This design comes from an exercise in tuning for small area, a short achievable clock period and few clock cycles per item on the open sky130 flow, not from production work.
Only simulation tests tie the RTL to the original design; equivalence was not proved.
The series may have gaps, and a smaller design here may also do less where the tests do not look.

<file path="config.mk">
export PLATFORM = sky130hd
export DESIGN_NAME = qr_decomp
export DESIGN_NICKNAME = qr_decomp
export VERILOG_FILES = /design/flow/design.v
export SDC_FILE = /design/flow/constraint.sdc
export NUM_CORES = 4
export LEC_CHECK = 0
export CAP_MARGIN = 20
export CORE_MARGIN = 2
export CORE_UTILIZATION = 40
export SLEW_MARGIN = 20
</file>
<file path="constraint.sdc">
create_clock -name core_clock -period 13.0 [get_ports {clk}]
set_input_delay 2.6000 -clock core_clock [delete_from_list [all_inputs] [get_ports {clk}]]
set_output_delay 2.6000 -clock core_clock [all_outputs]
set_load 0.01 [all_outputs]
</file>
<file path="design.v">
module fifo #(parameter DATA_WIDTH=32, ADDR_WIDTH=2, VECTOR_LEN=1)
            (clk, reset, rd, wr, empty, full, w_data, r_data);
	input  logic clk, reset, rd, wr;
	output logic empty, full;
	input  logic [DATA_WIDTH-1:0] w_data;
	output logic [DATA_WIDTH-1:0] r_data;
	logic [ADDR_WIDTH-1:0] w_addr, r_addr;
	logic w_en;
	assign w_en = wr & (~full | rd);
	fifo_ctrl #(ADDR_WIDTH, VECTOR_LEN) c_unit (.*);
	reg_file #(DATA_WIDTH, ADDR_WIDTH) r_unit (.*);
endmodule   
module fifo_ctrl #(parameter ADDR_WIDTH=4, VECTOR_LEN=1)
                 (clk, reset, rd, wr, empty, full, w_addr, r_addr);
	input  logic clk, reset, rd, wr;
	output logic empty, full;
	output logic [ADDR_WIDTH-1:0] w_addr, r_addr;
	logic [ADDR_WIDTH-1:0] rd_ptr, rd_ptr_next;
	logic [ADDR_WIDTH-1:0] wr_ptr, wr_ptr_next;
	logic empty_next, full_next;
	assign w_addr = wr_ptr;
	assign r_addr = rd_ptr;
	always_ff @(posedge clk) begin
		if (reset)
			begin
				wr_ptr <= 0;
				rd_ptr <= 0;
				full   <= 0;
				empty  <= 1;
			end
		else
			begin
				wr_ptr <= wr_ptr_next;
				rd_ptr <= rd_ptr_next;
				full   <= full_next;
				empty  <= empty_next;
			end
	end   
	always_comb begin
		rd_ptr_next = rd_ptr;
		wr_ptr_next = wr_ptr;
		empty_next = empty;
		full_next = full;
		case ({rd, wr})
			2'b11:   
				begin
					rd_ptr_next = rd_ptr + 1'b1;
					wr_ptr_next = wr_ptr + 1'b1;
				end
			2'b10:   
				if (~empty)
					begin
						rd_ptr_next = rd_ptr + 1'b1;
						if (rd_ptr_next == wr_ptr)
							empty_next = 1;
						full_next = 0;
					end
			2'b01:   
				if (~full)
					begin
						wr_ptr_next = wr_ptr + 1'b1;
						empty_next = 0;
						if (wr_ptr_next == rd_ptr)
							full_next = 1;
					end
			2'b00: ;  
		endcase
	end   
endmodule   
module reg_file #(parameter DATA_WIDTH=8, ADDR_WIDTH=2)
                (clk, w_data, w_en, w_addr, r_addr, r_data);
	input  logic clk, w_en;
	input  logic [ADDR_WIDTH-1:0] w_addr, r_addr;
	input  logic [DATA_WIDTH-1:0] w_data;
	output logic [DATA_WIDTH-1:0] r_data;
	logic [DATA_WIDTH-1:0] array_reg [0:2**ADDR_WIDTH-1];
	always_ff @(posedge clk)
	   if (w_en)
		   array_reg[w_addr] <= w_data;
	assign r_data = array_reg[r_addr];
endmodule   
module counter(input clk, reset,enable ,output[3:0] counter
    );
reg [3:0] counter_up;
always_ff @(posedge clk)
begin
if(reset)
 counter_up <= 4'd0;
else
 if(enable)
 counter_up <= counter_up + 4'd1;
 else
 counter_up <= 0;
end 
assign counter = counter_up;
endmodule
module oc_ic_counter(input clk, reset,enable ,output[3:0] counter
    );
logic [3:0] counter_up;
always_ff @(posedge clk)
begin
 if(reset)
 begin
   counter_up <= 0;
 end
 else
   begin
   if(enable)
   counter_up <= counter_up + 4'd1;
   else
   counter_up <= counter_up;
   end
end
assign counter = counter_up;
endmodule
module SqrtCORDIC(input         Start,
                  input         clk,
                  input         rst,
                  input  [31:0] InpNum,
                  output [15:0] Result,
                  output reg    Stop);
wire        init;
wire        gatedClk;
wire        le;
wire [15:0] added;
wire [15:0] addOrNot;
wire [47:0] squared;
wire [31:0] squaredRestr;
reg [15:0] OneShReg;
reg [15:0] Sqrt;
reg [31:0] InputReg;
reg [4:0] ctr;
assign added        = OneShReg + Sqrt;
assign squared      = added * added;
assign squaredRestr = squared >> 8;
assign le           = (squaredRestr <= InputReg) ? 1'b1  : 1'b0;
assign addOrNot     = (le == 1)                  ? added : Sqrt;
assign Result       = Sqrt>>4;
always @(posedge clk) begin
    if (rst) begin
   OneShReg <=16'b0;
Sqrt <=16'b0;
InputReg<=32'b0;
end else if (Start) begin
OneShReg<=16'b1<<15;
Sqrt<=16'b0;
InputReg<=InpNum;
end else if (~Stop) begin
OneShReg<=OneShReg>>1;
Sqrt<=addOrNot;
end
end
assign init = Start;
always@(posedge clk) begin
if (rst) begin
   ctr<= 5'b0;
 Stop<=1'b0;
end
else if (Start == 1'b1)
   begin
   ctr  <= 5'b0;
   Stop <= 1'b0;
   end
else
   if (ctr > 5'd15)
   begin
   ctr  <= ctr;
   Stop <= 1'b1;
   end
   else
   begin
   ctr  <= ctr + 5'b1;
   Stop <= 1'b0;
   end
end
endmodule 
module qdiv #(
    parameter Q = 8,
    parameter N = 16
)
(
    input [N-1:0] i_dividend,
    input [N-1:0] i_divisor,
    input i_start,
    input i_clk,
    input i_reset,  
    output [N-1:0] o_quotient_out,
    output o_complete,
    output o_overflow
);
reg [2*N+Q-3:0] reg_working_quotient;
reg [N-1:0] reg_quotient;
reg [N-2+Q:0] reg_working_dividend;
reg [2*N+Q-3:0] reg_working_divisor;
reg [N-1:0] reg_count;
reg reg_done;
reg reg_start;
reg reg_sign;
reg reg_overflow;
assign o_quotient_out[N-2:0] = reg_quotient[N-2:0];
assign o_quotient_out[N-1] = reg_sign;
assign o_complete = reg_done;
assign o_overflow = reg_overflow;
always @(posedge i_clk) begin
    if (i_reset) begin
        reg_done <= 1'b0;
        reg_start <= 1'b1;
        reg_overflow <= 1'b0;
        reg_sign <= 1'b0;
        reg_working_quotient <= 0;
        reg_quotient <= 0;
        reg_working_dividend <= 0;
        reg_working_divisor <= 0;
        reg_count <= 0;
    end else begin
        if (i_start && reg_start) begin
	    reg_start <= 1'b0;
            reg_count <= N+Q-1;
            reg_working_quotient <= 0;
            reg_working_dividend <= 0;  
            reg_working_divisor <= 0;    
            reg_overflow<=1'b0;										
			  reg_working_dividend[N+Q-2:Q] <=  i_dividend[N-2:0];				
			  reg_working_divisor[2*N+Q-3:N+Q-1] <= i_divisor[N-2:0];	
            reg_sign <= i_dividend[N-1] ^ i_divisor[N-1];
        end 
        else if (~reg_start) begin
            reg_working_divisor <= reg_working_divisor >> 1;
            reg_count <= reg_count - 1;
            if (reg_working_dividend >= reg_working_divisor) begin
                reg_working_quotient[reg_count] <= 1'b1;
                reg_working_dividend <= reg_working_dividend - reg_working_divisor;
            end
            if (reg_count == 0) begin
                reg_done <= 1'b1;
                reg_quotient <= reg_working_quotient;
                if (reg_working_quotient[2*N+Q-3:N] != 0)
                    reg_overflow <= 1'b1;
            end else begin
		  reg_count <= reg_count - 1;	
     end
     end
    end
end
endmodule
module norm
  ( input               clk_i
  , input               reset_i
  , input               done_acc
  , input        [15:0] A
  , input               v_i
  , output              ready_o
  , output logic [15:0] data_o
  , output        v_o
  , input               yumi_i
  );
  typedef enum logic [1:0] {eWAIT, eBUSY, eDONE} state_e;
  state_e  state_n, state_r;
  logic        v_o_norm;
  logic [15:0] A_n, A_r;
  logic [31:0] accum;
  assign ready_o = state_r == eWAIT;
  assign     v_o_norm = state_r == eDONE;
  assign accum = A_r;
  always_comb
    begin
      state_n = state_r;
      if (ready_o & v_i) begin
        state_n = eBUSY;
      end else if ((state_r == eBUSY & done_acc == 1'b1)) begin
        state_n = eDONE;
      end else if (v_o_norm & yumi_i) begin
        state_n = eWAIT;
      end
    end
  always_ff @(posedge clk_i)
    begin
      if (reset_i)
          state_r <= eWAIT;
      else
          state_r <= state_n;
    end
    assign A_n = ((state_r == eBUSY))? A_r+ A*A: A_r;
   always_ff@(posedge clk_i)
     begin
       if (reset_i)
           A_r<=0;
       else
           A_r <= A_n;
end
logic [31:0]in;
assign in= accum << 16;
SqrtCORDIC s1 (.Start(v_o_norm), .clk(clk_i), .InpNum(in), .rst(reset_i), .Result(data_o), .Stop(v_o));
endmodule
module normalization
  ( input               clk_i
  , input               reset_i
  , input        [15:0] A
  , input               v_i
  , output              ready_norm
  , output logic [15:0] data_out, data_norm
  , output logic        v_o, v_o_norm
  , input               yumi_i_norm
 , input               done_acc,
   output	o_overflow
  );
  logic [7:0] int_bits, fract_bits;
  logic [15:0] data_in_div;
  norm n1 (.clk_i( clk_i), .reset_i(reset_i), .done_acc(done_acc), .A(A), .v_i(v_i), 
             .ready_o(ready_norm), .data_o(data_norm), .v_o(v_o_norm), .yumi_i(1'b1));
				 assign int_bits=data_norm[15:8];
				 assign fract_bits= data_norm[7:0];
				 always @* begin
				 if (fract_bits >= 8'b10000000)  
            data_in_div = int_bits + 1;  
        else
            data_in_div = int_bits;  
    end
  qdiv #(.Q(8), .N(16)) d1 (.i_dividend(16'b0000000000000001), .i_divisor(data_in_div), .i_start(v_o_norm), .i_clk(clk_i),
 .i_reset(reset_i),
         .o_quotient_out(data_out), .o_complete(v_o), .o_overflow(o_overflow));
endmodule
module buffer_3 #(parameter DATA_WIDTH=16, ADDR_WIDTH=2)(
input [DATA_WIDTH-1:0] A_i,
input clk,reset,
input start_write,
input start_read,
output done_load,
output done_read_vector,
output [DATA_WIDTH-1:0] A_o
    );
 logic rd,wr; 
 logic [0:1] count_read;
 logic [0:1] count_write;
 logic [DATA_WIDTH-1:0] r_data, w_data;
 logic full, empty, done_temp_read, done_temp_write;  
assign w_data = A_i;
assign A_o = r_data;
assign done_read_vector = done_temp_read;
assign done_load = done_temp_write;
always_ff @(posedge clk)
begin
if(reset)
  begin
  done_temp_read <=0;
  done_temp_write <=0;
  count_read <=0;
  count_write <= 0;
 wr<=0;
  rd<=0;
  end
else
 begin
if (~start_write)
begin
count_write<= 0;
wr<=0;
done_temp_write <=0;
end
else if (count_write == 2'b11) 
  begin
  done_temp_write <= 1'b1;   
  wr<=1'b0;
  end
else if (start_write)  
 begin                  
 count_write <= count_write+ 1'b1;
 wr<=1'b1;
 end
else      
 begin
 count_write<= 0;
 wr<=0;
 end
if (~start_read)
 begin
 count_read<= 0;
 rd<=0;
 done_temp_read <=0;
 end
else if (count_read == 2'b10)
  begin
  done_temp_read <= 1'b1;
  count_read <= count_read+ 1'b1;
  rd <= 1'b1;
  end
else if (count_read ==3)  
  begin                   
   done_temp_read <= 1'b1;
   rd <= 0;
   end
else if (start_read && count_read !=2'b11)   
  begin                 
 count_read <= count_read+ 1'b1;
  rd <= 1'b1;
 end
else  
 begin
 count_read <= 0;
 rd <= 0;
 done_temp_read <=0;
 end
end
end
fifo   #(DATA_WIDTH,ADDR_WIDTH) in_buffer (.*);
endmodule
module input_buffer #(parameter DATA_WIDTH=16, ADDR_WIDTH=4)(
input [DATA_WIDTH-1:0] A_i,
input clk,reset,
input start_write,
input start_read,
output done_load,
output done_read_vector,
output [DATA_WIDTH-1:0] A_o,
output wr_o
    );
 logic rd,wr; 
 logic [0:1] count_read;
 logic [0:3] count_write;
 logic [DATA_WIDTH-1:0] r_data, w_data;
 logic full, empty, done_temp_read, done_temp_write;  
assign w_data = A_i;
assign A_o = r_data;
assign done_read_vector = done_temp_read;
assign done_load = done_temp_write;
assign wr_o = wr;
always_ff @(posedge clk)
begin
if(reset)
  begin
  done_temp_read <=0;
  done_temp_write <=0;
  count_read <=0;
  count_write <= 0;
   wr<=0;
  rd<=0;
  end
else
 begin
if (~start_write)
 begin
 count_write<= 0;
 wr<=0;
 done_temp_write <=0;
 end
else if (count_write == 4'b1001) 
  begin
  done_temp_write <= 1'b1;   
  wr<=1'b0;
  end
else if (start_write)  
 begin                  
 count_write <= count_write+ 1'b1;
 wr<=1'b1;
 done_temp_write <=0;
 end
else      
 begin
 count_write<= 0;
 wr<=0;
 done_temp_write <=0;
 end
if (~start_read)
 begin
 count_read<= 0;
 rd<=0;
 done_temp_read <=0;
 end
else if (count_read == 2'b10)
  begin
  done_temp_read <= 1'b1;
  count_read <= count_read+ 1'b1;
  rd <= 1'b1;
  end
else if (count_read ==3)  
  begin                   
   done_temp_read <= 1'b1;
   rd <= 0;
   count_read <=count_read;
   end
else if (start_read && count_read !=2'b11)   
  begin                 
 count_read <= count_read+ 1'b1;
  rd <= 1'b1;
  done_temp_read <=0;
 end
else  
 begin
 count_read <= 0;
 rd <= 0;
 done_temp_read <=0;
 end
end
end
fifo  #(DATA_WIDTH,ADDR_WIDTH) in_buffer (.*);
endmodule
module modified_buffer #(parameter DATA_WIDTH=16, ADDR_WIDTH=4)(
input [DATA_WIDTH-1:0] A_i,
input clk,reset,
input start_write,
input start_read,
output done_load,
output done_read_vector,
output [DATA_WIDTH-1:0] A_o
    );
 logic rd,wr; 
 logic [0:1] count_read;
 logic [0:1] count_write;
 logic [DATA_WIDTH-1:0] r_data, w_data;
 logic full, empty, done_temp_read, done_temp_write;  
assign w_data = A_i;
assign A_o = r_data;
assign done_read_vector = done_temp_read;
assign done_load = done_temp_write;
always_ff @(posedge clk)
begin
if(reset)
  begin
  done_temp_read <=0;
  done_temp_write <=0;
  count_read <=0;
  count_write <= 0;
  wr<=0;
  rd<=0;
  end
else
 begin
if (~start_write)
begin
count_write<= 0;
wr<=0;
done_temp_write <=0;
end
else if (count_write == 2'b11) 
  begin
  done_temp_write <= 1'b1;   
  wr<=1'b0;
  end
else if (start_write)  
 begin                  
 count_write <= count_write+ 1'b1;
 wr<=1'b1;
 done_temp_write <= 0;
 end
else      
 begin
 count_write<= 0;
 wr<=0;
 done_temp_write<=0;
 end
if (~start_read)
 begin
 count_read<= 0;
 rd<=0;
 done_temp_read <=0;
 end
else if (count_read == 2'b10)
  begin
  done_temp_read <= 1'b1;
  count_read <= count_read+ 1'b1;
  rd <= 1'b1;
  end
else if (count_read ==3)  
  begin                   
   done_temp_read <= 1'b1;
   rd <= 0;
   end
else if (start_read && count_read !=2'b11)   
  begin                 
 count_read <= count_read+ 1'b1;
  rd <= 1'b1;
  done_temp_read <=0;
 end
else  
 begin
 count_read <= 0;
 rd <= 0;
 done_temp_read <=0;
 end
end
end
fifo  #(DATA_WIDTH,ADDR_WIDTH) mod_buf (.*);
endmodule
module multiplier_b(
input [15:0] i_multiplier,
input [15:0] i_multiplicand,
input i_start,
input i_clk,
input i_reset,
output o_stop,
output [15:0] q1out,
output [15:0] q2out,
output [15:0] q3out
    );
logic stop_temp;   
logic [3:0] count_m;
counter cm(.clk(i_clk),
             .reset(i_reset),
             .enable(i_start & (~stop_temp)),
             .counter(count_m));
logic [15:0] q1out_temp, q2out_temp, q3out_temp;
assign q1out = q1out_temp;
assign q2out = q2out_temp;
assign q3out = q3out_temp;
assign o_stop =stop_temp;
always_ff @(posedge i_clk)
begin
  if(i_reset)
  begin
  q1out_temp <= 0;
  q2out_temp <= 0;
  q3out_temp <= 0;
  stop_temp<=0;
  end
  else
  begin
  case(count_m)
      4'b0001: q1out_temp <= i_multiplier * i_multiplicand;
      4'b0010: q2out_temp <= i_multiplier * i_multiplicand;
      4'b0011: begin
              q3out_temp <= i_multiplier * i_multiplicand;
              stop_temp <= 1'b1;
              end
	    4'b0000: stop_temp <= 0;
	   default: begin
		        q1out_temp <= q1out_temp;
               q2out_temp <= q2out_temp;
               q3out_temp <= q3out_temp;
               stop_temp <= stop_temp;
              end
   endcase
  end
end
endmodule
module load_q(
input [15:0] q1,
input [15:0] q2,
input [15:0] q3,
output [15:0] q1_l,
output [15:0] q2_l,
output [15:0] q3_l,
input clk,
input start,
input reset,
output stop
    );
logic stop_r, stop_n;
logic [15:0] q1_l_r, q2_l_r, q3_l_r;
logic [15:0] q1_l_n, q2_l_n, q3_l_n;
assign q1_l = q1_l_r;
assign q2_l = q2_l_r;
assign q3_l = q3_l_r;
assign stop = stop_r;
always_ff @(posedge clk)
begin
if(reset)
   begin
   q1_l_r <= 0;
   q2_l_r <= 0;
   q3_l_r <= 0;
   stop_r <= 0;
   end
else
   begin
    q1_l_r <= q1_l_n;
    q2_l_r <= q2_l_n;
    q3_l_r <= q3_l_n;
    stop_r <= stop_n;
    end
end
always_comb
   begin
     if (start)
     begin
     q1_l_n = q1;
     q2_l_n = q2;
     q3_l_n = q3;
     stop_n = 1;
     end
     else
     begin
     q1_l_n = q1_l_r;
     q2_l_n = q2_l_r;
     q3_l_n = q3_l_r;
     stop_n = 0;
     end
   end
endmodule
module o_q_i_dot(
input start,
input reset,
input clk,
input [15:0] q1_l, q2_l, q3_l,
output [15:0] q_i_dot,
output stop
    );
logic stop_temp;  
logic [15:0] q_i_dot_temp; 
assign stop = stop_temp;
assign q_i_dot = q_i_dot_temp;
logic [3:0] count;
counter cd(.clk(clk),
             .reset(reset),
             .enable(start & (~stop_temp)),
             .counter(count));
always_ff @(posedge clk)
begin
if (reset)
  begin
  stop_temp <= 0;
  q_i_dot_temp <= 0;
  end 
else
  begin
  case(count)
      4'b0000: q_i_dot_temp <= q1_l;
      4'b0001: q_i_dot_temp <= q2_l;
      4'b0010: begin
              q_i_dot_temp <= q3_l;
              stop_temp <= 1'b1;
              end
      default: stop_temp<=0;
   endcase
  end
end       
endmodule
module dot_product
  ( input               clk_i
  , input               reset_i
  , input               done_acc
  , input        [15:0] A
  , input        [15:0] B
  , input               A_v_i
  , input               B_v_i
  , output              ready_o
  , output logic [15:0] accum
  , output logic        v_o
  , input               yumi_i
  );
  typedef enum logic [1:0] {eWAIT, eBUSY, eDONE} state_e;
  state_e  state_n, state_r;
  logic [15:0] As;
  logic [31:0] A_n, A_r;
  assign ready_o = state_r == eWAIT;
  assign     v_o = state_r == eDONE;
  assign accum = A_r[23:8];
  always_comb
    begin
      state_n = state_r;
      if (ready_o & A_v_i & B_v_i) begin
        state_n = eBUSY;
      end else if ((state_r == eBUSY & done_acc==1'b1)) begin
        state_n = eDONE;
      end else if (v_o & yumi_i) begin
        state_n = eWAIT;
      end
    end
  always_ff @(posedge clk_i)
    begin
      if (reset_i)
       state_r <= eWAIT;
     else
        state_r <= state_n;
   end
    assign A_n = (state_r == eBUSY)? A_r+ A*B: A_r;
   always_ff@(posedge clk_i)
     begin
      if (reset_i)
           A_r<=0;
      else
           A_r <= A_n;
end
endmodule
module mul_dot(
input start,
input clk,
input reset,
input [15:0] q1_l, q2_l, q3_l,
input [15:0] dot_val,
output [31:0] d1_mul, d2_mul, d3_mul,
output stop  );
logic [31:0] d1_mul_temp, d2_mul_temp, d3_mul_temp;
logic stop_temp;
assign stop = stop_temp;
assign d1_mul = d1_mul_temp;
assign d2_mul = d2_mul_temp;
assign d3_mul = d3_mul_temp;
always_ff @(posedge clk)
begin
  if(reset)
    begin
    stop_temp <= 0;
    d1_mul_temp <=0;
    d2_mul_temp <=0;
    d3_mul_temp <=0;   
    end
  else if (start)
    begin 
    d1_mul_temp <= dot_val * q1_l;
    d2_mul_temp <= dot_val * q2_l;
    d3_mul_temp <= dot_val * q3_l;
    stop_temp <= 1'b1;
    end
  else
   begin
    stop_temp <= 0;
   end
end
endmodule
module sub(
   input start,
   output stop,
   input reset,
   input clk,
   input [15:0] sub1,
   input [15:0] d1_mul, d2_mul, d3_mul,
   output [15:0] sub_o,
   output start_w
    );
logic stop_temp; 
logic start_w_temp; 
logic [15:0] sub_o_temp; 
assign stop = stop_temp;
assign sub_o = sub_o_temp;
assign start_w = start_w_temp;
logic [3:0] count;
counter cd(.clk(clk),
             .reset(reset),
             .enable(start & (~stop_temp)),
             .counter(count));
always_ff @(posedge clk)
begin
if (reset)
  begin
  stop_temp <=  0;
  sub_o_temp <= 0;
  start_w_temp <= 0;
  end 
else
  begin
  case(count)
      4'b0000: begin
               start_w_temp <= start;
               end
      4'b0001: begin
               sub_o_temp <= sub1 - d1_mul;
               start_w_temp <= 1'b1;
               end
      4'b0010: begin
              sub_o_temp <= sub1 - d2_mul;
              start_w_temp <= 1'b1;
              end
      4'b0011: begin
              sub_o_temp <= sub1 - d3_mul;
              stop_temp <= 1'b1;
              start_w_temp<=1;
              end
      default: begin
              sub_o_temp <=0;
              stop_temp <=0;
              start_w_temp <=0;
             end
   endcase
  end
end       
endmodule
module controller(
    input start,
    input clk,
    input reset,
    output load_input,
    input done_load,
    input done_norm_state,
    input oc_eq_zero,
    output incr_oc,
    input oc_lt_n,
    input ic_eq_zero,
    output load_q,
    input oc_eq_one,
    input done_dot,
    input done_dot_mul ,
    input done_sub,
    output dot,
    output dot_mul,
    output sub,
    output incr_ic,
    input ic_eq_one,
    input ic_lt_n_minus_oc,
    input done_load_buff_sub_dot,
    output norm,
    output ic_eq_0,
    output read_input,  
    output read_modified ,   
    output read_modified_ds,
    output read_input_ds,
    output s_norm,
    output s_dot,
    output s_sub,
    output s_done
    );
    enum logic [3:0] {S_idle,S_load_reg,S_norm, S_wait_1 ,S_incr_oc,S_wait_2, S_dot, S_dot_mul, S_incr_ic,S_load_buff_sub_dot,S_wait_3, S_done, S_eq_0, S_sub} ps,ns;
    always_ff @(posedge clk)
    if (reset)
       ps <= S_idle;
    else
       ps <= ns;
    always_comb
       case(ps)
           S_idle: ns = start ? S_load_reg:S_idle;
           S_load_reg: ns = done_load ? S_norm:S_load_reg;
           S_norm: ns = done_norm_state? S_wait_1:S_norm;
           S_wait_1: ns = (ic_eq_one & ic_lt_n_minus_oc)? S_load_buff_sub_dot:S_incr_oc;
           S_incr_oc: ns = oc_lt_n ? S_wait_2:S_done;
           S_wait_2: ns = S_load_buff_sub_dot;
           S_load_buff_sub_dot: ns = done_load_buff_sub_dot ? S_incr_ic:S_load_buff_sub_dot;
           S_incr_ic: ns = S_dot;
           S_dot: ns = done_dot ? S_dot_mul : S_dot;
           S_dot_mul: ns = done_dot_mul ? S_sub : S_dot_mul;
           S_sub : ns = done_sub ? (ic_eq_one?S_norm:S_wait_3) : S_sub;
           S_wait_3:ns = ic_lt_n_minus_oc ? S_load_buff_sub_dot: S_incr_oc;
           S_done: ns = reset ? S_idle:S_done;
           default: ns=S_idle;
        endcase 
    assign load_input = (ps==S_load_reg);
    assign read_input= ((ps==S_norm) & oc_eq_zero);
    assign read_modified = ((ps==S_norm) & ~oc_eq_zero);
    assign incr_oc = (ps==S_incr_oc);
    assign load_q = (ps==S_wait_2) & ic_eq_zero;
    assign incr_ic = (ps==S_incr_ic);
    assign ic_eq_0 = (ps==S_wait_3) & ~ic_lt_n_minus_oc;
    assign dot_mul = (ps==S_dot_mul);
    assign dot = (ps==S_dot);
    assign sub = (ps==S_sub);
    assign norm = (ps==S_norm);
    assign read_input_ds =((ps==S_load_buff_sub_dot) & oc_eq_one);
    assign read_modified_ds = ((ps==S_load_buff_sub_dot) & ~oc_eq_one);
    assign s_norm = (ps==S_norm);
    assign s_dot = (ps==S_dot);
    assign s_sub = (ps==S_sub);
    assign s_done = (ps==S_done);
endmodule
module datapath #(parameter DATA_WIDTH=16, ADDR_WIDTH=4)(
input clk,
input reset,
input [DATA_WIDTH-1:0] A,  
input load_input,  
input load_q,  
input incr_oc,  
input incr_ic,  
output done_norm_state,  
output done_load,  
input read_input,  
input read_modified, 
input dot, 
output done_dot, 
input  dot_mul, 
output done_dot_mul, 
input sub,  
output done_sub, 
output oc_eq_zero,  
output oc_eq_one, 
output oc_lt_n,  
input ic_eq_0,  
output ic_eq_one, 
output ic_eq_zero, 
output ic_lt_n_minus_oc,  
output done_load_buff_sub_dot,
input read_input_ds,
input read_modified_ds,
input norm,
output [15:0]q1out,  
output [15:0]q2out,
output [15:0]q3out,
input s_norm,
input s_dot,
input s_sub,
output a_ready  
    );
 logic done_read_ib;  
 logic [DATA_WIDTH-1:0] ib_data_o;  
 logic [DATA_WIDTH-1:0] sub_data_o, mul_data_i, dot_data_i, dot_data_q, norm_data_i;
 logic [DATA_WIDTH-1:0] q1out_temp, q2out_temp, q3out_temp;  
 logic [DATA_WIDTH-1:0] q1_l, q2_l, q3_l;  
 assign q1out= q1out_temp;
 assign q2out= q2out_temp;
 assign q3out= q3out_temp;
 logic start_read_ib;
 logic [15:0] sub_data_i;
 assign start_read_ib = (read_input | read_input_ds);  
 logic done_modified_write, done_modified_read, start_modified_write;
  parameter n = 3;
 input_buffer #(DATA_WIDTH, ADDR_WIDTH) ib(.A_i(A),
                                           .clk(clk),
                                           .reset(reset),
                                           .start_write(load_input),
                                           .start_read(start_read_ib),
                                           .done_load(done_load),
                                           .done_read_vector(done_read_ib),
                                           .A_o(ib_data_o),
                                           .wr_o(a_ready));
 logic [15:0] modified_data_o, buffer_dot_data_i;
 always_comb
 begin
   if (read_input)
      begin
      norm_data_i = ib_data_o;
      end
   else if (read_modified)
      norm_data_i = modified_data_o >>8;
   else
     norm_data_i = 0;
 end                                          
 logic done_acc_norm; 
 assign done_acc_norm = (done_read_ib & norm) | (done_modified_read & norm);  
 logic [DATA_WIDTH-1:0] norm_data_div_o;  
logic o_overflow, yumi_i_norm, v_o_norm;
 logic [15:0] data_norm;
 logic start_norm;  
 assign start_norm= norm & ~(done_acc_norm);  
 normalization nm(.clk_i(clk),
                   .reset_i(reset || ~s_norm),  
                   .v_i(start_norm), 
                   .done_acc(done_acc_norm), 
                   .A(norm_data_i), 
                   .data_out(norm_data_div_o), 
                   .ready_norm(ready_norm),
                   .v_o(done_normalization), .o_overflow(o_overflow), .yumi_i_norm(yumi_i_norm), .v_o_norm(v_o_norm)
						 , .data_norm(data_norm));
 logic done_norm_state_temp;                
 assign done_norm_state= done_norm_state_temp;
  logic done_load_buffer_norm;
 buffer_3 #(DATA_WIDTH, ADDR_WIDTH) buffer_norm(.A_i(norm_data_i),
                                           .clk(clk),
                                           .reset(reset),
                                           .start_write(norm),
                                           .start_read(done_normalization),
                                           .done_load(done_load_buffer_norm),
                                           .done_read_vector(done_read_buffer_norm),
                                           .A_o(mul_data_i));   
 logic start_mul_norm;
 multiplier_b mulb ( .i_multiplicand(norm_data_div_o),
                  .i_multiplier(mul_data_i),
                  .i_start(start_mul_norm),
                  .o_stop(done_multiply),
                  .i_clk(clk),
	              .i_reset(reset),
                  .q1out(q1out_temp),
                  .q2out(q2out_temp),
                  .q3out(q3out_temp));
 assign reset_norm = reset | done_norm_state_temp;
 logic done_load_buffer_dot, done_read_buffer_dot, done_dot_temp;
  always_comb
 begin
   if (read_input_ds)
      buffer_dot_data_i = ib_data_o<<8;
   else if (read_modified_ds)
      buffer_dot_data_i = modified_data_o;
   else
     buffer_dot_data_i = 0;
 end 
 logic start_buff_dot_sub;
 assign start_buff_dot_sub = (read_input_ds | read_modified_ds) ; 
 buffer_3 #(DATA_WIDTH, ADDR_WIDTH) buffer_dot(.A_i(buffer_dot_data_i),
                                           .clk(clk),
                                           .reset(reset),
                                           .start_write(start_buff_dot_sub),
                                           .start_read(dot),
                                           .done_load(done_load_buffer_dot),
                                           .done_read_vector(done_read_buffer_dot),
                                           .A_o(dot_data_i));  
 buffer_3 #(DATA_WIDTH, ADDR_WIDTH) buffer_sub(.A_i(buffer_dot_data_i),
                                           .clk(clk),
                                           .reset(reset),
                                           .start_write(start_buff_dot_sub),
                                           .start_read(sub),
                                           .done_load(done_load_buffer_sub),
                                           .done_read_vector(done_read_buffer_sub),
                                           .A_o(sub_data_i)); 
 assign done_load_buff_sub_dot = done_load_buffer_dot |  done_load_buffer_sub;                                      
 logic done_load_q, done_o_q_i_dot; 
 load_q lq(.start(load_q),
           .q1(q1out_temp),
           .q2(q2out_temp),
           .q3(q3out_temp),
           .q1_l(q1_l),
           .q2_l(q2_l),
           .q3_l(q3_l),
           .clk(clk),
           .reset(reset),
           .stop(done_load_q)
           );
 o_q_i_dot oqi( .start(dot),       
                .stop(done_o_q_i_dot), 
                .reset(reset),
                .clk(clk),
                .q1_l(q1_l),
                .q2_l(q2_l),
                .q3_l(q3_l),
                .q_i_dot(dot_data_q)
               );
  logic [15:0] dot_product_o;
 logic done_acc_dot, start_dot;
 assign done_acc_dot = done_read_buffer_dot;
 assign start_dot = dot & ~(done_acc_dot);
 dot_product dot_p( .clk_i(clk),
                  .reset_i(reset | s_sub),  
                  .done_acc(done_acc_dot),
                  .A(dot_data_i),
                  .B(dot_data_q),
                  .A_v_i(start_dot),
                  .B_v_i(start_dot),
                  .ready_o(ready_o_dot),
                  .accum(dot_product_o), 
                  .v_o(done_dot),
                  .yumi_i(1'b1));
  logic [15:0] shift_mul_data_i;
 logic [31:0] d1_mul_temp, d2_mul_temp, d3_mul_temp;
 logic [15:0] d1_mul, d2_mul, d3_mul;
 assign d1_mul = d1_mul_temp[23:8];
 assign d2_mul = d2_mul_temp[23:8];
 assign d3_mul = d3_mul_temp[23:8]; 
  mul_dot   muld ( .start(dot_mul),
                   .clk(clk),
                   .reset(reset),
                   .q1_l(q1_l),
                   .q2_l(q2_l),
                   .q3_l(q3_l),
                   .dot_val(dot_product_o),
                   .stop(done_dot_mul),
                   .d1_mul(d1_mul_temp),
                   .d2_mul(d2_mul_temp),
                   .d3_mul(d3_mul_temp)
                 );  
 assign done_norm_state_temp = done_multiply & done_read_buffer_norm;  
 assign start_mul_norm = done_normalization & s_norm;  
  logic [3:0] count_oc, count_ic;      
  assign oc_eq_zero = (count_oc==0)?1:0;
  assign oc_eq_one = (count_oc==1)?1:0;
  assign oc_lt_n = (count_oc<n)?1:0;
  assign ic_eq_zero = (count_ic==0)?1:0;
  assign ic_eq_one = (count_ic==1)?1:0;
  assign ic_lt_n_minus_oc = (count_ic<(n-count_oc))?1:0;
  oc_ic_counter oc(.clk(clk),
             .reset(reset),
             .enable(incr_oc),
             .counter(count_oc));  
  oc_ic_counter ic(.clk(clk),
             .reset(reset | ic_eq_0),  
             .enable(incr_ic),
             .counter(count_ic)); 
  sub sub_mod( .start(sub),
           .stop(done_sub),
           .reset(reset),
           .clk(clk),
           .sub1(sub_data_i),
           .d1_mul(d1_mul), 
           .d2_mul(d2_mul),
           .d3_mul(d3_mul),
           .sub_o(sub_data_o),
           .start_w(start_modified_write));
 modified_buffer mod_buf( .A_i(sub_data_o),
                          .clk(clk),
                          .reset(reset),
                          .start_write(start_modified_write),
                          .start_read(read_modified | read_modified_ds),
                          .done_load(done_modified_write),
                          .done_read_vector(done_modified_read),
                          .A_o(modified_data_o));
endmodule
module qr_decomp #(parameter DATA_WIDTH=16, ADDR_WIDTH=4)(
input [DATA_WIDTH-1:0] A,
input clk,reset, start,
output a_ready,    
output q_valid,    
output done,       
output [DATA_WIDTH-1:0] q1out,
output [DATA_WIDTH-1:0] q2out,
output  [DATA_WIDTH-1:0] q3out
    );
    logic load_input;
    logic done_load;
    logic oc_eq_zero;
    logic done_norm_state;
    logic done_dot;
    logic done_sub;
    logic done_dot_mul;
    logic dot_mul;
    logic sub;
    logic incr_oc;
    logic oc_lt_n;
    logic ic_eq_0;
    logic load_q;
    logic oc_eq_one;
    logic dot;
    logic incr_ic;
    logic ic_eq_one;
    logic store_modified;
    logic ic_lt_n_minus_oc;
    logic ic_eq_zero;
    logic read_input;  
    logic read_modified ;
    logic read_input_ds;  
    logic read_modified_ds ;
    logic done_load_buff_sub_dot;
    logic norm;
    logic s_norm;
    logic s_dot;
    logic s_sub;
    logic s_done;
    controller c1(.*);
    datapath #(DATA_WIDTH, ADDR_WIDTH) d1(.*);
    assign done=s_done;
    assign q_valid = norm & done_norm_state;
endmodule
</file>
<file path="run.sh">
#!/bin/bash
# synth_recipe.tcl (not shown) runs the flow's synth.tcl, then flattens the netlist and writes it again
# the make line also repeats each setting of config.mk as NAME=value (left out here)
make -C /OpenROAD-flow-scripts/flow DESIGN_CONFIG=/design/flow/config.mk WORK_HOME=/design/flow/orfs CLKGATE_MAP_FILE= SYNTH_SCRIPT=/design/flow/synth_recipe.tcl finish
</file>
run_1/class_map.png
(1 px per µm) Fill, decap, tap and diode cells in gray.
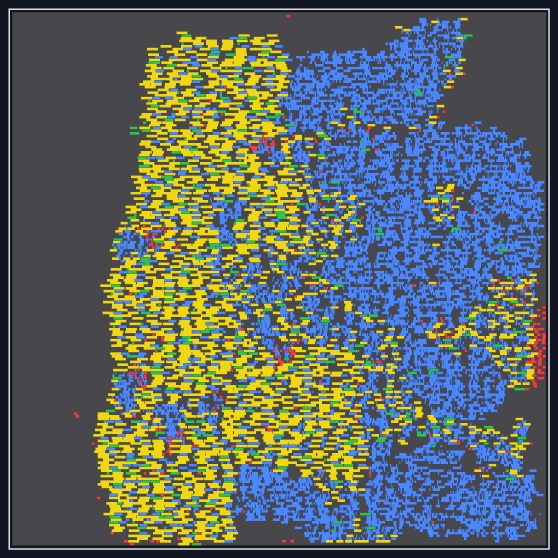
| color | class | cells |
|---|---|---|
| green | clock drivers and dummy loads | 342 |
| blue | remaining logic cells | 7465 |
| red | remaining buffers and delay cells | 271 |
| yellow | registers | 1791 |
post-layout util: 0.442
fin area: 0.126 mm²

run_1/blocks.png
(1 px per µm)
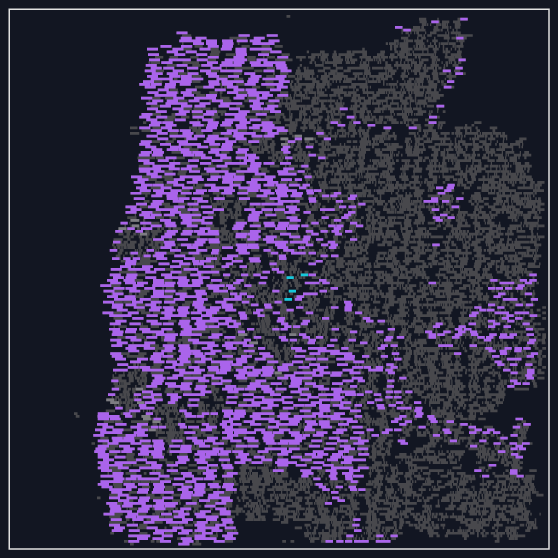
| color | scope | placed flops |
|---|---|---|
| cyan | c1 | 4 |
| purple | d1 | 1767 |

run_1/placed.png
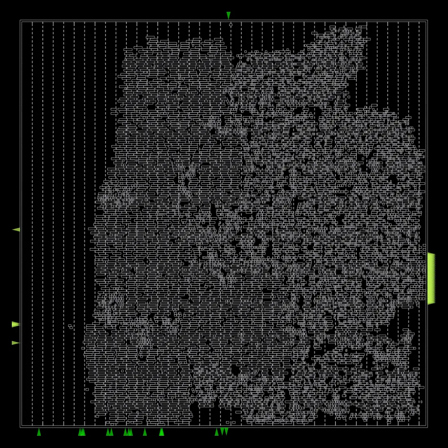
fillers: 25900
FP Rows: 196

==> flow_summary.json, run 1 <==
{
  "status": "complete, no violations",
  "syn2layout_area_growth_pct": 10.1,
  "finalSetupViolations": 0,
  "netlist_top_cells_count": "1445 x inv_1, 1316 x nand2_1, 1280 x edfxtp_1, 1023 x fa_1, 611 x ha_1",
  "clk_latency_ps": 890,
  "placed_area_mm2": 0.120,
  "root_buffer": "clkbuf_16",
  "synthAdderAreaFrac": 0.246,
  "fmax_mhz": 87.0,
  "yosys_warnings": 27,
  "synth-simple-area-share": 0.105,
  "required_ps": 13670,
  "cts_sinks": 1791,
  "cp.depth": 41,
  "ys_types": 80,
  "start_kind": "register",
  "slew_headroom": 0.262,
  "tightest_slew_ps": 1110,
  "cap_viol_max_count": 0,
  "critPathMaxStageDelay_ps": 800,
  "firstDrtPassIters": 6,
  "synthMuxAreaShare": 0.0846,
  "final.min_clock_period_ps": 11500,
  "dr.max_layer_used": "met5",
  "wl_met2_um": 136000,
  "hold_class": "register to register",
  "synth.most_common_cell": "inv_1",
  "endpoint_kind": "register",
  "r2r_start": "d1.nm.n1.s1.OneShReg[0]",
  "crit_fanout": 17,
  "htreeDepth": 4,
  "worst_path_most_repeated_cell": "fa_1",
  "ys_async_sr_fraction": 0,
  "synth_edf_count": 1280,
  "cts_buffer_depth": 4,
  "holdPathEnd": "d1.muld.d3_mul_temp[10]",
  "wirelength_met1_um": 124000,
  "core_area_mm2": 0.284,
  "dr.first_iter.drc_count": 5056,
  "wl_met3_um": 15600,
  "overflow": 0,
  "synthTopCellsByArea": "edfxtp_1 34%, fa_1 18%, dfxtp_1 9.0%, mux4_2 7.2%, ha_1 6.7%",
  "dieWidth_um": 538,
  "drtAntennaViolNets": 0,
  "drive_gt1_frac": 0.0999,
  "startpoint": "d1.nm.n1.s1.OneShReg[0]",
  "synth_seq_area_share": 0.426,
  "hpwl_um": 193000,
  "antenna_found_initial": 7,
  "cpLargestDelayFamily": "compound AO/OA/AOI/OAI gates",
  "grt_max_degree": 102,
  "die_area_mm2": 0.290,
  "grt_pass1_vias": 75400,
  "synth-xor-area-share": 0.0277,
  "drv_slew": 0,
  "synth_top_area_frac": 0.337,
  "cts-resized-gates": 0,
  "grt_pass1_wl_um": 443000,
  "cts_tree": "built",
  "via_per_inst": 5.25,
  "post_cts_buffers": 0,
  "r2r_end": "d1.nm.n1.s1.Sqrt[14]",
  "ioPinCount": 70,
  "crit_type": "register to register",
  "rsz0062_at_grt": "no",
  "path_buf_inv": 6,
  "wl_per_cell_um": 20.7,
  "hold_path_depth": 2,
  "syn_avg_cell_area_um2": 11.7,
  "min_from": "d1.muld.d3_mul_temp[10]",
  "arrival_ps": 12170,
  "grt_usage": 0.195,
  "portBuffers": 69,
  "cts_hold_buf": 0,
  "synth_top_family_by_area": "adder cells",
  "skew_ps": 100,
  "timing.final.crit_share": 0.884,
  "gp_congestion": 0.856,
  "hold_violations": 0,
  "syn_area_mm2": 0.114,
  "r2r_slack_ps": 1500,
  "synth_cells": 9724,
  "rr_worst_depth": 41,
  "finalNetCount": 11400,
  "numCtsBuffers": 190,
  "via_count": 71600,
  "synth_area_leader_cell": "edfxtp_1",
  "clk_pin_slew_ps": 60,
  "tns_ps": 0,
  "cp-endpoint": "d1.nm.n1.s1.Sqrt[14]",
  "synth_compound_area_frac": 0.0466,
  "fp.dieH_um": 538,
  "synthFlopType": "edfxtp_1",
  "crit_path_top_delay_cell": "xnor2_1",
  "start_util": 0.401
}
Testbench counts for the RTL of run 1, summed over its fixed seeds: cycles 20,320, matrices 80.
==> run 1: worst min-delay path: stages (launching register included) <==
cell and delay (ps):
dfxtp_1 310, nand2_1 50, a21oi_1 50
==> run 1: metrics by stage <==
stage	hold slack [ps]	util	instances	setup WS, ps
after floorplan	425	-	9724	2650
after global placement	437	0.420	13300	1250
after detailed placement	440	0.420	13300	1450
after CTS	453	0.442	13600	1400
after global routing	470	0.442	13600	661
final	447	0.442	13600	1500
==> run 1: cell families after synthesis <==
| family | count (synthesis) |
|---|---|
| AO/OA/AOI/OAI | 854 |
| AND/OR/NAND/NOR | 2669 |
| flip-flops | 1791 |
| adder cells (fa/ha/maj) | 1634 |
| buffers and inverters | 1916 |
| XOR/XNOR | 355 |
| multiplexers | 505 |
==> run 1: cells in the final DEF (no fill, tap or decap), drive strengths merged, types with 32 or more instances in the layout <==
cell,count
o21ai,115
nand2b,63
clkinv,67
clkdlybuf4s50,68
nor2,524
xnor2,232
buf,203
ha,611
nor3,106
edfxtp,1280
xor2,119
a22o,33
a21oi,373
nand2,1316
nand3,55
clkbuf,242
dfxtp,511
nand4,36
inv,1458
a21o,41
nor2b,55
a22oi,32
fa,1023
and2,407
a211oi,67
mux4,367
mux2i,125
==> run 1: area by class of cell <==
type / instances / area (µm²)
Timing Repair Buffer: 271 / 2210
Clock inverter: 100 / 966
Antenna cell: 3 / 7.51
Sequential cell: 1791 / 48700
Tap cell: 3762 / 4710
Inverter: 1448 / 5440
Fill cell: 25900 / 159000
Clock buffer: 242 / 5120
Multi-Input combinational cell: 6017 / 58500
==> run 1: per-layer routing <==
| layer | GRT usage | vias to the layer above |
|---|---|---|
| met4 | 0.0460 | 8 |
| li1 | - | 32300 |
| met2 | 0.327 | 1898 |
| met1 | 0.269 | 37100 |
| met3 | 0.0263 | 367 |
| met5 | 0 | - |
--- run 2 (changed files replaced; the others as in run 1) ---
==> design.v <==
module qr_decomp #(parameter DATA_WIDTH=16, ADDR_WIDTH=4)(
input [DATA_WIDTH-1:0] A,
input clk,reset, start,
output a_ready,    
output q_valid,    
output done,       
output [DATA_WIDTH-1:0] q1out,
output [DATA_WIDTH-1:0] q2out,
output  [DATA_WIDTH-1:0] q3out
    );
  reg        run, ar, qv, dn;
  reg  [4:0] cnt;
  assign a_ready = ar;
  assign q_valid = qv;
  assign done    = dn;
  always @(posedge clk) begin
    if (reset) begin
      run <= 1'b0; ar <= 1'b0; qv <= 1'b0; dn <= 1'b0; cnt <= 5'd0;
    end else begin
      if (!run && !dn) begin
        if (start) begin run <= 1'b1; ar <= 1'b1; cnt <= 5'd1; end
      end else if (run) begin
        cnt <= cnt + 5'd1;
        if (cnt == 5'd9) ar <= 1'b0;
        qv <= (cnt == 5'd6) | (cnt == 5'd19) | (cnt == 5'd20);
        if (cnt == 5'd20) begin run <= 1'b0; dn <= 1'b1; end
      end else
        qv <= 1'b0;
    end
  end
  reg [15:0] X0, X1, X2;         
  reg [7:0]  A0, A1, A2;         
  reg [7:0]  B0, B1, B2;         
  reg [23:0] ACC0, ACC1, ACC2;   
  reg [15:0] DOT;
  reg [23:0] TR;
  reg [7:0]  H;                  
  reg        Z;                  
  reg [15:0] O0, O1, O2;
  assign q1out = O0;
  assign q2out = O1;
  assign q3out = O2;
  wire [15:0] s = ACC0[15:0];
  reg  [7:0]  hf;
  always @* begin
    if      (s >= 16'd211) hf = 8'd8;
    else if (s >= 16'd157) hf = 8'd9;
    else if (s >= 16'd133) hf = 8'd10;
    else if (s >= 16'd111) hf = 8'd11;
    else if (s >= 16'd91)  hf = 8'd12;
    else if (s >= 16'd73)  hf = 8'd14;
    else if (s >= 16'd57)  hf = 8'd16;
    else if (s >= 16'd43)  hf = 8'd18;
    else if (s >= 16'd31)  hf = 8'd21;
    else if (s >= 16'd21)  hf = 8'd25;
    else if (s >= 16'd13)  hf = 8'd32;
    else if (s >= 16'd7)   hf = 8'd42;
    else if (s >= 16'd3)   hf = 8'd64;
    else                   hf = 8'd128;
  end
  wire [7:0] m2c0 = A0 - ACC0[23:16] - {7'd0, |ACC0[15:8]};
  wire [7:0] m2c1 = A1 - ACC1[23:16] - {7'd0, |ACC1[15:8]};
  wire [7:0] m2c2 = A2 - ACC2[23:16] - {7'd0, |ACC2[15:8]};
  wire [15:0] m3c0 = {B0, 8'd0} - ACC0[23:8];
  wire [15:0] m3c1 = {B1, 8'd0} - ACC1[23:8];
  wire [15:0] m3c2 = {B2, 8'd0} - ACC2[23:8];
  reg [7:0]  a0, a1, a2;
  reg [23:0] b0, b1, b2;
  reg        acc;
  always @* begin
    a0 = 8'd0; a1 = 8'd0; a2 = 8'd0;
    b0 = 24'd0; b1 = 24'd0; b2 = 24'd0;
    acc = 1'b0;
    case (cnt)
      5'd2, 5'd3, 5'd4: begin    
        a0 = X2[7:0]; b0 = {8'd0, X2[14:8], 1'b0, X2[7:0]}; acc = (cnt != 5'd2);
      end
      5'd6: begin a0 = H; a1 = H; a2 = H; b0 = {8'd0, X0}; b1 = {8'd0, X1}; b2 = {8'd0, X2}; end
      5'd7: begin a0 = A0; a1 = A1; a2 = A2; b0 = {8'd0, X0}; b1 = {8'd0, X1}; b2 = {8'd0, X2}; end
      5'd8, 5'd12: begin a0 = DOT[7:0]; a1 = DOT[7:0]; a2 = DOT[7:0];
                   b0 = {8'd0, X0}; b1 = {8'd0, X1}; b2 = {8'd0, X2}; end
      5'd9, 5'd13: begin a0 = DOT[15:8]; a1 = DOT[15:8]; a2 = DOT[15:8];
                   b0 = {X0, 8'd0}; b1 = {X1, 8'd0}; b2 = {X2, 8'd0}; acc = 1'b1; end
      5'd10: begin a0 = m2c0; a1 = m2c1; a2 = m2c2; b0 = {16'd0, m2c0}; b1 = {16'd0, m2c1}; b2 = {16'd0, m2c2}; end
      5'd11: begin a0 = B0; a1 = B1; a2 = B2; b0 = {8'd0, X0}; b1 = {8'd0, X1}; b2 = {8'd0, X2}; end
      5'd14: begin a0 = A0; a1 = A1; a2 = A2; b0 = {8'd0, m3c0}; b1 = {8'd0, m3c1}; b2 = {8'd0, m3c2}; end
      5'd15: begin a0 = H; b0 = TR; end
      5'd16: begin a0 = H; b0 = {8'd0, DOT}; end
      5'd17: begin a0 = A0; a1 = A1; a2 = A2; b0 = TR; b1 = TR; b2 = TR; end
      5'd18: begin a0 = B0; a1 = B1; a2 = B2; b0 = {16'd0, B0}; b1 = {16'd0, B1}; b2 = {16'd0, B2}; end
      5'd19: begin a0 = H; a1 = H; a2 = H; b0 = {16'd0, A0}; b1 = {16'd0, A1}; b2 = {16'd0, A2}; end
      5'd20: begin a0 = H; a1 = H; a2 = H; b0 = {16'd0, B0}; b1 = {16'd0, B1}; b2 = {16'd0, B2}; end
      default: ;
    endcase
  end
  wire [23:0] p0 = a0 * b0;
  wire [23:0] p1 = a1 * b1;
  wire [23:0] p2 = a2 * b2;
  wire [23:0] r0 = p0 + (acc ? ACC0 : 24'd0);
  wire [23:0] r1 = p1 + (acc ? ACC1 : 24'd0);
  wire [23:0] r2 = p2 + (acc ? ACC2 : 24'd0);
  wire [23:0] sum = p0 + p1 + p2;
  wire [15:0] zq0 = {X0[0], 15'd0} - {X0[14:0], 1'b0};
  wire [15:0] zq1 = {X1[0], 15'd0} - {X1[14:0], 1'b0};
  wire [15:0] zq2 = {X2[0], 15'd0} - {X2[14:0], 1'b0};
  wire [15:0] q0 = Z ? zq0 : {p0[14:0], 1'b0};
  wire [15:0] q1 = Z ? zq1 : {p1[14:0], 1'b0};
  wire [15:0] q2 = Z ? zq2 : {p2[14:0], 1'b0};
  always @(posedge clk) begin
    if (ar) begin
      if (cnt <= 5'd3) begin X2 <= A; X1 <= X2; X0 <= X1; end
      else if (cnt <= 5'd6) begin A2 <= A[7:0]; A1 <= A2; A0 <= A1; end
      else begin B2 <= A[7:0]; B1 <= B2; B0 <= B1; end
    end
    case (cnt)
      5'd2, 5'd3, 5'd4, 5'd8, 5'd9, 5'd12, 5'd13: begin ACC0 <= r0; ACC1 <= r1; ACC2 <= r2; end
      5'd5, 5'd11, 5'd19: begin H <= hf; Z <= (s == 16'd0); end
      default: ;
    endcase
    case (cnt)
      5'd6: begin X0 <= q0; X1 <= q1; X2 <= q2; O0 <= q0; O1 <= q1; O2 <= q2; end
      5'd7, 5'd11: DOT <= sum[15:0];
      5'd10: begin A0 <= m2c0; A1 <= m2c1; A2 <= m2c2; ACC0 <= {8'd0, sum[15:0]}; end
      5'd14: begin TR <= sum; ACC0 <= {8'd0, m3c0}; ACC1 <= {8'd0, m3c1}; ACC2 <= {8'd0, m3c2}; end
      5'd15: DOT <= p0[22:7];
      5'd16: TR <= {p0[22:0], 1'b0};
      5'd17: begin B0 <= ACC0[15:8] - p0[23:16] - {7'd0, ACC0[7:0] < p0[15:8]};
                   B1 <= ACC1[15:8] - p1[23:16] - {7'd0, ACC1[7:0] < p1[15:8]};
                   B2 <= ACC2[15:8] - p2[23:16] - {7'd0, ACC2[7:0] < p2[15:8]}; end
      5'd18: ACC0 <= {8'd0, sum[15:0]};
      5'd19, 5'd20: begin O0 <= {p0[14:0], 1'b0}; O1 <= {p1[14:0], 1'b0}; O2 <= {p2[14:0], 1'b0}; end
      default: ;
    endcase
  end
endmodule
==> flow_summary.json, run 2 <==
{
  "status": "complete, no violations",
  "synth_top_area_frac": 0.197,
  "startpoint": "ACC0[13]",
  "clk_latency_ps": 610,
  "mostFrequentLayoutCells": "510 x inv_1, 502 x nand2_1, 485 x nor2_1",
  "portBuffers": 66,
  "numCtsBuffers": 38,
  "fin_util": 0.443,
  "htreeDepth": 2,
  "post_cts_buffers": 0,
  "stdcell_area_mm2": 0.0413,
  "root_buffer": "clkbuf_16",
  "finalSetupViolations": 0,
  "start_util": 0.403,
  "synth_edf_count": 246,
  "syn_avg_cell_area_um2": 8.63,
  "die_area_mm2": 0.0963,
  "wl_per_cell_um": 27.4,
  "synth-simple-area-share": 0.184,
  "drtAntennaViolNets": 0,
  "skew_ps": 31.5,
  "r2r_start": "ACC0[13]",
  "cts_sinks": 271,
  "overflow": 0,
  "grt_pass1_wl_um": 224000,
  "arrival_ps": 12640,
  "cap_viol_max_count": 0,
  "hold_violations": 0,
  "synth_compound_area_frac": 0.153,
  "via_per_inst": 5.92,
  "synthFlopType": "edfxtp_1",
  "ys_async_sr_fraction": 0,
  "synth_area_leader_cell": "edfxtp_1",
  "timing.final.crit_share": 0.948,
  "synthTopCellsByArea": "edfxtp_1 20%, fa_1 19%, ha_1 10%, inv_1 5.1%, nand2_1 5.0%",
  "pre_cts_ws_ps": 870,
  "crit_fanout": 11,
  "placed_area_mm2": 0.0400,
  "grt_usage": 0.323,
  "grt_pass1_vias": 32400,
  "tns_ps": 0,
  "netlist_top_cells_count": "510 x inv_1, 503 x nand2_1, 487 x nor2_1, 361 x fa_1, 301 x ha_1",
  "tightest_slew_ps": 1220,
  "fmax_mhz": 81.1,
  "synthMuxAreaShare": 0.0113,
  "synth_seq_area_share": 0.210,
  "clk_pin_slew_ps": 60,
  "drive_gt1_frac": 0.0747,
  "crit_path_top_delay_cell": "and3_1",
  "final.min_clock_period_ps": 12320,
  "hpwl_um": 125000,
  "ioPinCount": 70,
  "ys_types": 100,
  "slew_headroom": 0.184,
  "syn_area_mm2": 0.0375,
  "antenna_found_initial": 10,
  "required_ps": 13320,
  "dr.first_iter.drc_count": 4266,
  "fp.dieH_um": 310,
  "synthAdderAreaFrac": 0.295,
  "yosys_warnings": 1,
  "final_common_cell": "inv_1",
  "dieWidth_um": 310,
  "path_buf_inv": 8,
  "crit_type": "register to register",
  "syn2layout_area_growth_pct": 10.1,
  "hold_class": "register to register",
  "drv_slew": 0,
  "synth-xor-area-share": 0.0741,
  "firstDrtPassIters": 8,
  "endpoint_kind": "register",
  "ys_ff_latch": 271,
  "min_from": "ACC2[17]",
  "synth_top_family_by_area": "adder cells",
  "synth.most_common_cell": "inv_1",
  "synth_cells": 4351,
  "rsz0062_at_grt": "no",
  "cts_buffer_depth": 3,
  "critPathMaxStageDelay_ps": 570,
  "grt_max_degree": 91,
  "cts_tree": "built",
  "start_kind": "register",
  "finalWorstSetupSlack_ps": 676,
  "drcViolationCount": 0,
  "gp_congestion": 1.11,
  "finalNetCount": 5071,
  "worst_path_most_repeated_cell": "fa_1",
  "cpLargestDelayFamily": "adder cells"
}
Testbench counts for the RTL of run 2, summed over its fixed seeds: cycles 1,840, matrices 80.
## run 2: area by class of cell
type	instances	area, µm²	share of cell area
multi-input combinational	3384	27100	0.656
sequential	271	7890	0.191
inverter	514	1930	0.0467
tap	1254	1570	0.0380
timing repair buffer	181	1540	0.0372
clock buffer	42	966	0.0234
clock inverter	28	322	0.00778
antenna	4	10.0	0.000242
## run 2: worst paths after layout
kind | depth (start not counted) | to | slack, ps
worst max-delay path | 49 | B0[6] | 680
worst min-delay path | 2 | ACC2[17] | 470
worst min register to register | 2 | ACC2[17] | 470
worst max register to register | 49 | B0[6] | 680
## run 2: tightest hold or removal path, delay by kind of cell (launching register included)
family	cells	cell delay, ps
flops	1	320
simple gates	1	50
compound gates	1	50
## run 2: timing repair
item                                    CTS  global route
hold buffers                              0             0
resized for setup                         0             1
endpoints found under the setup margin    0             2
## run 2: kinds of logic after synthesis
| kind of cell | Yosys count |
|---|---|
| xor gates and xnor gates | 304 |
| DFF | 271 |
| other | 1 |
| muxes | 41 |
| adders and majority gates | 670 |
| buffers and inverters | 698 |
| and+or+nand+nor | 1492 |
| AOI/OAI and AO/OA | 874 |
## run 2: metrics by stage
stage          hold slack (ps)  instances
2_1_floorplan              440       4353
3_3_place_gp               451       5604
3_5_place_dp               471       5604
4_1_cts                    476       5674
5_1_grt                    496       5674
6_report                   471       5678
## run 2: metal layers
metal | up-vias | track usage | routed length [µm]
li1 | 14800 | - | -
met1 | 16500 | 0.415 | 61400
met2 | 1859 | 0.493 | 66900
met3 | 452 | 0.0783 | 15900
met4 | 10 | 0.187 | 11100
met5 | - | 0 | 66
run_2/m3.png
(2 px per µm)
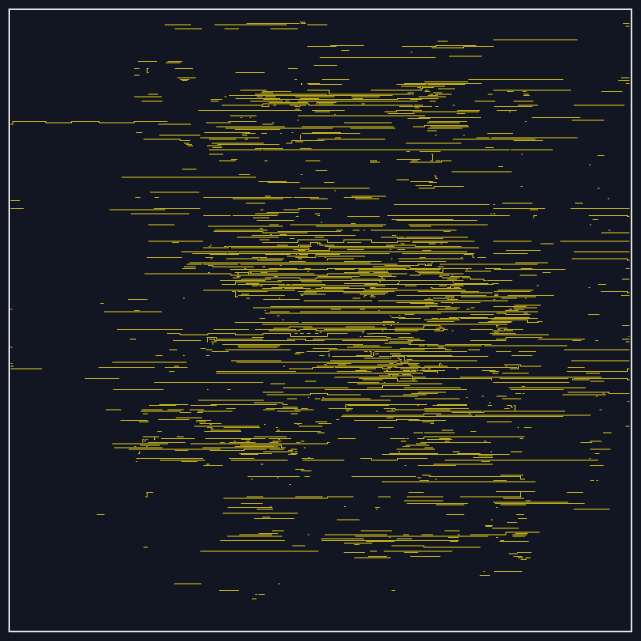
share of all routed wire: 10%
wire length on this layer: 15900 µm
nets with wire on the layer: 569
longest straight run: 123 µm

run_2/m1.png
(1 px per µm) Cells faint in the background.
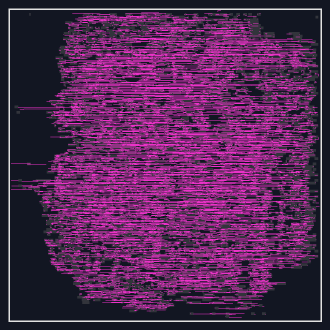
wire length on this layer: 61.4 mm
share of all routed wire: 40%
nets with wire on the layer: 4794
longest straight run: 90.2 µm
main direction: horizontal
total routed wirelength: 155000 µm
met1 GRT Util: 0.415
vias after detailed routing: 33600

run_2/placed.png
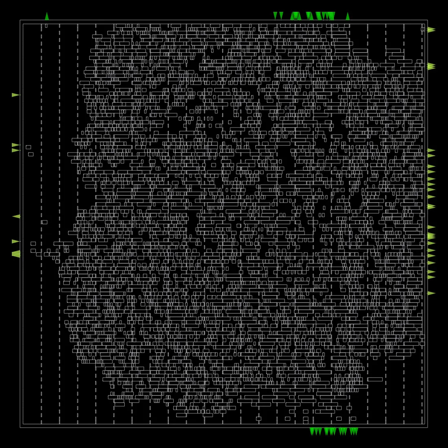
FP Rows: 112
fillers: 9141
core area: 0.0932 mm²
sequential share of cell area: 0.191

## Run 3: files that changed since run 2, shown whole
==> design.v <==
module qr_decomp #(parameter DATA_WIDTH=16, ADDR_WIDTH=4)(
input [DATA_WIDTH-1:0] A,
input clk,reset, start,
output a_ready,    
output q_valid,    
output done,       
output [DATA_WIDTH-1:0] q1out,
output [DATA_WIDTH-1:0] q2out,
output  [DATA_WIDTH-1:0] q3out
    );
  reg [22:1] ph;
  reg        ar, qv, dn, osel;
  wire       run   = |ph;
  wire       take0 = ~run & ~dn & start;
  assign a_ready = take0 | ar;
  assign q_valid = qv;
  assign done    = dn;
  always @(posedge clk) begin
    if (reset) begin
      ph <= 22'd0; ar <= 1'b0; qv <= 1'b0; dn <= 1'b0; osel <= 1'b0;
    end else begin
      ph <= {ph[21:1], take0};
      if (take0) ar <= 1'b1;
      if (ph[8]) ar <= 1'b0;
      qv <= ph[8] | ph[14] | ph[22];
      if (ph[14]) osel <= 1'b1;
      if (ph[20]) osel <= 1'b0;
      if (ph[22]) dn <= 1'b1;
    end
  end
  reg [15:0] X0, X1, X2;         
  reg [7:0]  A0, A1, A2;         
  reg [7:0]  B0, B1, B2;         
  reg [15:0] Q0, Q1, Q2;         
  reg [15:0] S;                  
  reg [15:0] RC;                 
  reg [15:0] DOT;                
  reg [23:0] ACC;                
  assign q1out = osel ? Q0 : X0;
  assign q2out = osel ? Q1 : X1;
  assign q3out = osel ? Q2 : X2;
  function [3:0] band(input [15:0] s);
    if      (s >= 16'd211) band = 4'd14;
    else if (s >= 16'd157) band = 4'd13;
    else if (s >= 16'd133) band = 4'd12;
    else if (s >= 16'd111) band = 4'd11;
    else if (s >= 16'd91)  band = 4'd10;
    else if (s >= 16'd73)  band = 4'd9;
    else if (s >= 16'd57)  band = 4'd8;
    else if (s >= 16'd43)  band = 4'd7;
    else if (s >= 16'd31)  band = 4'd6;
    else if (s >= 16'd21)  band = 4'd5;
    else if (s >= 16'd13)  band = 4'd4;
    else if (s >= 16'd7)   band = 4'd3;
    else if (s >= 16'd3)   band = 4'd2;
    else if (s != 16'd0)   band = 4'd1;
    else                   band = 4'd0;
  endfunction
  function [15:0] rcval(input [3:0] b);
    case (b)
      4'd1: rcval = 16'd256;  4'd2: rcval = 16'd128;  4'd3: rcval = 16'd84;
      4'd4: rcval = 16'd64;   4'd5: rcval = 16'd50;   4'd6: rcval = 16'd42;
      4'd7: rcval = 16'd36;   4'd8: rcval = 16'd32;   4'd9: rcval = 16'd28;
      4'd10: rcval = 16'd24;  4'd11: rcval = 16'd22;  4'd12: rcval = 16'd20;
      4'd13: rcval = 16'd18;  4'd14: rcval = 16'd16;
      default: rcval = 16'h7ffe;
    endcase
  endfunction
  function [15:0] cu8(input [7:0] v, input [3:0] b);
    reg [15:0] t1, t2, t3;
    begin
      t1 = 16'd0; t2 = 16'd0; t3 = 16'd0;
      case (b)
        4'd1: t1 = {v, 8'd0};                                               
        4'd2: t1 = {1'b0, v, 7'd0};                                         
        4'd3: begin t1 = {2'd0, v, 6'd0}; t2 = {4'd0, v, 4'd0}; t3 = {6'd0, v, 2'd0}; end  
        4'd4: t1 = {2'd0, v, 6'd0};                                         
        4'd5: begin t1 = {3'd0, v, 5'd0}; t2 = {4'd0, v, 4'd0}; t3 = {7'd0, v, 1'd0}; end  
        4'd6: begin t1 = {3'd0, v, 5'd0}; t2 = {5'd0, v, 3'd0}; t3 = {7'd0, v, 1'd0}; end  
        4'd7: begin t1 = {3'd0, v, 5'd0}; t2 = {6'd0, v, 2'd0}; end        
        4'd8: t1 = {3'd0, v, 5'd0};                                         
        4'd9: begin t1 = {4'd0, v, 4'd0}; t2 = {5'd0, v, 3'd0}; t3 = {6'd0, v, 2'd0}; end  
        4'd10: begin t1 = {4'd0, v, 4'd0}; t2 = {5'd0, v, 3'd0}; end       
        4'd11: begin t1 = {4'd0, v, 4'd0}; t2 = {6'd0, v, 2'd0}; t3 = {7'd0, v, 1'd0}; end  
        4'd12: begin t1 = {4'd0, v, 4'd0}; t2 = {6'd0, v, 2'd0}; end       
        4'd13: begin t1 = {4'd0, v, 4'd0}; t2 = {7'd0, v, 1'd0}; end       
        4'd14: t1 = {4'd0, v, 4'd0};                                        
        default: ;
      endcase
      cu8 = t1 + t2 + t3;
    end
  endfunction
  wire [3:0] sband = band(S);
  wire sq_x  = ph[1] | ph[2] | ph[3];
  wire sq_a  = ph[11] | ph[12] | ph[13];
  wire sq_b  = ph[19] | ph[20] | ph[21];
  wire [7:0] sa = ({8{sq_x}} & X2[7:0]) | ({8{ph[4] | ph[5] | ph[6]}} & A2) |
                  ({8{ph[7] | ph[8] | ph[9]}} & B2) |
                  ({8{ph[11]}} & A0) | ({8{ph[12]}} & A1) | ({8{ph[13]}} & A2) |
                  ({8{ph[19]}} & B0) | ({8{ph[20]}} & B1) | ({8{ph[21]}} & B2);
  wire [15:0] sb = ({16{sq_x}} & {X2[14:8], 1'b0, X2[7:0]}) |
                   ({16{ph[4] | ph[7]}} & X0) | ({16{ph[5] | ph[8]}} & X1) |
                   ({16{ph[6] | ph[9]}} & X2) | ({16{sq_a | sq_b}} & {8'd0, sa});
  wire        sacc = ~(ph[1] | ph[4] | ph[7] | ph[11] | ph[19]);
  wire        sen  = sq_x | sq_a | sq_b | (|ph[9:4]);
  wire [15:0] snext = sa * sb + (sacc ? S : 16'd0);
  wire op_q1  = ph[5] | ph[6] | ph[8];
  wire op_e2  = ph[9] | ph[10] | ph[11];
  wire op_e3  = ph[12] | ph[13] | ph[14];
  wire op_t   = ph[15] | ph[16] | ph[17];
  wire op_f   = ph[18] | ph[19] | ph[20];
  wire neg    = op_e2 | op_e3 | op_f;
  wire [15:0] ba = ({16{ph[5] | ph[9] | ph[12]}} & X0) | ({16{ph[6] | ph[10] | ph[13]}} & X1) |
                   ({16{ph[8] | ph[11] | ph[14]}} & X2) | ({16{ph[7]}} & S) |
                   ({16{ph[15]}} & X0) | ({16{ph[16]}} & X1) | ({16{ph[17]}} & X2) |
                   ({16{op_f}} & ACC[23:8]);
  wire [15:0] bb = ({16{op_q1 | ph[7] | op_e3}} & RC) | ({16{op_e2}} & DOT) |
                   ({16{ph[15] | ph[18]}} & Q0) | ({16{ph[16] | ph[19]}} & Q1) |
                   ({16{ph[17] | ph[20]}} & Q2);
  wire [7:0]  av = ({8{ph[9]}} & A0) | ({8{ph[10]}} & A1) | ({8{ph[11]}} & A2) |
                   ({8{ph[12]}} & B0) | ({8{ph[13]}} & B1) | ({8{ph[14]}} & B2);
  wire [23:0] badd = ({24{op_e2 | op_e3}} & {av, 16'h00ff}) |
                     ({24{ph[18]}} & {X0, 8'hff}) | ({24{ph[19]}} & {X1, 8'hff}) |
                     ({24{ph[20]}} & {X2, 8'hff}) |
                     ({24{ph[16] | ph[17]}} & ACC);
  wire [7:0]  bbn  = ~bb[7:0] + 8'd1;
  wire [23:0] bcor = {24{neg}} & {bbn, bb};
  wire [15:0] bax  = ba ^ {16{neg}};
  wire [23:0] br   = badd + bcor + bax * bb;
  wire [7:0] cv0 = ph[14] ? A0 : B0;
  wire [7:0] cv1 = ph[14] ? A1 : B1;
  wire [7:0] cv2 = ph[14] ? A2 : B2;
  wire [15:0] cq0 = cu8(cv0, sband);
  wire [15:0] cq1 = cu8(cv1, sband);
  wire [15:0] cq2 = cu8(cv2, sband);
  always @(posedge clk) begin
    if (a_ready) begin
      if (take0 | ph[1] | ph[2]) begin X2 <= A; X1 <= X2; X0 <= X1; end
      else if (ph[3] | ph[4] | ph[5]) begin A2 <= A[7:0]; A1 <= A2; A0 <= A1; end
      else begin B2 <= A[7:0]; B1 <= B2; B0 <= B1; end
    end
    if (sen) S <= snext;
    if (ph[4])  RC <= rcval(sband);
    if (ph[10]) RC <= S;
    if (ph[5])  X0 <= br[15:0];
    if (ph[6])  X1 <= br[15:0];
    if (ph[7])  DOT <= br[15:0];
    if (ph[8])  X2 <= br[15:0];
    if (ph[9])  A0 <= br[23:16];
    if (ph[10]) A1 <= br[23:16];
    if (ph[11]) A2 <= br[23:16];
    if (ph[12]) X0 <= br[23:8];
    if (ph[13]) X1 <= br[23:8];
    if (ph[14]) X2 <= br[23:8];
    if (op_t)   ACC <= br;
    if (ph[18]) B0 <= br[23:16];
    if (ph[19]) B1 <= br[23:16];
    if (ph[20]) B2 <= br[23:16];
    if (ph[14]) begin Q0 <= cq0; Q1 <= cq1; Q2 <= cq2; end
    if (ph[22]) begin X0 <= cq0; X1 <= cq1; X2 <= cq2; end
  end
endmodule
==> flow_summary.json, run 3 <==
{
  "hold_class": "register to register",
  "hold_violations": 0,
  "final.min_clock_period_ps": 10110,
  "post_cts_buffers": 0,
  "worst_path_most_repeated_cell": "fa_1",
  "grt_pass1_vias": 24200,
  "top_regs": "ACC x24, ph x22",
  "via_per_inst": 6.05,
  "timing.final.crit_share": 0.778,
  "cpLargestDelayFamily": "adder cells",
  "arrival_ps": 10550,
  "r2r_start": "ph[13]",
  "synthTopCellsByArea": "edfxtp_1 23%, fa_1 22%, ha_1 6.9%, inv_1 5.5%, nand2_1 4.7%",
  "finalNetCount": 3477,
  "antenna_found_initial": 2,
  "synth_area_leader_cell": "edfxtp_1",
  "overflow": 0,
  "crit_fanout": 40,
  "firstDrtPassIters": 13,
  "drv_slew": 0,
  "syn_area_mm2": 0.0281,
  "multi_input_area_mm2": 0.0190,
  "synth.most_common_cell": "inv_1",
  "synth_edf_count": 213,
  "synthFlopType": "edfxtp_1",
  "status": "complete, no violations",
  "grt_max_degree": 82,
  "ioPinCount": 70,
  "yosys_warnings": 1,
  "cts_sinks": 239,
  "drive_gt1_frac": 0.0879,
  "finalWorstSetupSlack_ps": 2890,
  "min_from": "ph[21]",
  "diodes": 0,
  "tns_ps": 0,
  "hpwl_um": 87000,
  "fmax_mhz": 98.9,
  "cts_buffer_depth": 3,
  "r2r_slack_ps": 2890,
  "dr.first_iter.drc_count": 3363,
  "grt_usage": 0.302,
  "critPathMaxStageDelay_ps": 920,
  "gp_congestion": 0.981,
  "syn2layout_area_growth_pct": 9.40,
  "slew_headroom": 0.168,
  "mostFrequentLayoutCells": "415 x inv_1, 349 x nand2_1, 306 x fa_1",
  "cap_viol_max_count": 0,
  "endpoint_kind": "register",
  "tightest_slew_ps": 1240,
  "required_ps": 13440,
  "netlist_top_cells_count": "415 x inv_1, 349 x nand2_1, 306 x fa_1, 271 x nor2_1, 213 x edfxtp_1",
  "startpoint": "ph[13]",
  "final_common_cell": "inv_1",
  "ys_ff_latch": 239,
  "largest_register": "ACC",
  "dieWidth_um": 269,
  "seq_area_mm2": 0.00692,
  "cts_hold_buf": 0,
  "numCtsBuffers": 25,
  "skew_ps": 13.5,
  "die_area_mm2": 0.0724,
  "start_kind": "register",
  "clk_pin_slew_ps": 70,
  "root_buffer": "clkbuf_16",
  "path_buf_inv": 5,
  "ys_types": 80,
  "grt_pass1_wl_um": 163000,
  "cts_tree": "built",
  "clk_latency_ps": 570,
  "fill_cells": 6801,
  "crit_type": "register to register",
  "drtAntennaViolNets": 0,
  "rsz0062_at_grt": "no",
  "largest_reg_flops": 24,
  "synth_top_area_frac": 0.227,
  "pre_cts_ws_ps": 3190,
  "portBuffers": 69,
  "drcViolationCount": 0,
  "finalSetupViolations": 0,
  "synth_seq_area_share": 0.246,
  "cts-resized-gates": 0,
  "wl_per_cell_um": 28.2,
  "htreeDepth": 1,
  "ys_async_sr_fraction": 0,
  "row_count": 97,
  "synth_cells": 3004,
  "syn_avg_cell_area_um2": 9.36,
  "crit_path_top_delay_cell": "xor2_1",
  "fp.dieH_um": 269,
  "start_util": 0.403
}
Testbench counts for the RTL of run 3, summed over its fixed seeds: cycles 2,000, matrices 80.
[run 3: changes by cell type after synthesis, sizes merged, moves of 55 or more]
| cell | previous run | this run |
|---|---|---|
| and2 | 80 | 10 |
| nand2 | 503 | 349 |
| ha | 301 | 155 |
| xor2 | 90 | 17 |
| a21oi | 220 | 127 |
| mux2 | 12 | 111 |
| xnor2 | 207 | 109 |
| nor2 | 489 | 271 |
| fa | 361 | 306 |
| o21ai | 238 | 86 |
| inv | 512 | 416 |
| or2 | 79 | 15 |
[run 3: layout make-up]
type	count	share of cell area
multi-input combinational	2173	0.618
tap	940	0.0382
clock inverter	20	0.00740
timing repair buffer	139	0.0395
sequential	239	0.225
inverter	419	0.0511
clock buffer	26	0.0205
[run 3: through the flow]
stage / cells / util / area, µm² / hold WS [ps]
global route: 3956 / 0.441 / 30800 / 480
floorplan: 3004 / - / 28100 / 443
detailed placement: 3909 / 0.428 / 29900 / 454
CTS: 3955 / 0.440 / 30700 / 469
finish: 3956 / 0.441 / 30800 / 471
global placement: 3909 / 0.428 / 29800 / 458
[run 3: final timing paths]
check           end  cells past startpoint
max           A2[6]                     27
max reg2reg   A2[6]                     27
min          ph[22]                      1
min reg2reg  ph[22]                      1
[run 3: logic make-up (layout without fill, tap and decap cells)]
| kind of cell | Yosys count | count (layout) | share of synthesized area |
|---|---|---|---|
| flops | 239 | 239 | 0.246 |
| buf+inv | 592 | 604 | 0.0806 |
| mux | 170 | 170 | 0.0655 |
| fa+ha+maj | 461 | 461 | 0.287 |
| xor+xnor | 128 | 128 | 0.0425 |
| compound gates | 576 | 576 | 0.148 |
| simple gates | 838 | 838 | 0.131 |
[run 3: routing by layer]
layer / global-route usage / wire [µm] / share of wire
met5: 0.00987 / 114 / 0.0010
met4: 0.184 / 7950 / 0.071
met3: 0.0420 / 9560 / 0.086
met2: 0.502 / 52400 / 0.47
met1: 0.372 / 41400 / 0.37
run_3/class_map.png
(1.5 px per µm) Fill, decap, tap and diode cells in gray.
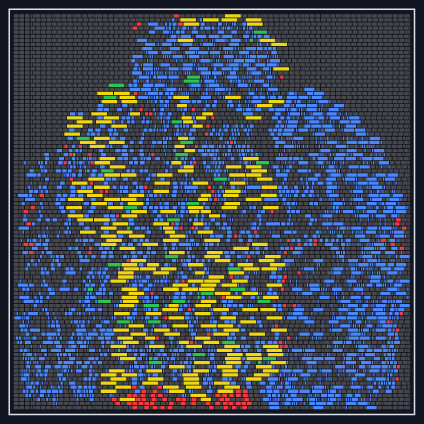
| color | class | cells |
|---|---|---|
| green | clock drivers and dummy loads | 46 |
| red | remaining buffers and delay cells | 139 |
| blue | remaining logic cells | 2592 |
| yellow | registers | 239 |
core area: 0.0698 mm²
fin area: 0.0308 mm²
sequential share of cell area: 0.225

run_3/m1.png
(1.5 px per µm) Cells faint in the background.
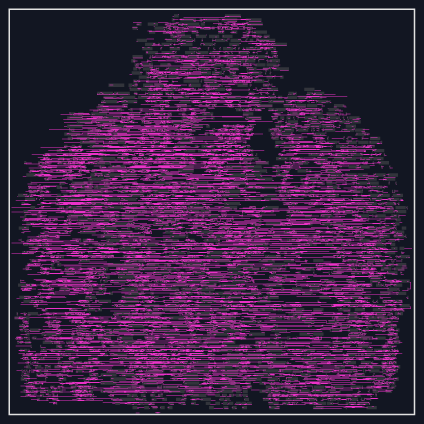
main direction: horizontal
share of all routed wire: 37%
met1 GRT Util: 0.372
vias after detailed routing: 23900
total routed wirelength: 111000 µm

run_3/ff_map.png
(1.5 px per µm)
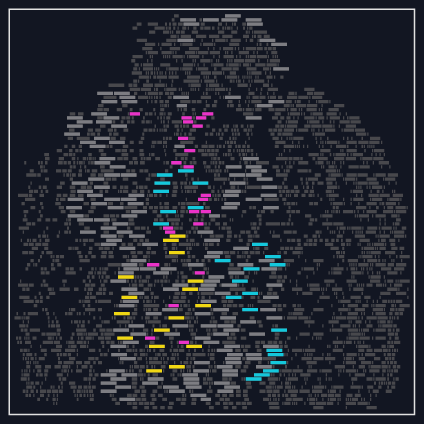
| color | netlist name | placed flops |
|---|---|---|
| magenta | ph | 22 |
| cyan | ACC | 24 |
| yellow | X2 | 16 |

--- run 4 (changed files replaced; the others as in run 3) ---
==> design.v <==
module qr_decomp #(parameter DATA_WIDTH=16, ADDR_WIDTH=4)(
input [DATA_WIDTH-1:0] A,
input clk,reset, start,
output a_ready,    
output q_valid,    
output done,       
output [DATA_WIDTH-1:0] q1out,
output [DATA_WIDTH-1:0] q2out,
output  [DATA_WIDTH-1:0] q3out
    );
  reg [22:1] ph;
  reg        ar, qv, dn, o_q, o_c;
  wire       run   = |ph;
  wire       take0 = ~run & ~dn & start;
  wire [22:1] phn  = {ph[21:1], take0};    
  assign a_ready = take0 | ar;
  assign q_valid = qv;
  assign done    = dn;
  reg s_sqx, s_sqa, s_sqb, s_a2, s_b2, s_sa0, s_sa1, s_sa2, s_sb0, s_sb1, s_sb2;
  reg s_x0, s_x1, s_x2, s_sacc, s_sen;
  reg b_x0, b_x1, b_x2, b_nx0, b_nx1, b_nx2, b_s, b_nacc;
  reg b_rc, b_dot, b_q0, b_q1, b_q2, b_neg;
  reg c_a;                  
  reg d_a0, d_a1, d_a2, d_b0, d_b1, d_b2, d_e, d_m0, d_m1, d_m2, d_acc;
  always @(posedge clk) begin
    if (reset) begin
      ph <= 22'd0; ar <= 1'b0; qv <= 1'b0; dn <= 1'b0; o_q <= 1'b0; o_c <= 1'b0;
      {s_sqx, s_sqa, s_sqb, s_a2, s_b2, s_sa0, s_sa1, s_sa2, s_sb0, s_sb1, s_sb2} <= 11'd0;
      {s_x0, s_x1, s_x2, s_sacc, s_sen} <= 5'd0;
      {b_x0, b_x1, b_x2, b_nx0, b_nx1, b_nx2, b_s, b_nacc} <= 8'd0;
      {b_rc, b_dot, b_q0, b_q1, b_q2, b_neg} <= 6'd0;
      {d_a0, d_a1, d_a2, d_b0, d_b1, d_b2, d_e, d_m0, d_m1, d_m2, d_acc} <= 11'd0;
      c_a <= 1'b0;
    end else begin
      ph <= phn;
      if (take0) ar <= 1'b1;
      if (ph[8]) ar <= 1'b0;
      qv  <= phn[9] | phn[15] | phn[22];
      o_q <= phn[15];
      o_c <= phn[22];
      if (phn[22]) dn <= 1'b1;
      s_sqx <= phn[1] | phn[2] | phn[3];
      s_sqa <= phn[10] | phn[11] | phn[12];
      s_sqb <= phn[19] | phn[20] | phn[21];
      s_a2  <= phn[4] | phn[5] | phn[6];
      s_b2  <= phn[7] | phn[8] | phn[9];
      s_sa0 <= phn[10]; s_sa1 <= phn[11]; s_sa2 <= phn[12];
      s_sb0 <= phn[19]; s_sb1 <= phn[20]; s_sb2 <= phn[21];
      s_x0  <= phn[4] | phn[7];
      s_x1  <= phn[5] | phn[8];
      s_x2  <= phn[6] | phn[9];
      s_sacc <= ~(phn[1] | phn[4] | phn[7] | phn[10] | phn[19]);
      s_sen <= phn[1] | phn[2] | phn[3] | phn[4] | phn[5] | phn[6] | phn[7] | phn[8] | phn[9] |
               phn[10] | phn[11] | phn[12] | phn[19] | phn[20] | phn[21];
      b_x0  <= phn[5] | phn[15];
      b_x1  <= phn[6] | phn[16];
      b_x2  <= phn[8] | phn[17];
      b_nx0 <= phn[9] | phn[12];
      b_nx1 <= phn[10] | phn[13];
      b_nx2 <= phn[11] | phn[14];
      b_s   <= phn[7];
      b_nacc <= phn[18] | phn[19] | phn[20];
      b_rc  <= phn[5] | phn[6] | phn[7] | phn[8] | phn[12] | phn[13] | phn[14];
      b_dot <= phn[9] | phn[10] | phn[11];
      b_q0  <= phn[15] | phn[18];
      b_q1  <= phn[16] | phn[19];
      b_q2  <= phn[17] | phn[20];
      b_neg <= phn[9] | phn[10] | phn[11] | phn[12] | phn[13] | phn[14] | phn[18] | phn[19] | phn[20];
      c_a  <= phn[14];
      d_a0 <= phn[9];  d_a1 <= phn[10]; d_a2 <= phn[11];
      d_b0 <= phn[12]; d_b1 <= phn[13]; d_b2 <= phn[14];
      d_e  <= phn[9] | phn[10] | phn[11] | phn[12] | phn[13] | phn[14];
      d_m0 <= phn[18]; d_m1 <= phn[19]; d_m2 <= phn[20];
      d_acc <= phn[16] | phn[17];
    end
  end
  reg [15:0] X0, X1, X2;         
  reg [7:0]  A0, A1, A2;         
  reg [7:0]  B0, B1, B2;         
  reg [15:0] Q0, Q1, Q2;         
  reg [15:0] S;                  
  reg [15:0] RC;                 
  reg [15:0] DOT;                
  reg [23:0] ACC;                
  wire [15:0] cq0, cq1, cq2;
  assign q1out = o_q ? Q0 : o_c ? cq0 : X0;
  assign q2out = o_q ? Q1 : o_c ? cq1 : X1;
  assign q3out = o_q ? Q2 : o_c ? cq2 : X2;
  function [3:0] band(input [15:0] s);
    if      (s >= 16'd211) band = 4'd14;
    else if (s >= 16'd157) band = 4'd13;
    else if (s >= 16'd133) band = 4'd12;
    else if (s >= 16'd111) band = 4'd11;
    else if (s >= 16'd91)  band = 4'd10;
    else if (s >= 16'd73)  band = 4'd9;
    else if (s >= 16'd57)  band = 4'd8;
    else if (s >= 16'd43)  band = 4'd7;
    else if (s >= 16'd31)  band = 4'd6;
    else if (s >= 16'd21)  band = 4'd5;
    else if (s >= 16'd13)  band = 4'd4;
    else if (s >= 16'd7)   band = 4'd3;
    else if (s >= 16'd3)   band = 4'd2;
    else if (s != 16'd0)   band = 4'd1;
    else                   band = 4'd0;
  endfunction
  function [15:0] rcval(input [3:0] b);
    case (b)
      4'd1: rcval = 16'd256;  4'd2: rcval = 16'd128;  4'd3: rcval = 16'd84;
      4'd4: rcval = 16'd64;   4'd5: rcval = 16'd50;   4'd6: rcval = 16'd42;
      4'd7: rcval = 16'd36;   4'd8: rcval = 16'd32;   4'd9: rcval = 16'd28;
      4'd10: rcval = 16'd24;  4'd11: rcval = 16'd22;  4'd12: rcval = 16'd20;
      4'd13: rcval = 16'd18;  4'd14: rcval = 16'd16;
      default: rcval = 16'h7ffe;
    endcase
  endfunction
  function [15:0] cu8(input [7:0] v, input [3:0] b);
    reg [15:0] t1, t2, t3;
    begin
      t1 = 16'd0; t2 = 16'd0; t3 = 16'd0;
      case (b)
        4'd1: t1 = {v, 8'd0};                                               
        4'd2: t1 = {1'b0, v, 7'd0};                                         
        4'd3: begin t1 = {2'd0, v, 6'd0}; t2 = {4'd0, v, 4'd0}; t3 = {6'd0, v, 2'd0}; end  
        4'd4: t1 = {2'd0, v, 6'd0};                                         
        4'd5: begin t1 = {3'd0, v, 5'd0}; t2 = {4'd0, v, 4'd0}; t3 = {7'd0, v, 1'd0}; end  
        4'd6: begin t1 = {3'd0, v, 5'd0}; t2 = {5'd0, v, 3'd0}; t3 = {7'd0, v, 1'd0}; end  
        4'd7: begin t1 = {3'd0, v, 5'd0}; t2 = {6'd0, v, 2'd0}; end        
        4'd8: t1 = {3'd0, v, 5'd0};                                         
        4'd9: begin t1 = {4'd0, v, 4'd0}; t2 = {5'd0, v, 3'd0}; t3 = {6'd0, v, 2'd0}; end  
        4'd10: begin t1 = {4'd0, v, 4'd0}; t2 = {5'd0, v, 3'd0}; end       
        4'd11: begin t1 = {4'd0, v, 4'd0}; t2 = {6'd0, v, 2'd0}; t3 = {7'd0, v, 1'd0}; end  
        4'd12: begin t1 = {4'd0, v, 4'd0}; t2 = {6'd0, v, 2'd0}; end       
        4'd13: begin t1 = {4'd0, v, 4'd0}; t2 = {7'd0, v, 1'd0}; end       
        4'd14: t1 = {4'd0, v, 4'd0};                                        
        default: ;
      endcase
      cu8 = t1 + t2 + t3;
    end
  endfunction
  wire [3:0] sband = band(S);
  reg  [3:0] bandr;             
  wire [7:0] sa = ({8{s_sqx}} & X2[7:0]) | ({8{s_a2}} & A2) | ({8{s_b2}} & B2) |
                  ({8{s_sa0}} & A0) | ({8{s_sa1}} & A1) | ({8{s_sa2}} & A2) |
                  ({8{s_sb0}} & B0) | ({8{s_sb1}} & B1) | ({8{s_sb2}} & B2);
  wire [15:0] sb = ({16{s_sqx}} & {X2[14:8], 1'b0, X2[7:0]}) |
                   ({16{s_x0}} & X0) | ({16{s_x1}} & X1) | ({16{s_x2}} & X2) |
                   ({16{s_sqa | s_sqb}} & {8'd0, sa});
  wire [15:0] snext = sa * sb + ({16{s_sacc}} & S);
  wire [15:0] ba = ({16{b_x0}} & X0) | ({16{b_x1}} & X1) | ({16{b_x2}} & X2) |
                   ({16{b_nx0}} & ~X0) | ({16{b_nx1}} & ~X1) | ({16{b_nx2}} & ~X2) |
                   ({16{b_s}} & S) | ({16{b_nacc}} & ~ACC[23:8]);
  wire [15:0] bb = ({16{b_rc}} & RC) | ({16{b_dot}} & DOT) |
                   ({16{b_q0}} & Q0) | ({16{b_q1}} & Q1) | ({16{b_q2}} & Q2);
  wire [7:0]  av = ({8{d_a0}} & A0) | ({8{d_a1}} & A1) | ({8{d_a2}} & A2) |
                   ({8{d_b0}} & B0) | ({8{d_b1}} & B1) | ({8{d_b2}} & B2);
  wire [23:0] badd = ({24{d_e}} & {av, 16'h00ff}) |
                     ({24{d_m0}} & {X0, 8'hff}) | ({24{d_m1}} & {X1, 8'hff}) |
                     ({24{d_m2}} & {X2, 8'hff}) | ({24{d_acc}} & ACC);
  wire [7:0]  bbn  = ~bb[7:0] + 8'd1;
  wire [23:0] bcor = {24{b_neg}} & {bbn, bb};
  wire [23:0] br   = badd + bcor + ba * bb;
  wire [7:0] cv0 = c_a ? A0 : B0;
  wire [7:0] cv1 = c_a ? A1 : B1;
  wire [7:0] cv2 = c_a ? A2 : B2;
  assign cq0 = cu8(cv0, bandr);
  assign cq1 = cu8(cv1, bandr);
  assign cq2 = cu8(cv2, bandr);
  always @(posedge clk) begin
    if (a_ready) begin
      if (take0 | ph[1] | ph[2]) begin X2 <= A; X1 <= X2; X0 <= X1; end
      else if (ph[3] | ph[4] | ph[5]) begin A2 <= A[7:0]; A1 <= A2; A0 <= A1; end
      else begin B2 <= A[7:0]; B1 <= B2; B0 <= B1; end
    end
    if (s_sen) S <= snext;
    if (ph[13]) bandr <= sband;
    if (ph[21]) bandr <= band(snext);
    if (ph[4])  RC <= rcval(sband);
    if (ph[10]) RC <= S;
    if (ph[5])  X0 <= br[15:0];
    if (ph[6])  X1 <= br[15:0];
    if (ph[7])  DOT <= br[15:0];
    if (ph[8])  X2 <= br[15:0];
    if (ph[9])  A0 <= br[23:16];
    if (ph[10]) A1 <= br[23:16];
    if (ph[11]) A2 <= br[23:16];
    if (ph[12]) X0 <= br[23:8];
    if (ph[13]) X1 <= br[23:8];
    if (ph[14]) X2 <= br[23:8];
    if (ph[15] | ph[16] | ph[17]) ACC <= br;
    if (ph[18]) B0 <= br[23:16];
    if (ph[19]) B1 <= br[23:16];
    if (ph[20]) B2 <= br[23:16];
    if (ph[14]) begin Q0 <= cq0; Q1 <= cq1; Q2 <= cq2; end
  end
endmodule
==> config.mk <==
export PLATFORM = sky130hd
export DESIGN_NAME = qr_decomp
export DESIGN_NICKNAME = qr_decomp
export VERILOG_FILES = /design/flow/design.v
export SDC_FILE = /design/flow/constraint.sdc
export NUM_CORES = 4
export LEC_CHECK = 0
export CAP_MARGIN = 20
export CORE_MARGIN = 2
export CORE_UTILIZATION = 40
export SETUP_SLACK_MARGIN = 5
export SLEW_MARGIN = 20
==> flow_summary.json, run 4 <==
{
  "synth_cells": 3211,
  "synth_seq_area_share": 0.253,
  "rr_worst_depth": 23,
  "fp.dieH_um": 276,
  "top_regs": "ACC x24, ph x22",
  "cts_sinks": 267,
  "slew_headroom": 0.204,
  "crit_fanout": 24,
  "holdPathEnd": "ph[2]",
  "grt_pass1_vias": 24900,
  "synth_top_area_frac": 0.220,
  "firstDrtPassIters": 10,
  "yosys_warnings": 1,
  "synth_edf_count": 217,
  "fmax_mhz": 126,
  "path_cells": "bufbuf_16, mux2i_1, o22ai_1, a221oi_1, fa_1, inv_1, ha_1, a2111oi_2, o41ai_1, and2_4, o22ai_2, nor3b_1, a211o_1, clkdlybuf4s50_1",
  "crit_path_top_delay_cell": "mux2i_1",
  "grt_max_degree": 99,
  "path_buf_inv": 3,
  "synth-simple-area-share": 0.146,
  "cts_hold_buf": 0,
  "cap_viol_max_count": 0,
  "clk_latency_ps": 620,
  "die_area_mm2": 0.0763,
  "grt_usage": 0.296,
  "gp_congestion": 1.01,
  "min_from": "ph[1]",
  "ys_async_sr_fraction": 0,
  "status": "complete, no violations",
  "r2r_start": "b_rc",
  "grt_use_met1": 0.422,
  "finalSetupViolations": 0,
  "cpLargestDelayFamily": "compound AO/OA/AOI/OAI gates",
  "hold_violations": 0,
  "portBuffers": 69,
  "placed_area_mm2": 0.0314,
  "ys_ff_latch": 267,
  "grt.busiest_layer": "met2",
  "hold_class": "register to register",
  "gr-usage-met2": 0.437,
  "largest_reg_flops": 24,
  "overflow": 0,
  "largest_register": "ACC",
  "synthAdderAreaFrac": 0.272,
  "synth_compound_area_frac": 0.147,
  "synthFlopType": "edfxtp_1",
  "clk_pin_slew_ps": 60,
  "endpoint_kind": "primary output",
  "grt_pass1_wl_um": 169000,
  "antenna_found_initial": 7,
  "syn_avg_cell_area_um2": 9.24,
  "arrival_ps": 5310,
  "required_ps": 10400,
  "stdcell_area_mm2": 0.0337,
  "synth-xor-area-share": 0.0335,
  "tns_ps": 0,
  "hold_slack_ps": 488,
  "final.min_clock_period_ps": 7910,
  "routed_wl_um": 115000,
  "cts_buffer_depth": 3,
  "wl_per_cell_um": 27.0,
  "drtAntennaViolNets": 0,
  "hold_path_depth": 1,
  "root_buffer": "clkbuf_16",
  "cp.depth": 14,
  "synth.most_common_cell": "inv_1",
  "synthMuxAreaShare": 0.0695,
  "start_util": 0.405,
  "row_count": 99,
  "r2r_end": "A2[6]",
  "numCtsBuffers": 31,
  "via_per_inst": 6.08,
  "critPathMaxStageDelay_ps": 830,
  "synth_area_leader_cell": "edfxtp_1",
  "cts_tree": "built",
  "drcViolationCount": 0,
  "synthTopCellsByArea": "edfxtp_1 22%, fa_1 21%, ha_1 6.5%, inv_1 5.6%, nand2_1 4.8%",
  "syn2layout_area_growth_pct": 13.7,
  "dieWidth_um": 276,
  "synth_top_family_by_area": "adder cells",
  "hpwl_um": 86100,
  "final_common_cell": "inv_1",
  "tightest_slew_ps": 1190,
  "ioPinCount": 70,
  "drv_slew": 0,
  "drive_gt1_frac": 0.122,
  "finalNetCount": 3763,
  "syn_area_mm2": 0.0297,
  "netlist_top_cells_count": "441 x inv_1, 383 x nand2_1, 306 x fa_1, 223 x nor2_1, 217 x edfxtp_1",
  "timing.final.crit_share": 0.608,
  "rsz0062_at_grt": "yes",
  "htreeDepth": 1,
  "dr.first_iter.drc_count": 3595,
  "ys_types": 80,
  "r2r_slack_ps": 5210,
  "mostFrequentLayoutCells": "441 x inv_1, 377 x nand2_1, 306 x fa_1",
  "skew_ps": 36.9,
  "crit_type": "register to primary output",
  "start_kind": "register"
}
Testbench counts for the RTL of run 4, summed over its fixed seeds: cycles 1,920, matrices 80.
run 4: cell types whose count changed after synthesis, sizes merged, moves of 27 or more:
cell and delta:
a22oi +77, mux2i +69, nor2 -48, o21ai +48, mux2 -42, xnor2 -35, nand2 +34, and2 +27
run 4: worst max path at each step:
stage,startpoint,end,slack (ps)
after floorplan,ph[14],q1out[15],5120
after global placement,bandr[3],q1out[15],3970
after global routing,bandr[1],q1out[12],4930
after CTS,bandr[1],q3out[14],5000
after detailed placement,bandr[3],q1out[15],4020
final,ph[14],q2out[13],5090
run 4: worst reg2reg max path, cell delays in order (launching register included):
cell	delay, ps
dfxtp_2	430
a222oi_1	700
inv_1	180
a221oi_4	350
nor2_1	120
fa_1	440
fa_1	540
inv_1	50
fa_1	480
inv_1	60
fa_1	540
inv_1	70
fa_1	530
inv_1	60
fa_1	490
ha_1	350
o21a_1	150
o21ai_0	160
nor4_1	310
and3b_1	230
o31a_1	290
and4b_1	230
or3_4	480
mux2_2	310
run 4: what timing repair did:
action,in CTS,in global routing
cloned,2,1
pin swaps,15,22
setup endpoints to repair,59,71
buffers inserted,55,27
gates resized for setup,77,66
run 4: metal layers:
metal  wire length (µm)  up-vias  share of wire
met3              13200      298           0.11
met4               5850        6          0.051
li1                   -    11200              -
met5                 33        -        0.00029
met2              48800     1695           0.42
met1              47400    12700           0.41
run 4: per-stage QoR:
stage | instances | setup WS (ps) | util
3_3_place_gp | 4124 | 3970 | 0.429
4_1_cts | 4239 | 5000 | 0.453
2_1_floorplan | 3211 | 5120 | -
5_1_grt | 4267 | 4930 | 0.461
3_5_place_dp | 4124 | 4020 | 0.429
6_report | 4270 | 5090 | 0.461
run 4: layout make-up:
type / instances / area [µm²]
fill: 7049 / 39500
multi-input combinational: 2328 / 20400
sequential: 267 / 7540
timing repair buffer: 212 / 1930
inverter: 443 / 1660
tap: 959 / 1200
clock buffer: 46 / 942
clock inverter: 12 / 88.8
antenna: 3 / 7.51
run_4/class_map.png
(1.5 px per µm) Fill, decap, tap and diode cells in gray.
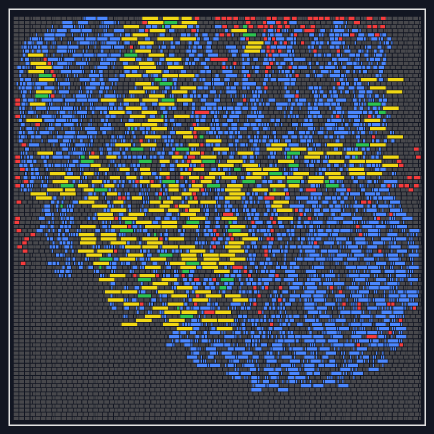
| color | class | cells |
|---|---|---|
| blue | remaining logic cells | 2771 |
| red | remaining buffers and delay cells | 212 |
| yellow | registers | 267 |
| green | clock drivers and dummy loads | 58 |

run_4/placed.png
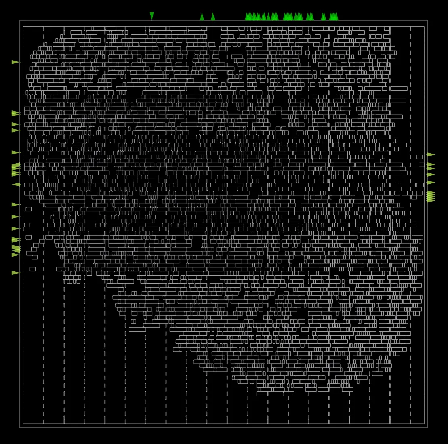
final non-filler cell total: 4270
core area: 0.0732 mm²
sequential share of cell area: 0.223

run_4/m3.png
(2 px per µm)
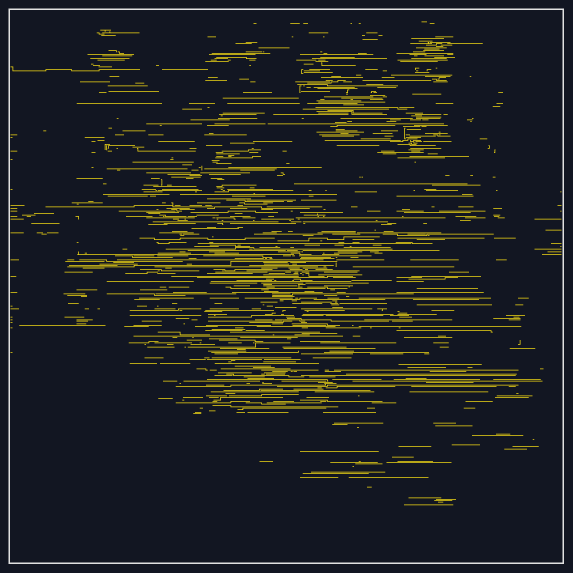
longest straight run: 108 µm
share of all routed wire: 11%
main direction: horizontal
vias after detailed routing: 26000
met3 usage: 0.0624

==> run 5: changes to the inputs <==
--- a/design.v
+++ b/design.v
@@ -9,9 +9,9 @@
 output  [DATA_WIDTH-1:0] q3out
     );
-  reg [22:1] ph;
+  reg [21:1] ph;
   reg        ar, qv, dn, o_q, o_c;
   wire       run   = |ph;
   wire       take0 = ~run & ~dn & start;
-  wire [22:1] phn  = {ph[21:1], take0};    
+  wire [21:1] phn  = {ph[20:1], take0};    
   assign a_ready = take0 | ar;
   assign q_valid = qv;
@@ -25,5 +25,5 @@
   always @(posedge clk) begin
     if (reset) begin
-      ph <= 22'd0; ar <= 1'b0; qv <= 1'b0; dn <= 1'b0; o_q <= 1'b0; o_c <= 1'b0;
+      ph <= 21'd0; ar <= 1'b0; qv <= 1'b0; dn <= 1'b0; o_q <= 1'b0; o_c <= 1'b0;
       {s_sqx, s_sqa, s_sqb, s_a2, s_b2, s_sa0, s_sa1, s_sa2, s_sb0, s_sb1, s_sb2} <= 11'd0;
       {s_x0, s_x1, s_x2, s_sacc, s_sen} <= 5'd0;
@@ -36,41 +36,40 @@
       if (take0) ar <= 1'b1;
       if (ph[8]) ar <= 1'b0;
-      qv  <= phn[9] | phn[15] | phn[22];
-      o_q <= phn[15];
-      o_c <= phn[22];
-      if (phn[22]) dn <= 1'b1;
+      qv  <= phn[7] | phn[14] | phn[21];
+      o_q <= phn[14];
+      o_c <= phn[21];
+      if (phn[21]) dn <= 1'b1;
       s_sqx <= phn[1] | phn[2] | phn[3];
-      s_sqa <= phn[10] | phn[11] | phn[12];
-      s_sqb <= phn[19] | phn[20] | phn[21];
       s_a2  <= phn[4] | phn[5] | phn[6];
       s_b2  <= phn[7] | phn[8] | phn[9];
-      s_sa0 <= phn[10]; s_sa1 <= phn[11]; s_sa2 <= phn[12];
-      s_sb0 <= phn[19]; s_sb1 <= phn[20]; s_sb2 <= phn[21];
       s_x0  <= phn[4] | phn[7];
       s_x1  <= phn[5] | phn[8];
       s_x2  <= phn[6] | phn[9];
-      s_sacc <= ~(phn[1] | phn[4] | phn[7] | phn[10] | phn[19]);
-      s_sen <= phn[1] | phn[2] | phn[3] | phn[4] | phn[5] | phn[6] | phn[7] | phn[8] | phn[9] |
-               phn[10] | phn[11] | phn[12] | phn[19] | phn[20] | phn[21];
-      b_x0  <= phn[5] | phn[15];
-      b_x1  <= phn[6] | phn[16];
-      b_x2  <= phn[8] | phn[17];
-      b_nx0 <= phn[9] | phn[12];
-      b_nx1 <= phn[10] | phn[13];
-      b_nx2 <= phn[11] | phn[14];
+      s_sqa <= phn[10] | phn[11] | phn[12];
+      s_sa0 <= phn[10]; s_sa1 <= phn[11]; s_sa2 <= phn[12];
+      s_sqb <= phn[18] | phn[19] | phn[20];
+      s_sb0 <= phn[18]; s_sb1 <= phn[19]; s_sb2 <= phn[20];
+      s_sacc <= ~(phn[1] | phn[4] | phn[7] | phn[10] | phn[18]);
+      s_sen <= (|phn[12:1]) | phn[18] | phn[19] | phn[20];
+      b_x0  <= phn[4] | phn[14];
+      b_x1  <= phn[5] | phn[15];
+      b_x2  <= phn[6] | phn[16];
+      b_nx0 <= phn[8] | phn[11];
+      b_nx1 <= phn[9] | phn[12];
+      b_nx2 <= phn[10] | phn[13];
       b_s   <= phn[7];
-      b_nacc <= phn[18] | phn[19] | phn[20];
-      b_rc  <= phn[5] | phn[6] | phn[7] | phn[8] | phn[12] | phn[13] | phn[14];
-      b_dot <= phn[9] | phn[10] | phn[11];
-      b_q0  <= phn[15] | phn[18];
-      b_q1  <= phn[16] | phn[19];
-      b_q2  <= phn[17] | phn[20];
-      b_neg <= phn[9] | phn[10] | phn[11] | phn[12] | phn[13] | phn[14] | phn[18] | phn[19] | phn[20];
-      c_a  <= phn[14];
-      d_a0 <= phn[9];  d_a1 <= phn[10]; d_a2 <= phn[11];
-      d_b0 <= phn[12]; d_b1 <= phn[13]; d_b2 <= phn[14];
-      d_e  <= phn[9] | phn[10] | phn[11] | phn[12] | phn[13] | phn[14];
-      d_m0 <= phn[18]; d_m1 <= phn[19]; d_m2 <= phn[20];
-      d_acc <= phn[16] | phn[17];
+      b_nacc <= phn[17] | phn[18] | phn[19];
+      b_rc  <= phn[4] | phn[5] | phn[6] | phn[7] | phn[11] | phn[12] | phn[13];
+      b_dot <= phn[8] | phn[9] | phn[10];
+      b_q0  <= phn[14] | phn[17];
+      b_q1  <= phn[15] | phn[18];
+      b_q2  <= phn[16] | phn[19];
+      b_neg <= (|phn[13:8]) | phn[17] | phn[18] | phn[19];
+      d_a0 <= phn[8];  d_a1 <= phn[9];  d_a2 <= phn[10];
+      d_b0 <= phn[11]; d_b1 <= phn[12]; d_b2 <= phn[13];
+      d_e  <= |phn[13:8];
+      d_m0 <= phn[17]; d_m1 <= phn[18]; d_m2 <= phn[19];
+      d_acc <= phn[15] | phn[16];
+      c_a  <= phn[13];
     end
   end
@@ -138,5 +137,4 @@
     end
   endfunction
-  wire [3:0] sband = band(S);
   reg  [3:0] bandr;             
   wire [7:0] sa = ({8{s_sqx}} & X2[7:0]) | ({8{s_a2}} & A2) | ({8{s_b2}} & B2) |
@@ -173,23 +171,22 @@
     end
     if (s_sen) S <= snext;
-    if (ph[13]) bandr <= sband;
-    if (ph[21]) bandr <= band(snext);
-    if (ph[4])  RC <= rcval(sband);
+    if (ph[3])  RC <= rcval(band(snext));
     if (ph[10]) RC <= S;
-    if (ph[5])  X0 <= br[15:0];
-    if (ph[6])  X1 <= br[15:0];
+    if (ph[12] | ph[20]) bandr <= band(snext);
+    if (ph[4])  X0 <= br[15:0];
+    if (ph[5])  X1 <= br[15:0];
+    if (ph[6])  X2 <= br[15:0];
     if (ph[7])  DOT <= br[15:0];
-    if (ph[8])  X2 <= br[15:0];
-    if (ph[9])  A0 <= br[23:16];
-    if (ph[10]) A1 <= br[23:16];
-    if (ph[11]) A2 <= br[23:16];
-    if (ph[12]) X0 <= br[23:8];
-    if (ph[13]) X1 <= br[23:8];
-    if (ph[14]) X2 <= br[23:8];
-    if (ph[15] | ph[16] | ph[17]) ACC <= br;
-    if (ph[18]) B0 <= br[23:16];
-    if (ph[19]) B1 <= br[23:16];
-    if (ph[20]) B2 <= br[23:16];
-    if (ph[14]) begin Q0 <= cq0; Q1 <= cq1; Q2 <= cq2; end
+    if (ph[8])  A0 <= br[23:16];
+    if (ph[9])  A1 <= br[23:16];
+    if (ph[10]) A2 <= br[23:16];
+    if (ph[11]) X0 <= br[23:8];
+    if (ph[12]) X1 <= br[23:8];
+    if (ph[13]) X2 <= br[23:8];
+    if (ph[14] | ph[15] | ph[16]) ACC <= br;
+    if (ph[17]) B0 <= br[23:16];
+    if (ph[18]) B1 <= br[23:16];
+    if (ph[19]) B2 <= br[23:16];
+    if (ph[13]) begin Q0 <= cq0; Q1 <= cq1; Q2 <= cq2; end
   end
 endmodule
==> flow_summary.json, run 5 <==
{
  "clk_latency_ps": 600,
  "seq_area_mm2": 0.00753,
  "fmax_mhz": 122,
  "grt_pass1_wl_um": 170000,
  "crit_path_top_delay_cell": "fa_1",
  "yosys_warnings": 1,
  "skew_ps": 14.6,
  "htreeDepth": 1,
  "antenna_found_initial": 9,
  "synthTopCellsByArea": "edfxtp_1 22%, fa_1 21%, ha_1 6.6%, inv_1 5.6%, nand2_1 4.9%",
  "cts_buffer_depth": 3,
  "worst_path_most_repeated_cell": "buf_4",
  "grt_usage": 0.306,
  "gr-usage-met2": 0.452,
  "ys_types": 82,
  "ys_async_sr_fraction": 0,
  "final.min_clock_period_ps": 8210,
  "arrival_ps": 8560,
  "clk_pin_slew_ps": 60,
  "grt_pass1_vias": 25000,
  "cts_hold_buf": 0,
  "pre_cts_ws_ps": 3470,
  "synth_cells": 3181,
  "gr-usage-met3": 0.0703,
  "drv_slew": 0,
  "start_kind": "register",
  "post_cts_buffers": 101,
  "via_per_inst": 6.12,
  "cts_tree": "built",
  "status": "complete, no violations",
  "cts-resized-gates": 114,
  "ioPinCount": 70,
  "tns_ps": 0,
  "finalNetCount": 3782,
  "netlist_top_cells_count": "443 x inv_1, 381 x nand2_1, 306 x fa_1, 236 x nor2_1, 217 x edfxtp_1",
  "dieWidth_um": 275,
  "start_util": 0.404,
  "crit_type": "register to register",
  "routed_wl_um": 118000,
  "grt_use_met1": 0.417,
  "slew_headroom": 0.228,
  "final_common_cell": "inv_1",
  "hold_violations": 0,
  "top_regs": "ACC x24, ph x21",
  "timing.final.crit_share": 0.631,
  "numCtsBuffers": 29,
  "ys_ff_latch": 266,
  "grt.busiest_layer": "met2",
  "tightest_slew_ps": 1150,
  "wl_per_cell_um": 27.4,
  "endpoint_kind": "register",
  "syn_avg_cell_area_um2": 9.26,
  "syn2layout_area_growth_pct": 16.8,
  "synth_seq_area_share": 0.255,
  "die_area_mm2": 0.0758,
  "cap_viol_max_count": 0,
  "firstDrtPassIters": 11,
  "multi_input_area_mm2": 0.0207,
  "hpwl_um": 87000,
  "rsz0062_at_grt": "yes",
  "drcViolationCount": 0,
  "synth_area_leader_cell": "edfxtp_1",
  "hold_class": "register to register",
  "largest_reg_flops": 24,
  "required_ps": 13350,
  "synth_edf_count": 217,
  "fill_cells": 6880,
  "via_count": 26300,
  "synth.most_common_cell": "inv_1",
  "root_buffer": "clkbuf_16",
  "crit_fanout": 5,
  "fp.dieH_um": 275,
  "finalSetupViolations": 0,
  "drtAntennaViolNets": 0,
  "cts_sinks": 266,
  "synthFlopType": "edfxtp_1",
  "portBuffers": 69,
  "largest_register": "ACC",
  "overflow": 0,
  "mostFrequentLayoutCells": "438 x inv_1, 373 x nand2_1, 305 x fa_1",
  "grt_max_degree": 93,
  "finalWorstSetupSlack_ps": 4790,
  "synth_top_area_frac": 0.221,
  "critPathMaxStageDelay_ps": 530,
  "gp_congestion": 1.03,
  "drive_gt1_frac": 0.157,
  "syn_area_mm2": 0.0294,
  "dr.first_iter.drc_count": 4278
}
Testbench counts for the RTL of run 5, summed over its fixed seeds: cycles 1,840, matrices 80.
[run 5: cell count changes after synthesis, moves of 7 or more]
cell      change
o221ai_1      -7
buf_1        +12
mux2i_1      +10
or4_1         -8
clkbuf_1     -13
a21o_1        -9
a21oi_1      -31
nor2_1       +13
[run 5: through the flow]
stage                     hold slack [ps]  instances  cell area [µm²]   util
after floorplan                       460       3181            29500      -
after global placement                471       4085            31100  0.427
after detailed placement              472       4085            31100  0.427
after CTS                             480       4242            33400  0.457
after global routing                  496       4284            34400  0.471
final                                 480       4290            34400  0.472
[run 5: worst max-delay path, delay by kind of cell, from the launching register on]
kind                     cells  cell delay (ps)
XOR/XNOR                     1              170
AND/OR/NAND/NOR              1               50
flip-flops                   1              510
AO/OA/AOI/OAI                5             1410
buffers and inverters       29             3590
adder cells (fa/ha/maj)      5             2230
[run 5: logic make-up (layout without fill, tap and decap cells)]
group,after synthesis,count (layout),share of synthesized area
multiplexers,212,212,0.0752
flip-flops,266,266,0.255
AND/OR/NAND/NOR,915,915,0.142
XOR/XNOR,101,101,0.0315
AO/OA/AOI/OAI,609,609,0.144
buffers and inverters,617,761,0.0791
adder cells (fa/ha/maj),461,461,0.274
other,0,6,0
[run 5: final timing paths]
check | startpoint | endpoint | slack, ps | depth (start not counted)
min | ph[2] | ph[3] | 480 | 1
max reg2reg | X2[3] | S[13] | 4790 | 41
min reg2reg | ph[2] | ph[3] | 480 | 1
max | X2[3] | S[13] | 4790 | 41
[run 5: layout make-up]
| class | instances | area share |
|---|---|---|
| flip-flops and latches | 266 | 0.219 |
| diodes | 6 | 0.000436 |
| well taps | 959 | 0.0349 |
| inverters | 444 | 0.0485 |
| multi-input cells | 2298 | 0.600 |
| clock inverters | 15 | 0.00436 |
| repair buffers | 263 | 0.0687 |
| clock buffers | 39 | 0.0240 |
[run 5: per-layer routing]
| layer | share of wire | vias to the layer above |
|---|---|---|
| met5 | 0.00048 | - |
| met4 | 0.064 | 10 |
| met3 | 0.12 | 389 |
| met2 | 0.43 | 1749 |
| met1 | 0.39 | 12900 |
| li1 | - | 11200 |
run_5/gates.png
(3 px per µm)
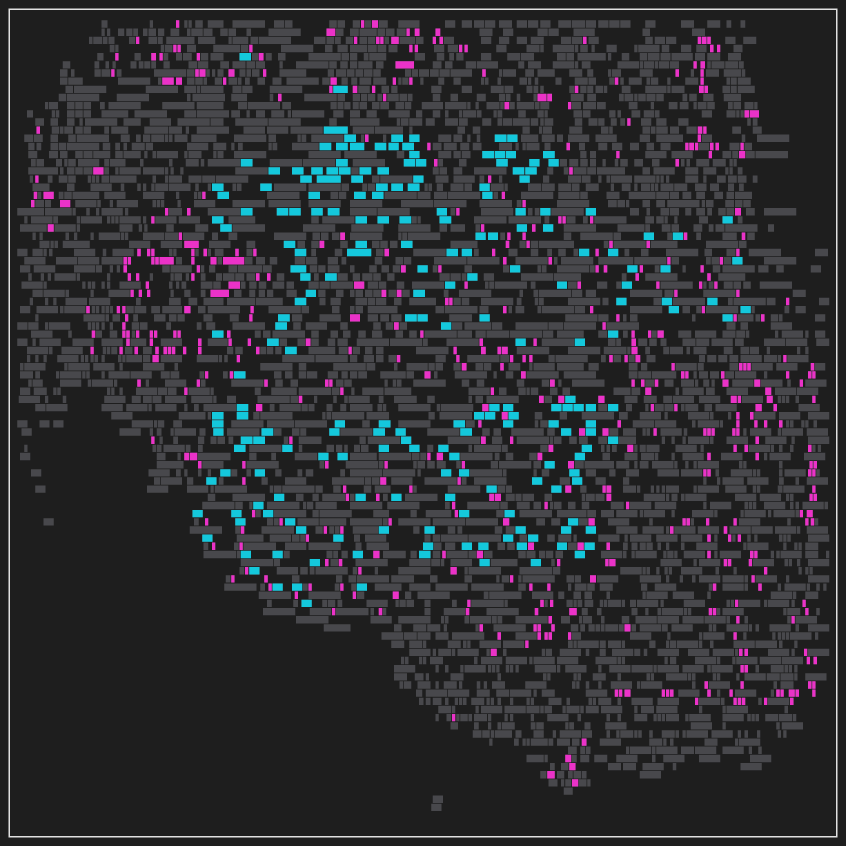
| color | family | cells | most used |
|---|---|---|---|
| magenta | nand cells | 481 | nand2_1 |
| cyan | mux cells | 212 | mux2i_1 |

run_5/m3.png
(2 px per µm)
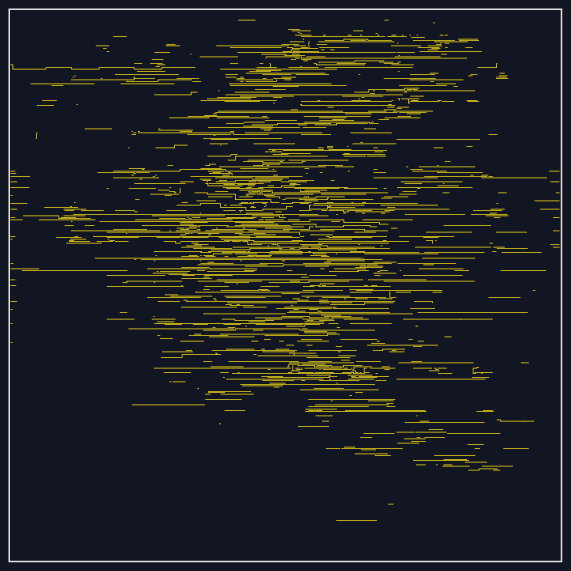
wire length on this layer: 13600 µm
nets with wire on the layer: 519
main direction: horizontal

run_5/class_map.png
(1.5 px per µm) Fill, decap, tap and diode cells in gray.
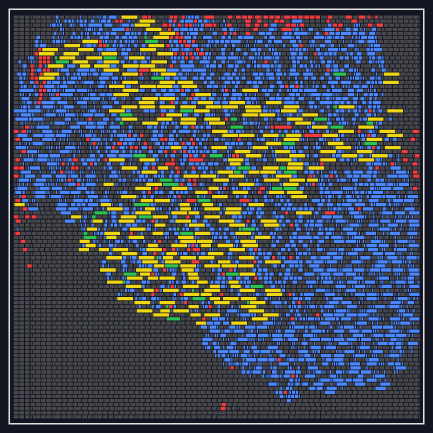
| color | class | cells |
|---|---|---|
| blue | remaining logic cells | 2742 |
| yellow | registers | 266 |
| green | clock drivers and dummy loads | 54 |
| red | remaining buffers and delay cells | 263 |
core area: 0.0730 mm²
fin area: 0.0344 mm²
post-layout util: 0.472
FP Rows: 99

==> run 6: changes to the inputs <==
--- a/design.v
+++ b/design.v
@@ -20,5 +20,5 @@
   reg s_x0, s_x1, s_x2, s_sacc, s_sen;
   reg b_x0, b_x1, b_x2, b_nx0, b_nx1, b_nx2, b_s, b_nacc;
-  reg b_rc, b_dot, b_q0, b_q1, b_q2, b_neg;
+  reg b_rc, b_q0, b_q1, b_q2, b_neg;
   reg c_a;                  
   reg d_a0, d_a1, d_a2, d_b0, d_b1, d_b2, d_e, d_m0, d_m1, d_m2, d_acc;
@@ -29,5 +29,5 @@
       {s_x0, s_x1, s_x2, s_sacc, s_sen} <= 5'd0;
       {b_x0, b_x1, b_x2, b_nx0, b_nx1, b_nx2, b_s, b_nacc} <= 8'd0;
-      {b_rc, b_dot, b_q0, b_q1, b_q2, b_neg} <= 6'd0;
+      {b_rc, b_q0, b_q1, b_q2, b_neg} <= 5'd0;
       {d_a0, d_a1, d_a2, d_b0, d_b1, d_b2, d_e, d_m0, d_m1, d_m2, d_acc} <= 11'd0;
       c_a <= 1'b0;
@@ -60,6 +60,5 @@
       b_s   <= phn[7];
       b_nacc <= phn[17] | phn[18] | phn[19];
-      b_rc  <= phn[4] | phn[5] | phn[6] | phn[7] | phn[11] | phn[12] | phn[13];
-      b_dot <= phn[8] | phn[9] | phn[10];
+      b_rc  <= (|phn[13:4]);
       b_q0  <= phn[14] | phn[17];
       b_q1  <= phn[15] | phn[18];
@@ -80,5 +79,4 @@
   reg [15:0] S;                  
   reg [15:0] RC;                 
-  reg [15:0] DOT;                
   reg [23:0] ACC;                
   wire [15:0] cq0, cq1, cq2;
@@ -148,5 +146,5 @@
                    ({16{b_nx0}} & ~X0) | ({16{b_nx1}} & ~X1) | ({16{b_nx2}} & ~X2) |
                    ({16{b_s}} & S) | ({16{b_nacc}} & ~ACC[23:8]);
-  wire [15:0] bb = ({16{b_rc}} & RC) | ({16{b_dot}} & DOT) |
+  wire [15:0] bb = ({16{b_rc}} & RC) |
                    ({16{b_q0}} & Q0) | ({16{b_q1}} & Q1) | ({16{b_q2}} & Q2);
   wire [7:0]  av = ({8{d_a0}} & A0) | ({8{d_a1}} & A1) | ({8{d_a2}} & A2) |
@@ -177,5 +175,5 @@
     if (ph[5])  X1 <= br[15:0];
     if (ph[6])  X2 <= br[15:0];
-    if (ph[7])  DOT <= br[15:0];
+    if (ph[7])  RC <= br[15:0];
     if (ph[8])  A0 <= br[23:16];
     if (ph[9])  A1 <= br[23:16];
--- a/config.mk
+++ b/config.mk
@@ -8,5 +8,6 @@
 export CAP_MARGIN = 20
 export CORE_MARGIN = 2
-export CORE_UTILIZATION = 40
+export CORE_UTILIZATION = 60
+export CTS_BUF_LIST = sky130_fd_sc_hd__clkbuf_8 sky130_fd_sc_hd__clkbuf_4
 export SETUP_SLACK_MARGIN = 5
 export SLEW_MARGIN = 20
==> flow_summary.json, run 6 <==
{
  "ioPinCount": 70,
  "status": "complete, no violations",
  "rr_worst_depth": 21,
  "required_ps": 10400,
  "drv_slew": 0,
  "r2r_start": "ph[7]",
  "worst_path_most_repeated_cell": "buf_4",
  "firstDrtPassIters": 10,
  "synth_seq_area_share": 0.243,
  "largest_reg_flops": 24,
  "cts_sinks": 249,
  "netlist_top_cells_count": "435 x inv_1, 378 x nand2_1, 306 x fa_1, 211 x nor2_1, 201 x edfxtp_1",
  "mostFrequentLayoutCells": "435 x inv_1, 369 x nand2_1, 305 x fa_1",
  "routed_wl_um": 111000,
  "crit_path_top_delay_cell": "fa_1",
  "endpoint_kind": "primary output",
  "via_per_inst": 6.76,
  "hold_class": "register to register",
  "skew_ps": 56.6,
  "top_regs": "ACC x24, ph x21",
  "tightest_slew_ps": 1190,
  "drtAntennaViolNets": 0,
  "crit_fanout": 7,
  "crit_type": "register to primary output",
  "finalNetCount": 3700,
  "path_cells": "buf_6, buf_12, or2_4, mux2i_4, nand2_2, o21ai_4, buf_6, buf_4, buf_4, a221oi_1, fa_1, inv_1, ha_4, inv_1, o21bai_1, a21o_1, a21oi_2, o21ai_2, o41ai_2, buf_4, o311ai_2, o31ai_2, a221o_1, dlygate4sd2_1",
  "drive_gt1_frac": 0.142,
  "start_kind": "register",
  "ys_ff_latch": 249,
  "synth_cells": 3117,
  "syn_area_mm2": 0.0288,
  "overflow": 0,
  "synth.most_common_cell": "inv_1",
  "fp.dieH_um": 223,
  "final.min_clock_period_ps": 7950,
  "r2r_slack_ps": 5070,
  "critPathMaxStageDelay_ps": 520,
  "htreeDepth": 2,
  "stdcell_area_mm2": 0.0326,
  "finalSetupViolations": 0,
  "start_util": 0.606,
  "clk_latency_ps": 640,
  "numCtsBuffers": 44,
  "synth_area_leader_cell": "fa_1",
  "synth_top_area_frac": 0.213,
  "cts_tree": "built",
  "timing.final.crit_share": 0.611,
  "gp_congestion": 1.08,
  "startpoint": "bandr[1]",
  "core_area_mm2": 0.0475,
  "hpwl_um": 84300,
  "hold_violations": 0,
  "syn_avg_cell_area_um2": 9.24,
  "rsz0062_at_grt": "yes",
  "yosys_warnings": 1,
  "final_common_cell": "inv_1",
  "grt_usage": 0.445,
  "via_count": 26200,
  "cap_viol_max_count": 0,
  "cts_hold_buf": 0,
  "root_buffer": "clkbuf_8",
  "clk_pin_slew_ps": 60,
  "tns_ps": 0,
  "die_area_mm2": 0.0498,
  "synthTopCellsByArea": "fa_1 21%, edfxtp_1 21%, ha_1 6.7%, inv_1 5.7%, nand2_1 4.9%",
  "syn2layout_area_growth_pct": 13.0,
  "portBuffers": 69,
  "largest_register": "ACC",
  "cts_buffer_depth": 3,
  "arrival_ps": 5350,
  "grt_max_degree": 96,
  "synth_edf_count": 201,
  "placed_area_mm2": 0.0300,
  "ys_async_sr_fraction": 0,
  "drcViolationCount": 0,
  "dr.first_iter.drc_count": 4109,
  "ys_types": 84,
  "grt_pass1_vias": 25500,
  "dieWidth_um": 223,
  "grt_pass1_wl_um": 163000,
  "cp.depth": 24,
  "antenna_found_initial": 10,
  "synthFlopType": "edfxtp_1",
  "path_buf_inv": 9,
  "wl_per_cell_um": 28.5,
  "slew_headroom": 0.202,
  "fmax_mhz": 126,
  "cp-endpoint": "q3out[15]",
  "cpLargestDelayFamily": "compound AO/OA/AOI/OAI gates",
  "r2r_end": "A0[2]"
}
Testbench counts for the RTL of run 6, summed over its fixed seeds: cycles 1,840, matrices 80.
[run 6: cell type report]
type	count	area, µm²
inverter	437	1640
clock inverter	22	214
tap	615	769
clock buffer	60	732
sequential	249	7020
fill	3838	15000
multi-input combinational	2271	20200
timing repair buffer	217	1940
antenna	3	7.51
[run 6: worst min-delay path by stage]
stage / start / to / slack (ps) / depth (start not counted)
2_1_floorplan: ph[15] / ph[16] / 450 / 2
6_report: ph[2] / ph[3] / 480 / 1
4_1_cts: ph[2] / ph[3] / 480 / 1
3_3_place_gp: ph[2] / ph[3] / 470 / 1
3_5_place_dp: ph[1] / ph[2] / 470 / 1
5_1_grt: ph[1] / ph[2] / 510 / 1
[run 6: logic make-up after synthesis]
family / count (synthesis) / synth area share
simple gates: 873 / 0.139
compound gates: 627 / 0.150
buf+inv: 597 / 0.0795
fa+ha+maj: 462 / 0.280
flops: 249 / 0.243
mux: 210 / 0.0762
xor+xnor: 99 / 0.0319
[run 6: metal layers]
layer | global-route usage | wire (µm) | up-vias
met1 | 0.596 | 41700 | 12800
met4 | 0.221 | 7190 | 8
met2 | 0.639 | 45300 | 2033
li1 | - | - | 10900
met5 | 0 | 56 | -
met3 | 0.162 | 16400 | 462
[run 6: what timing repair did]
item	CTS	global route
resized for setup	120	81
setup buffers	48	52
cloned	2	0
endpoints found under the setup margin	100	81
pin swaps	26	43
[run 6: metrics by stage]
| step | utilization | instances | worst slack (ps) | hold slack [ps] |
|---|---|---|---|---|
| after floorplan | - | 3117 | 5130 | 450 |
| after global placement | 0.631 | 3686 | 4040 | 472 |
| after detailed placement | 0.632 | 3687 | 3900 | 475 |
| after CTS | 0.669 | 3819 | 4840 | 483 |
| after global routing | 0.685 | 3871 | 4910 | 507 |
| final | 0.685 | 3874 | 5050 | 480 |
run_6/placed.png
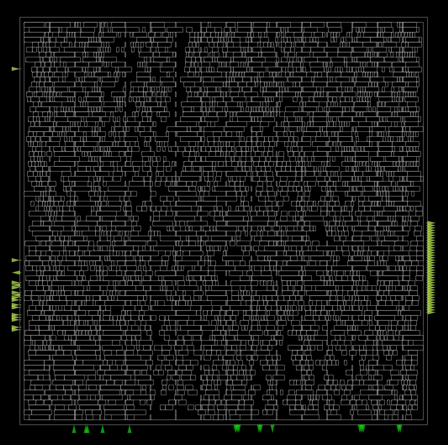
FP Rows: 80
post-layout util: 0.685
sequential share of cell area: 0.216

run_6/class_map.png
(1.5 px per µm) Fill, decap, tap and diode cells in gray.
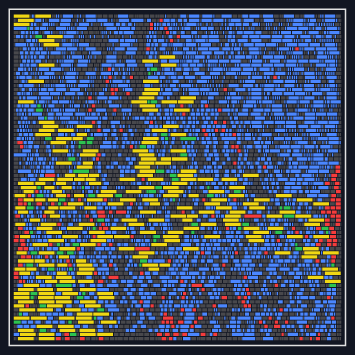
| color | class | cells |
|---|---|---|
| yellow | registers | 249 |
| green | clock drivers and dummy loads | 82 |
| blue | remaining logic cells | 2708 |
| red | remaining buffers and delay cells | 217 |

run_6/gates.png
(3 px per µm)
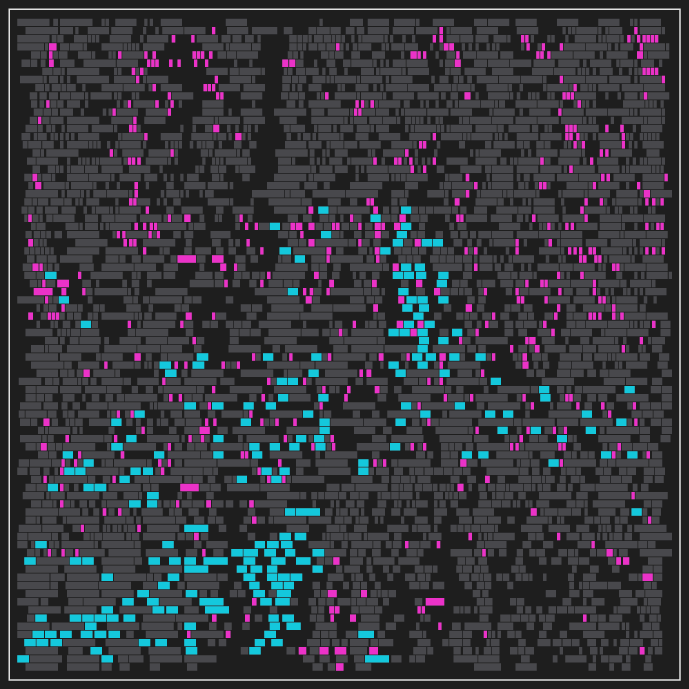
| color | family | cells | most used |
|---|---|---|---|
| magenta | nand cells | 465 | nand2_1 |
| cyan | mux cells | 210 | mux2i_1 |


==> screenshots <==
M1 wires.
picture 1
(1.5 px per µm) Cells faint in the background.
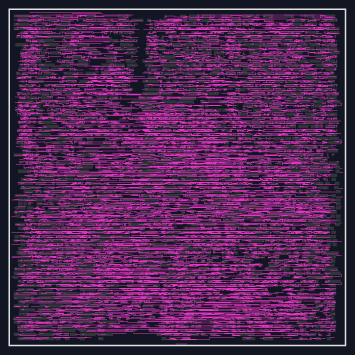
picture 2
(1.5 px per µm) Cells faint in the background.
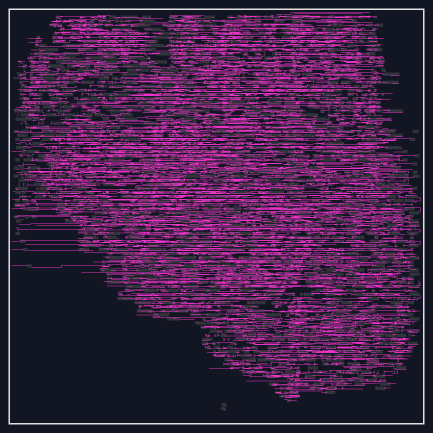
picture 3
(1 px per µm) Cells faint in the background.
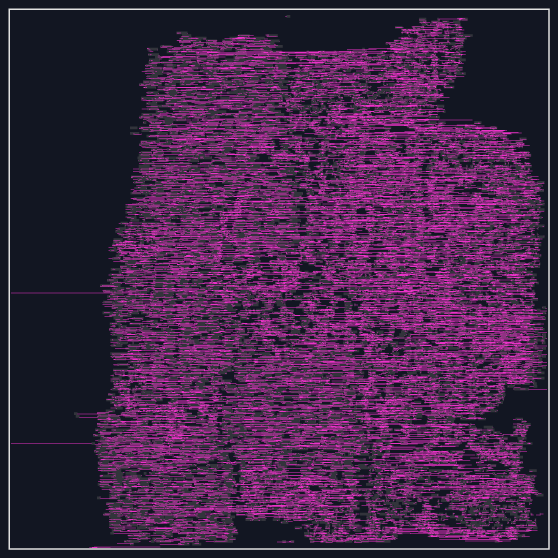
- largest die: picture 3
- smallest die: picture 1
run 6: picture 1
run 1: picture 3
run 5: picture 2


==> layout pictures side by side <==
Gate-type map.
image #1
(1.5 px per µm)
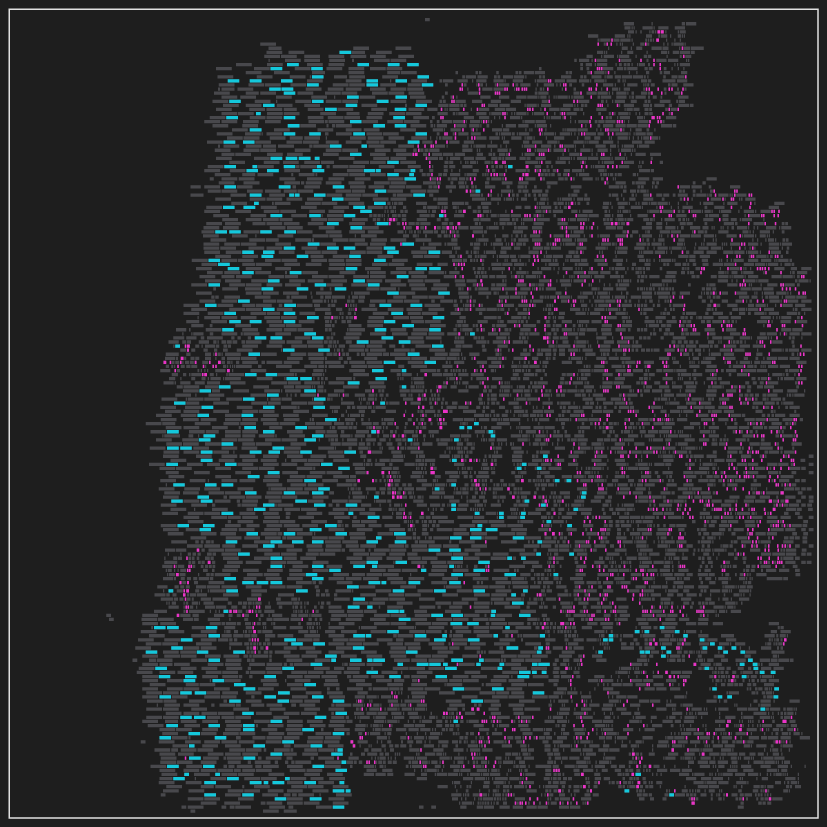
image #2
(2 px per µm)
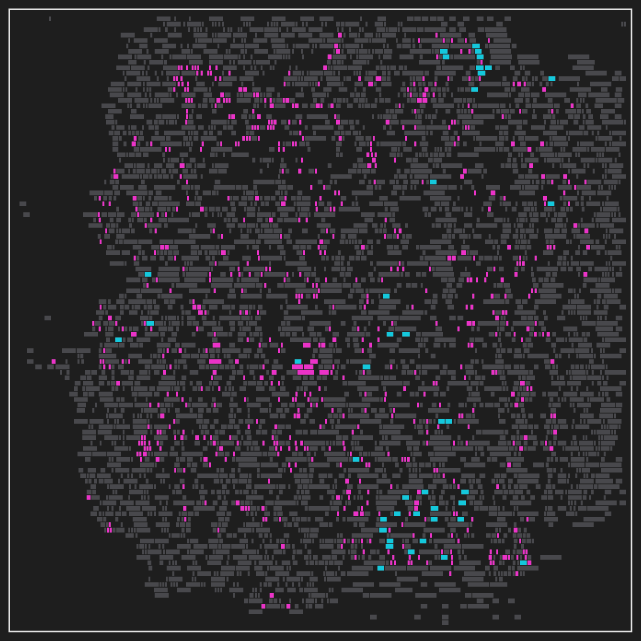
image #3
(3 px per µm)
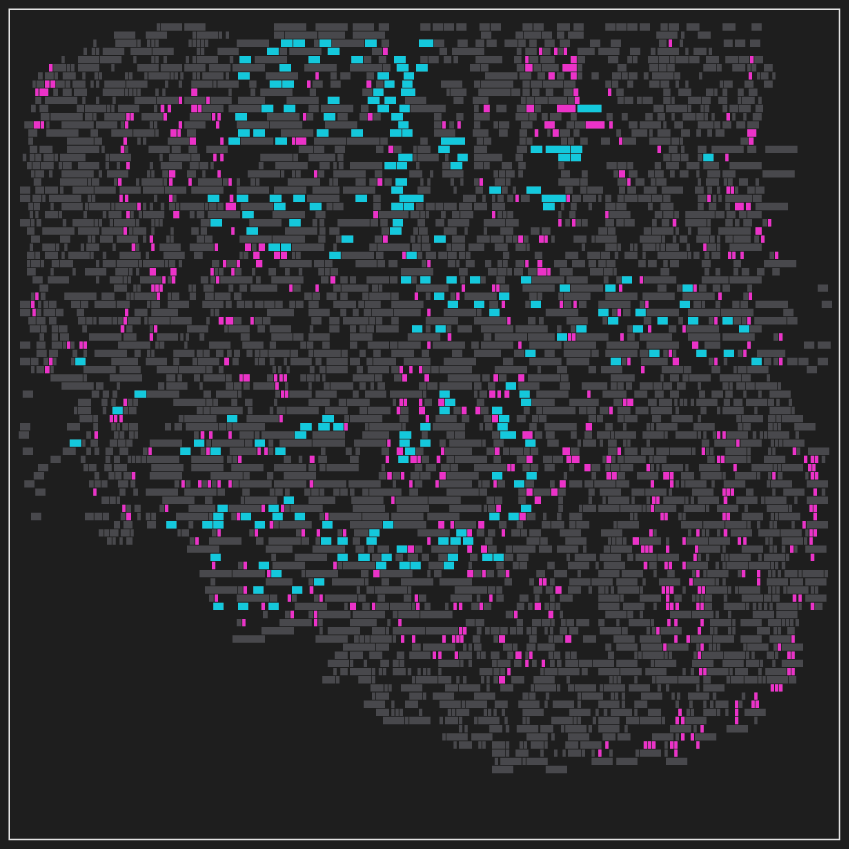
image #4
(3 px per µm)
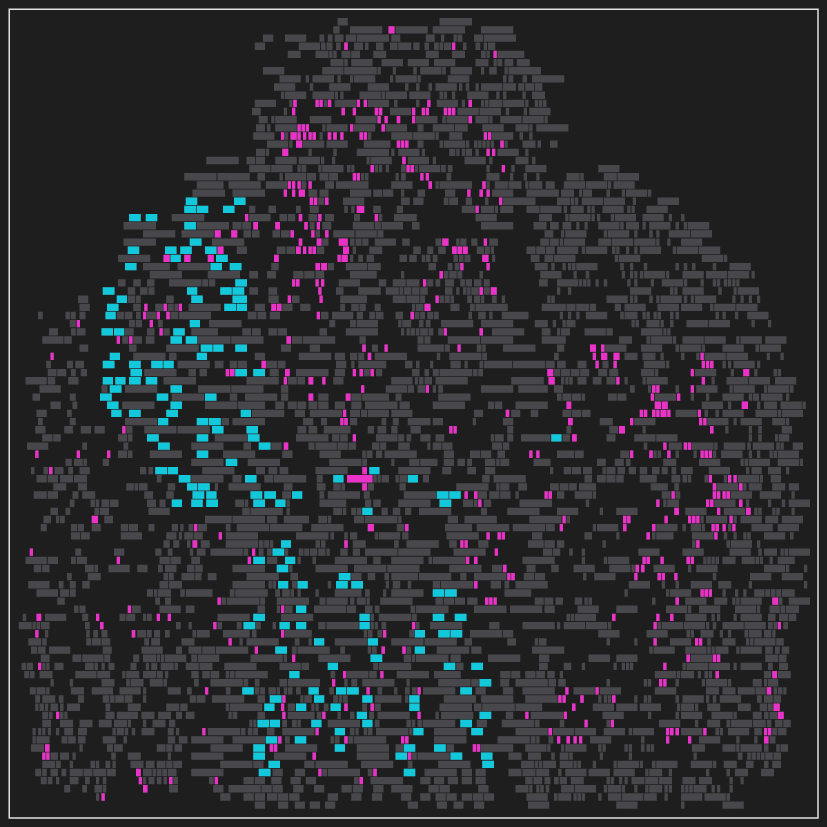
For run 2, see image #2.
For run 4, see image #3.
For run 3, see image #4.
For run 1, see image #1.
- most cells: image #1

==> separate check: timing with driven ports <==
In the flow no input, the clock included, has a driving cell. The finished layouts below were timed again as built, in two steps. Step 1 (the two cells are an assumption about what drives the block):
set clk [get_ports {clk}]
set_driving_cell -lib_cell sky130_fd_sc_hd__clkbuf_16 $clk
set_driving_cell -lib_cell sky130_fd_sc_hd__buf_2 [delete_from_list [all_inputs] $clk]
Step 2 times the ports against the registers' clock, not the clock port: input delays grow and output delays shrink by t, the midpoint of the rising clock arrivals with the driver on. Slacks: ideal / step 1 / step 2; pairs: ideal / step 1.
| run | t (ns) | setup slack, ns | latest minus earliest clock arrival (ns) | pins driven straight from the clock port |
|---|---|---|---|---|
| run 1 | 0.937 | 1.503 / 1.503 / 1.503 | 0.106 / 0.106 | 1 |
| run 2 | 0.669 | 0.676 / 0.676 / 0.676 | 0.032 / 0.032 | 1 |
| run 3 | 0.619 | 2.888 / 2.888 / 2.888 | 0.014 / 0.013 | 1 |
| run 4 | 0.663 | 5.095 / 5.030 / 5.208 | 0.037 / 0.037 | 1 |
| run 5 | 0.652 | 4.794 / 4.794 / 4.794 | 0.015 / 0.014 | 1 |
| run 6 | 0.671 | 5.053 / 4.998 / 5.069 | 0.059 / 0.059 | 1 |
After both steps every run listed still meets setup and hold.
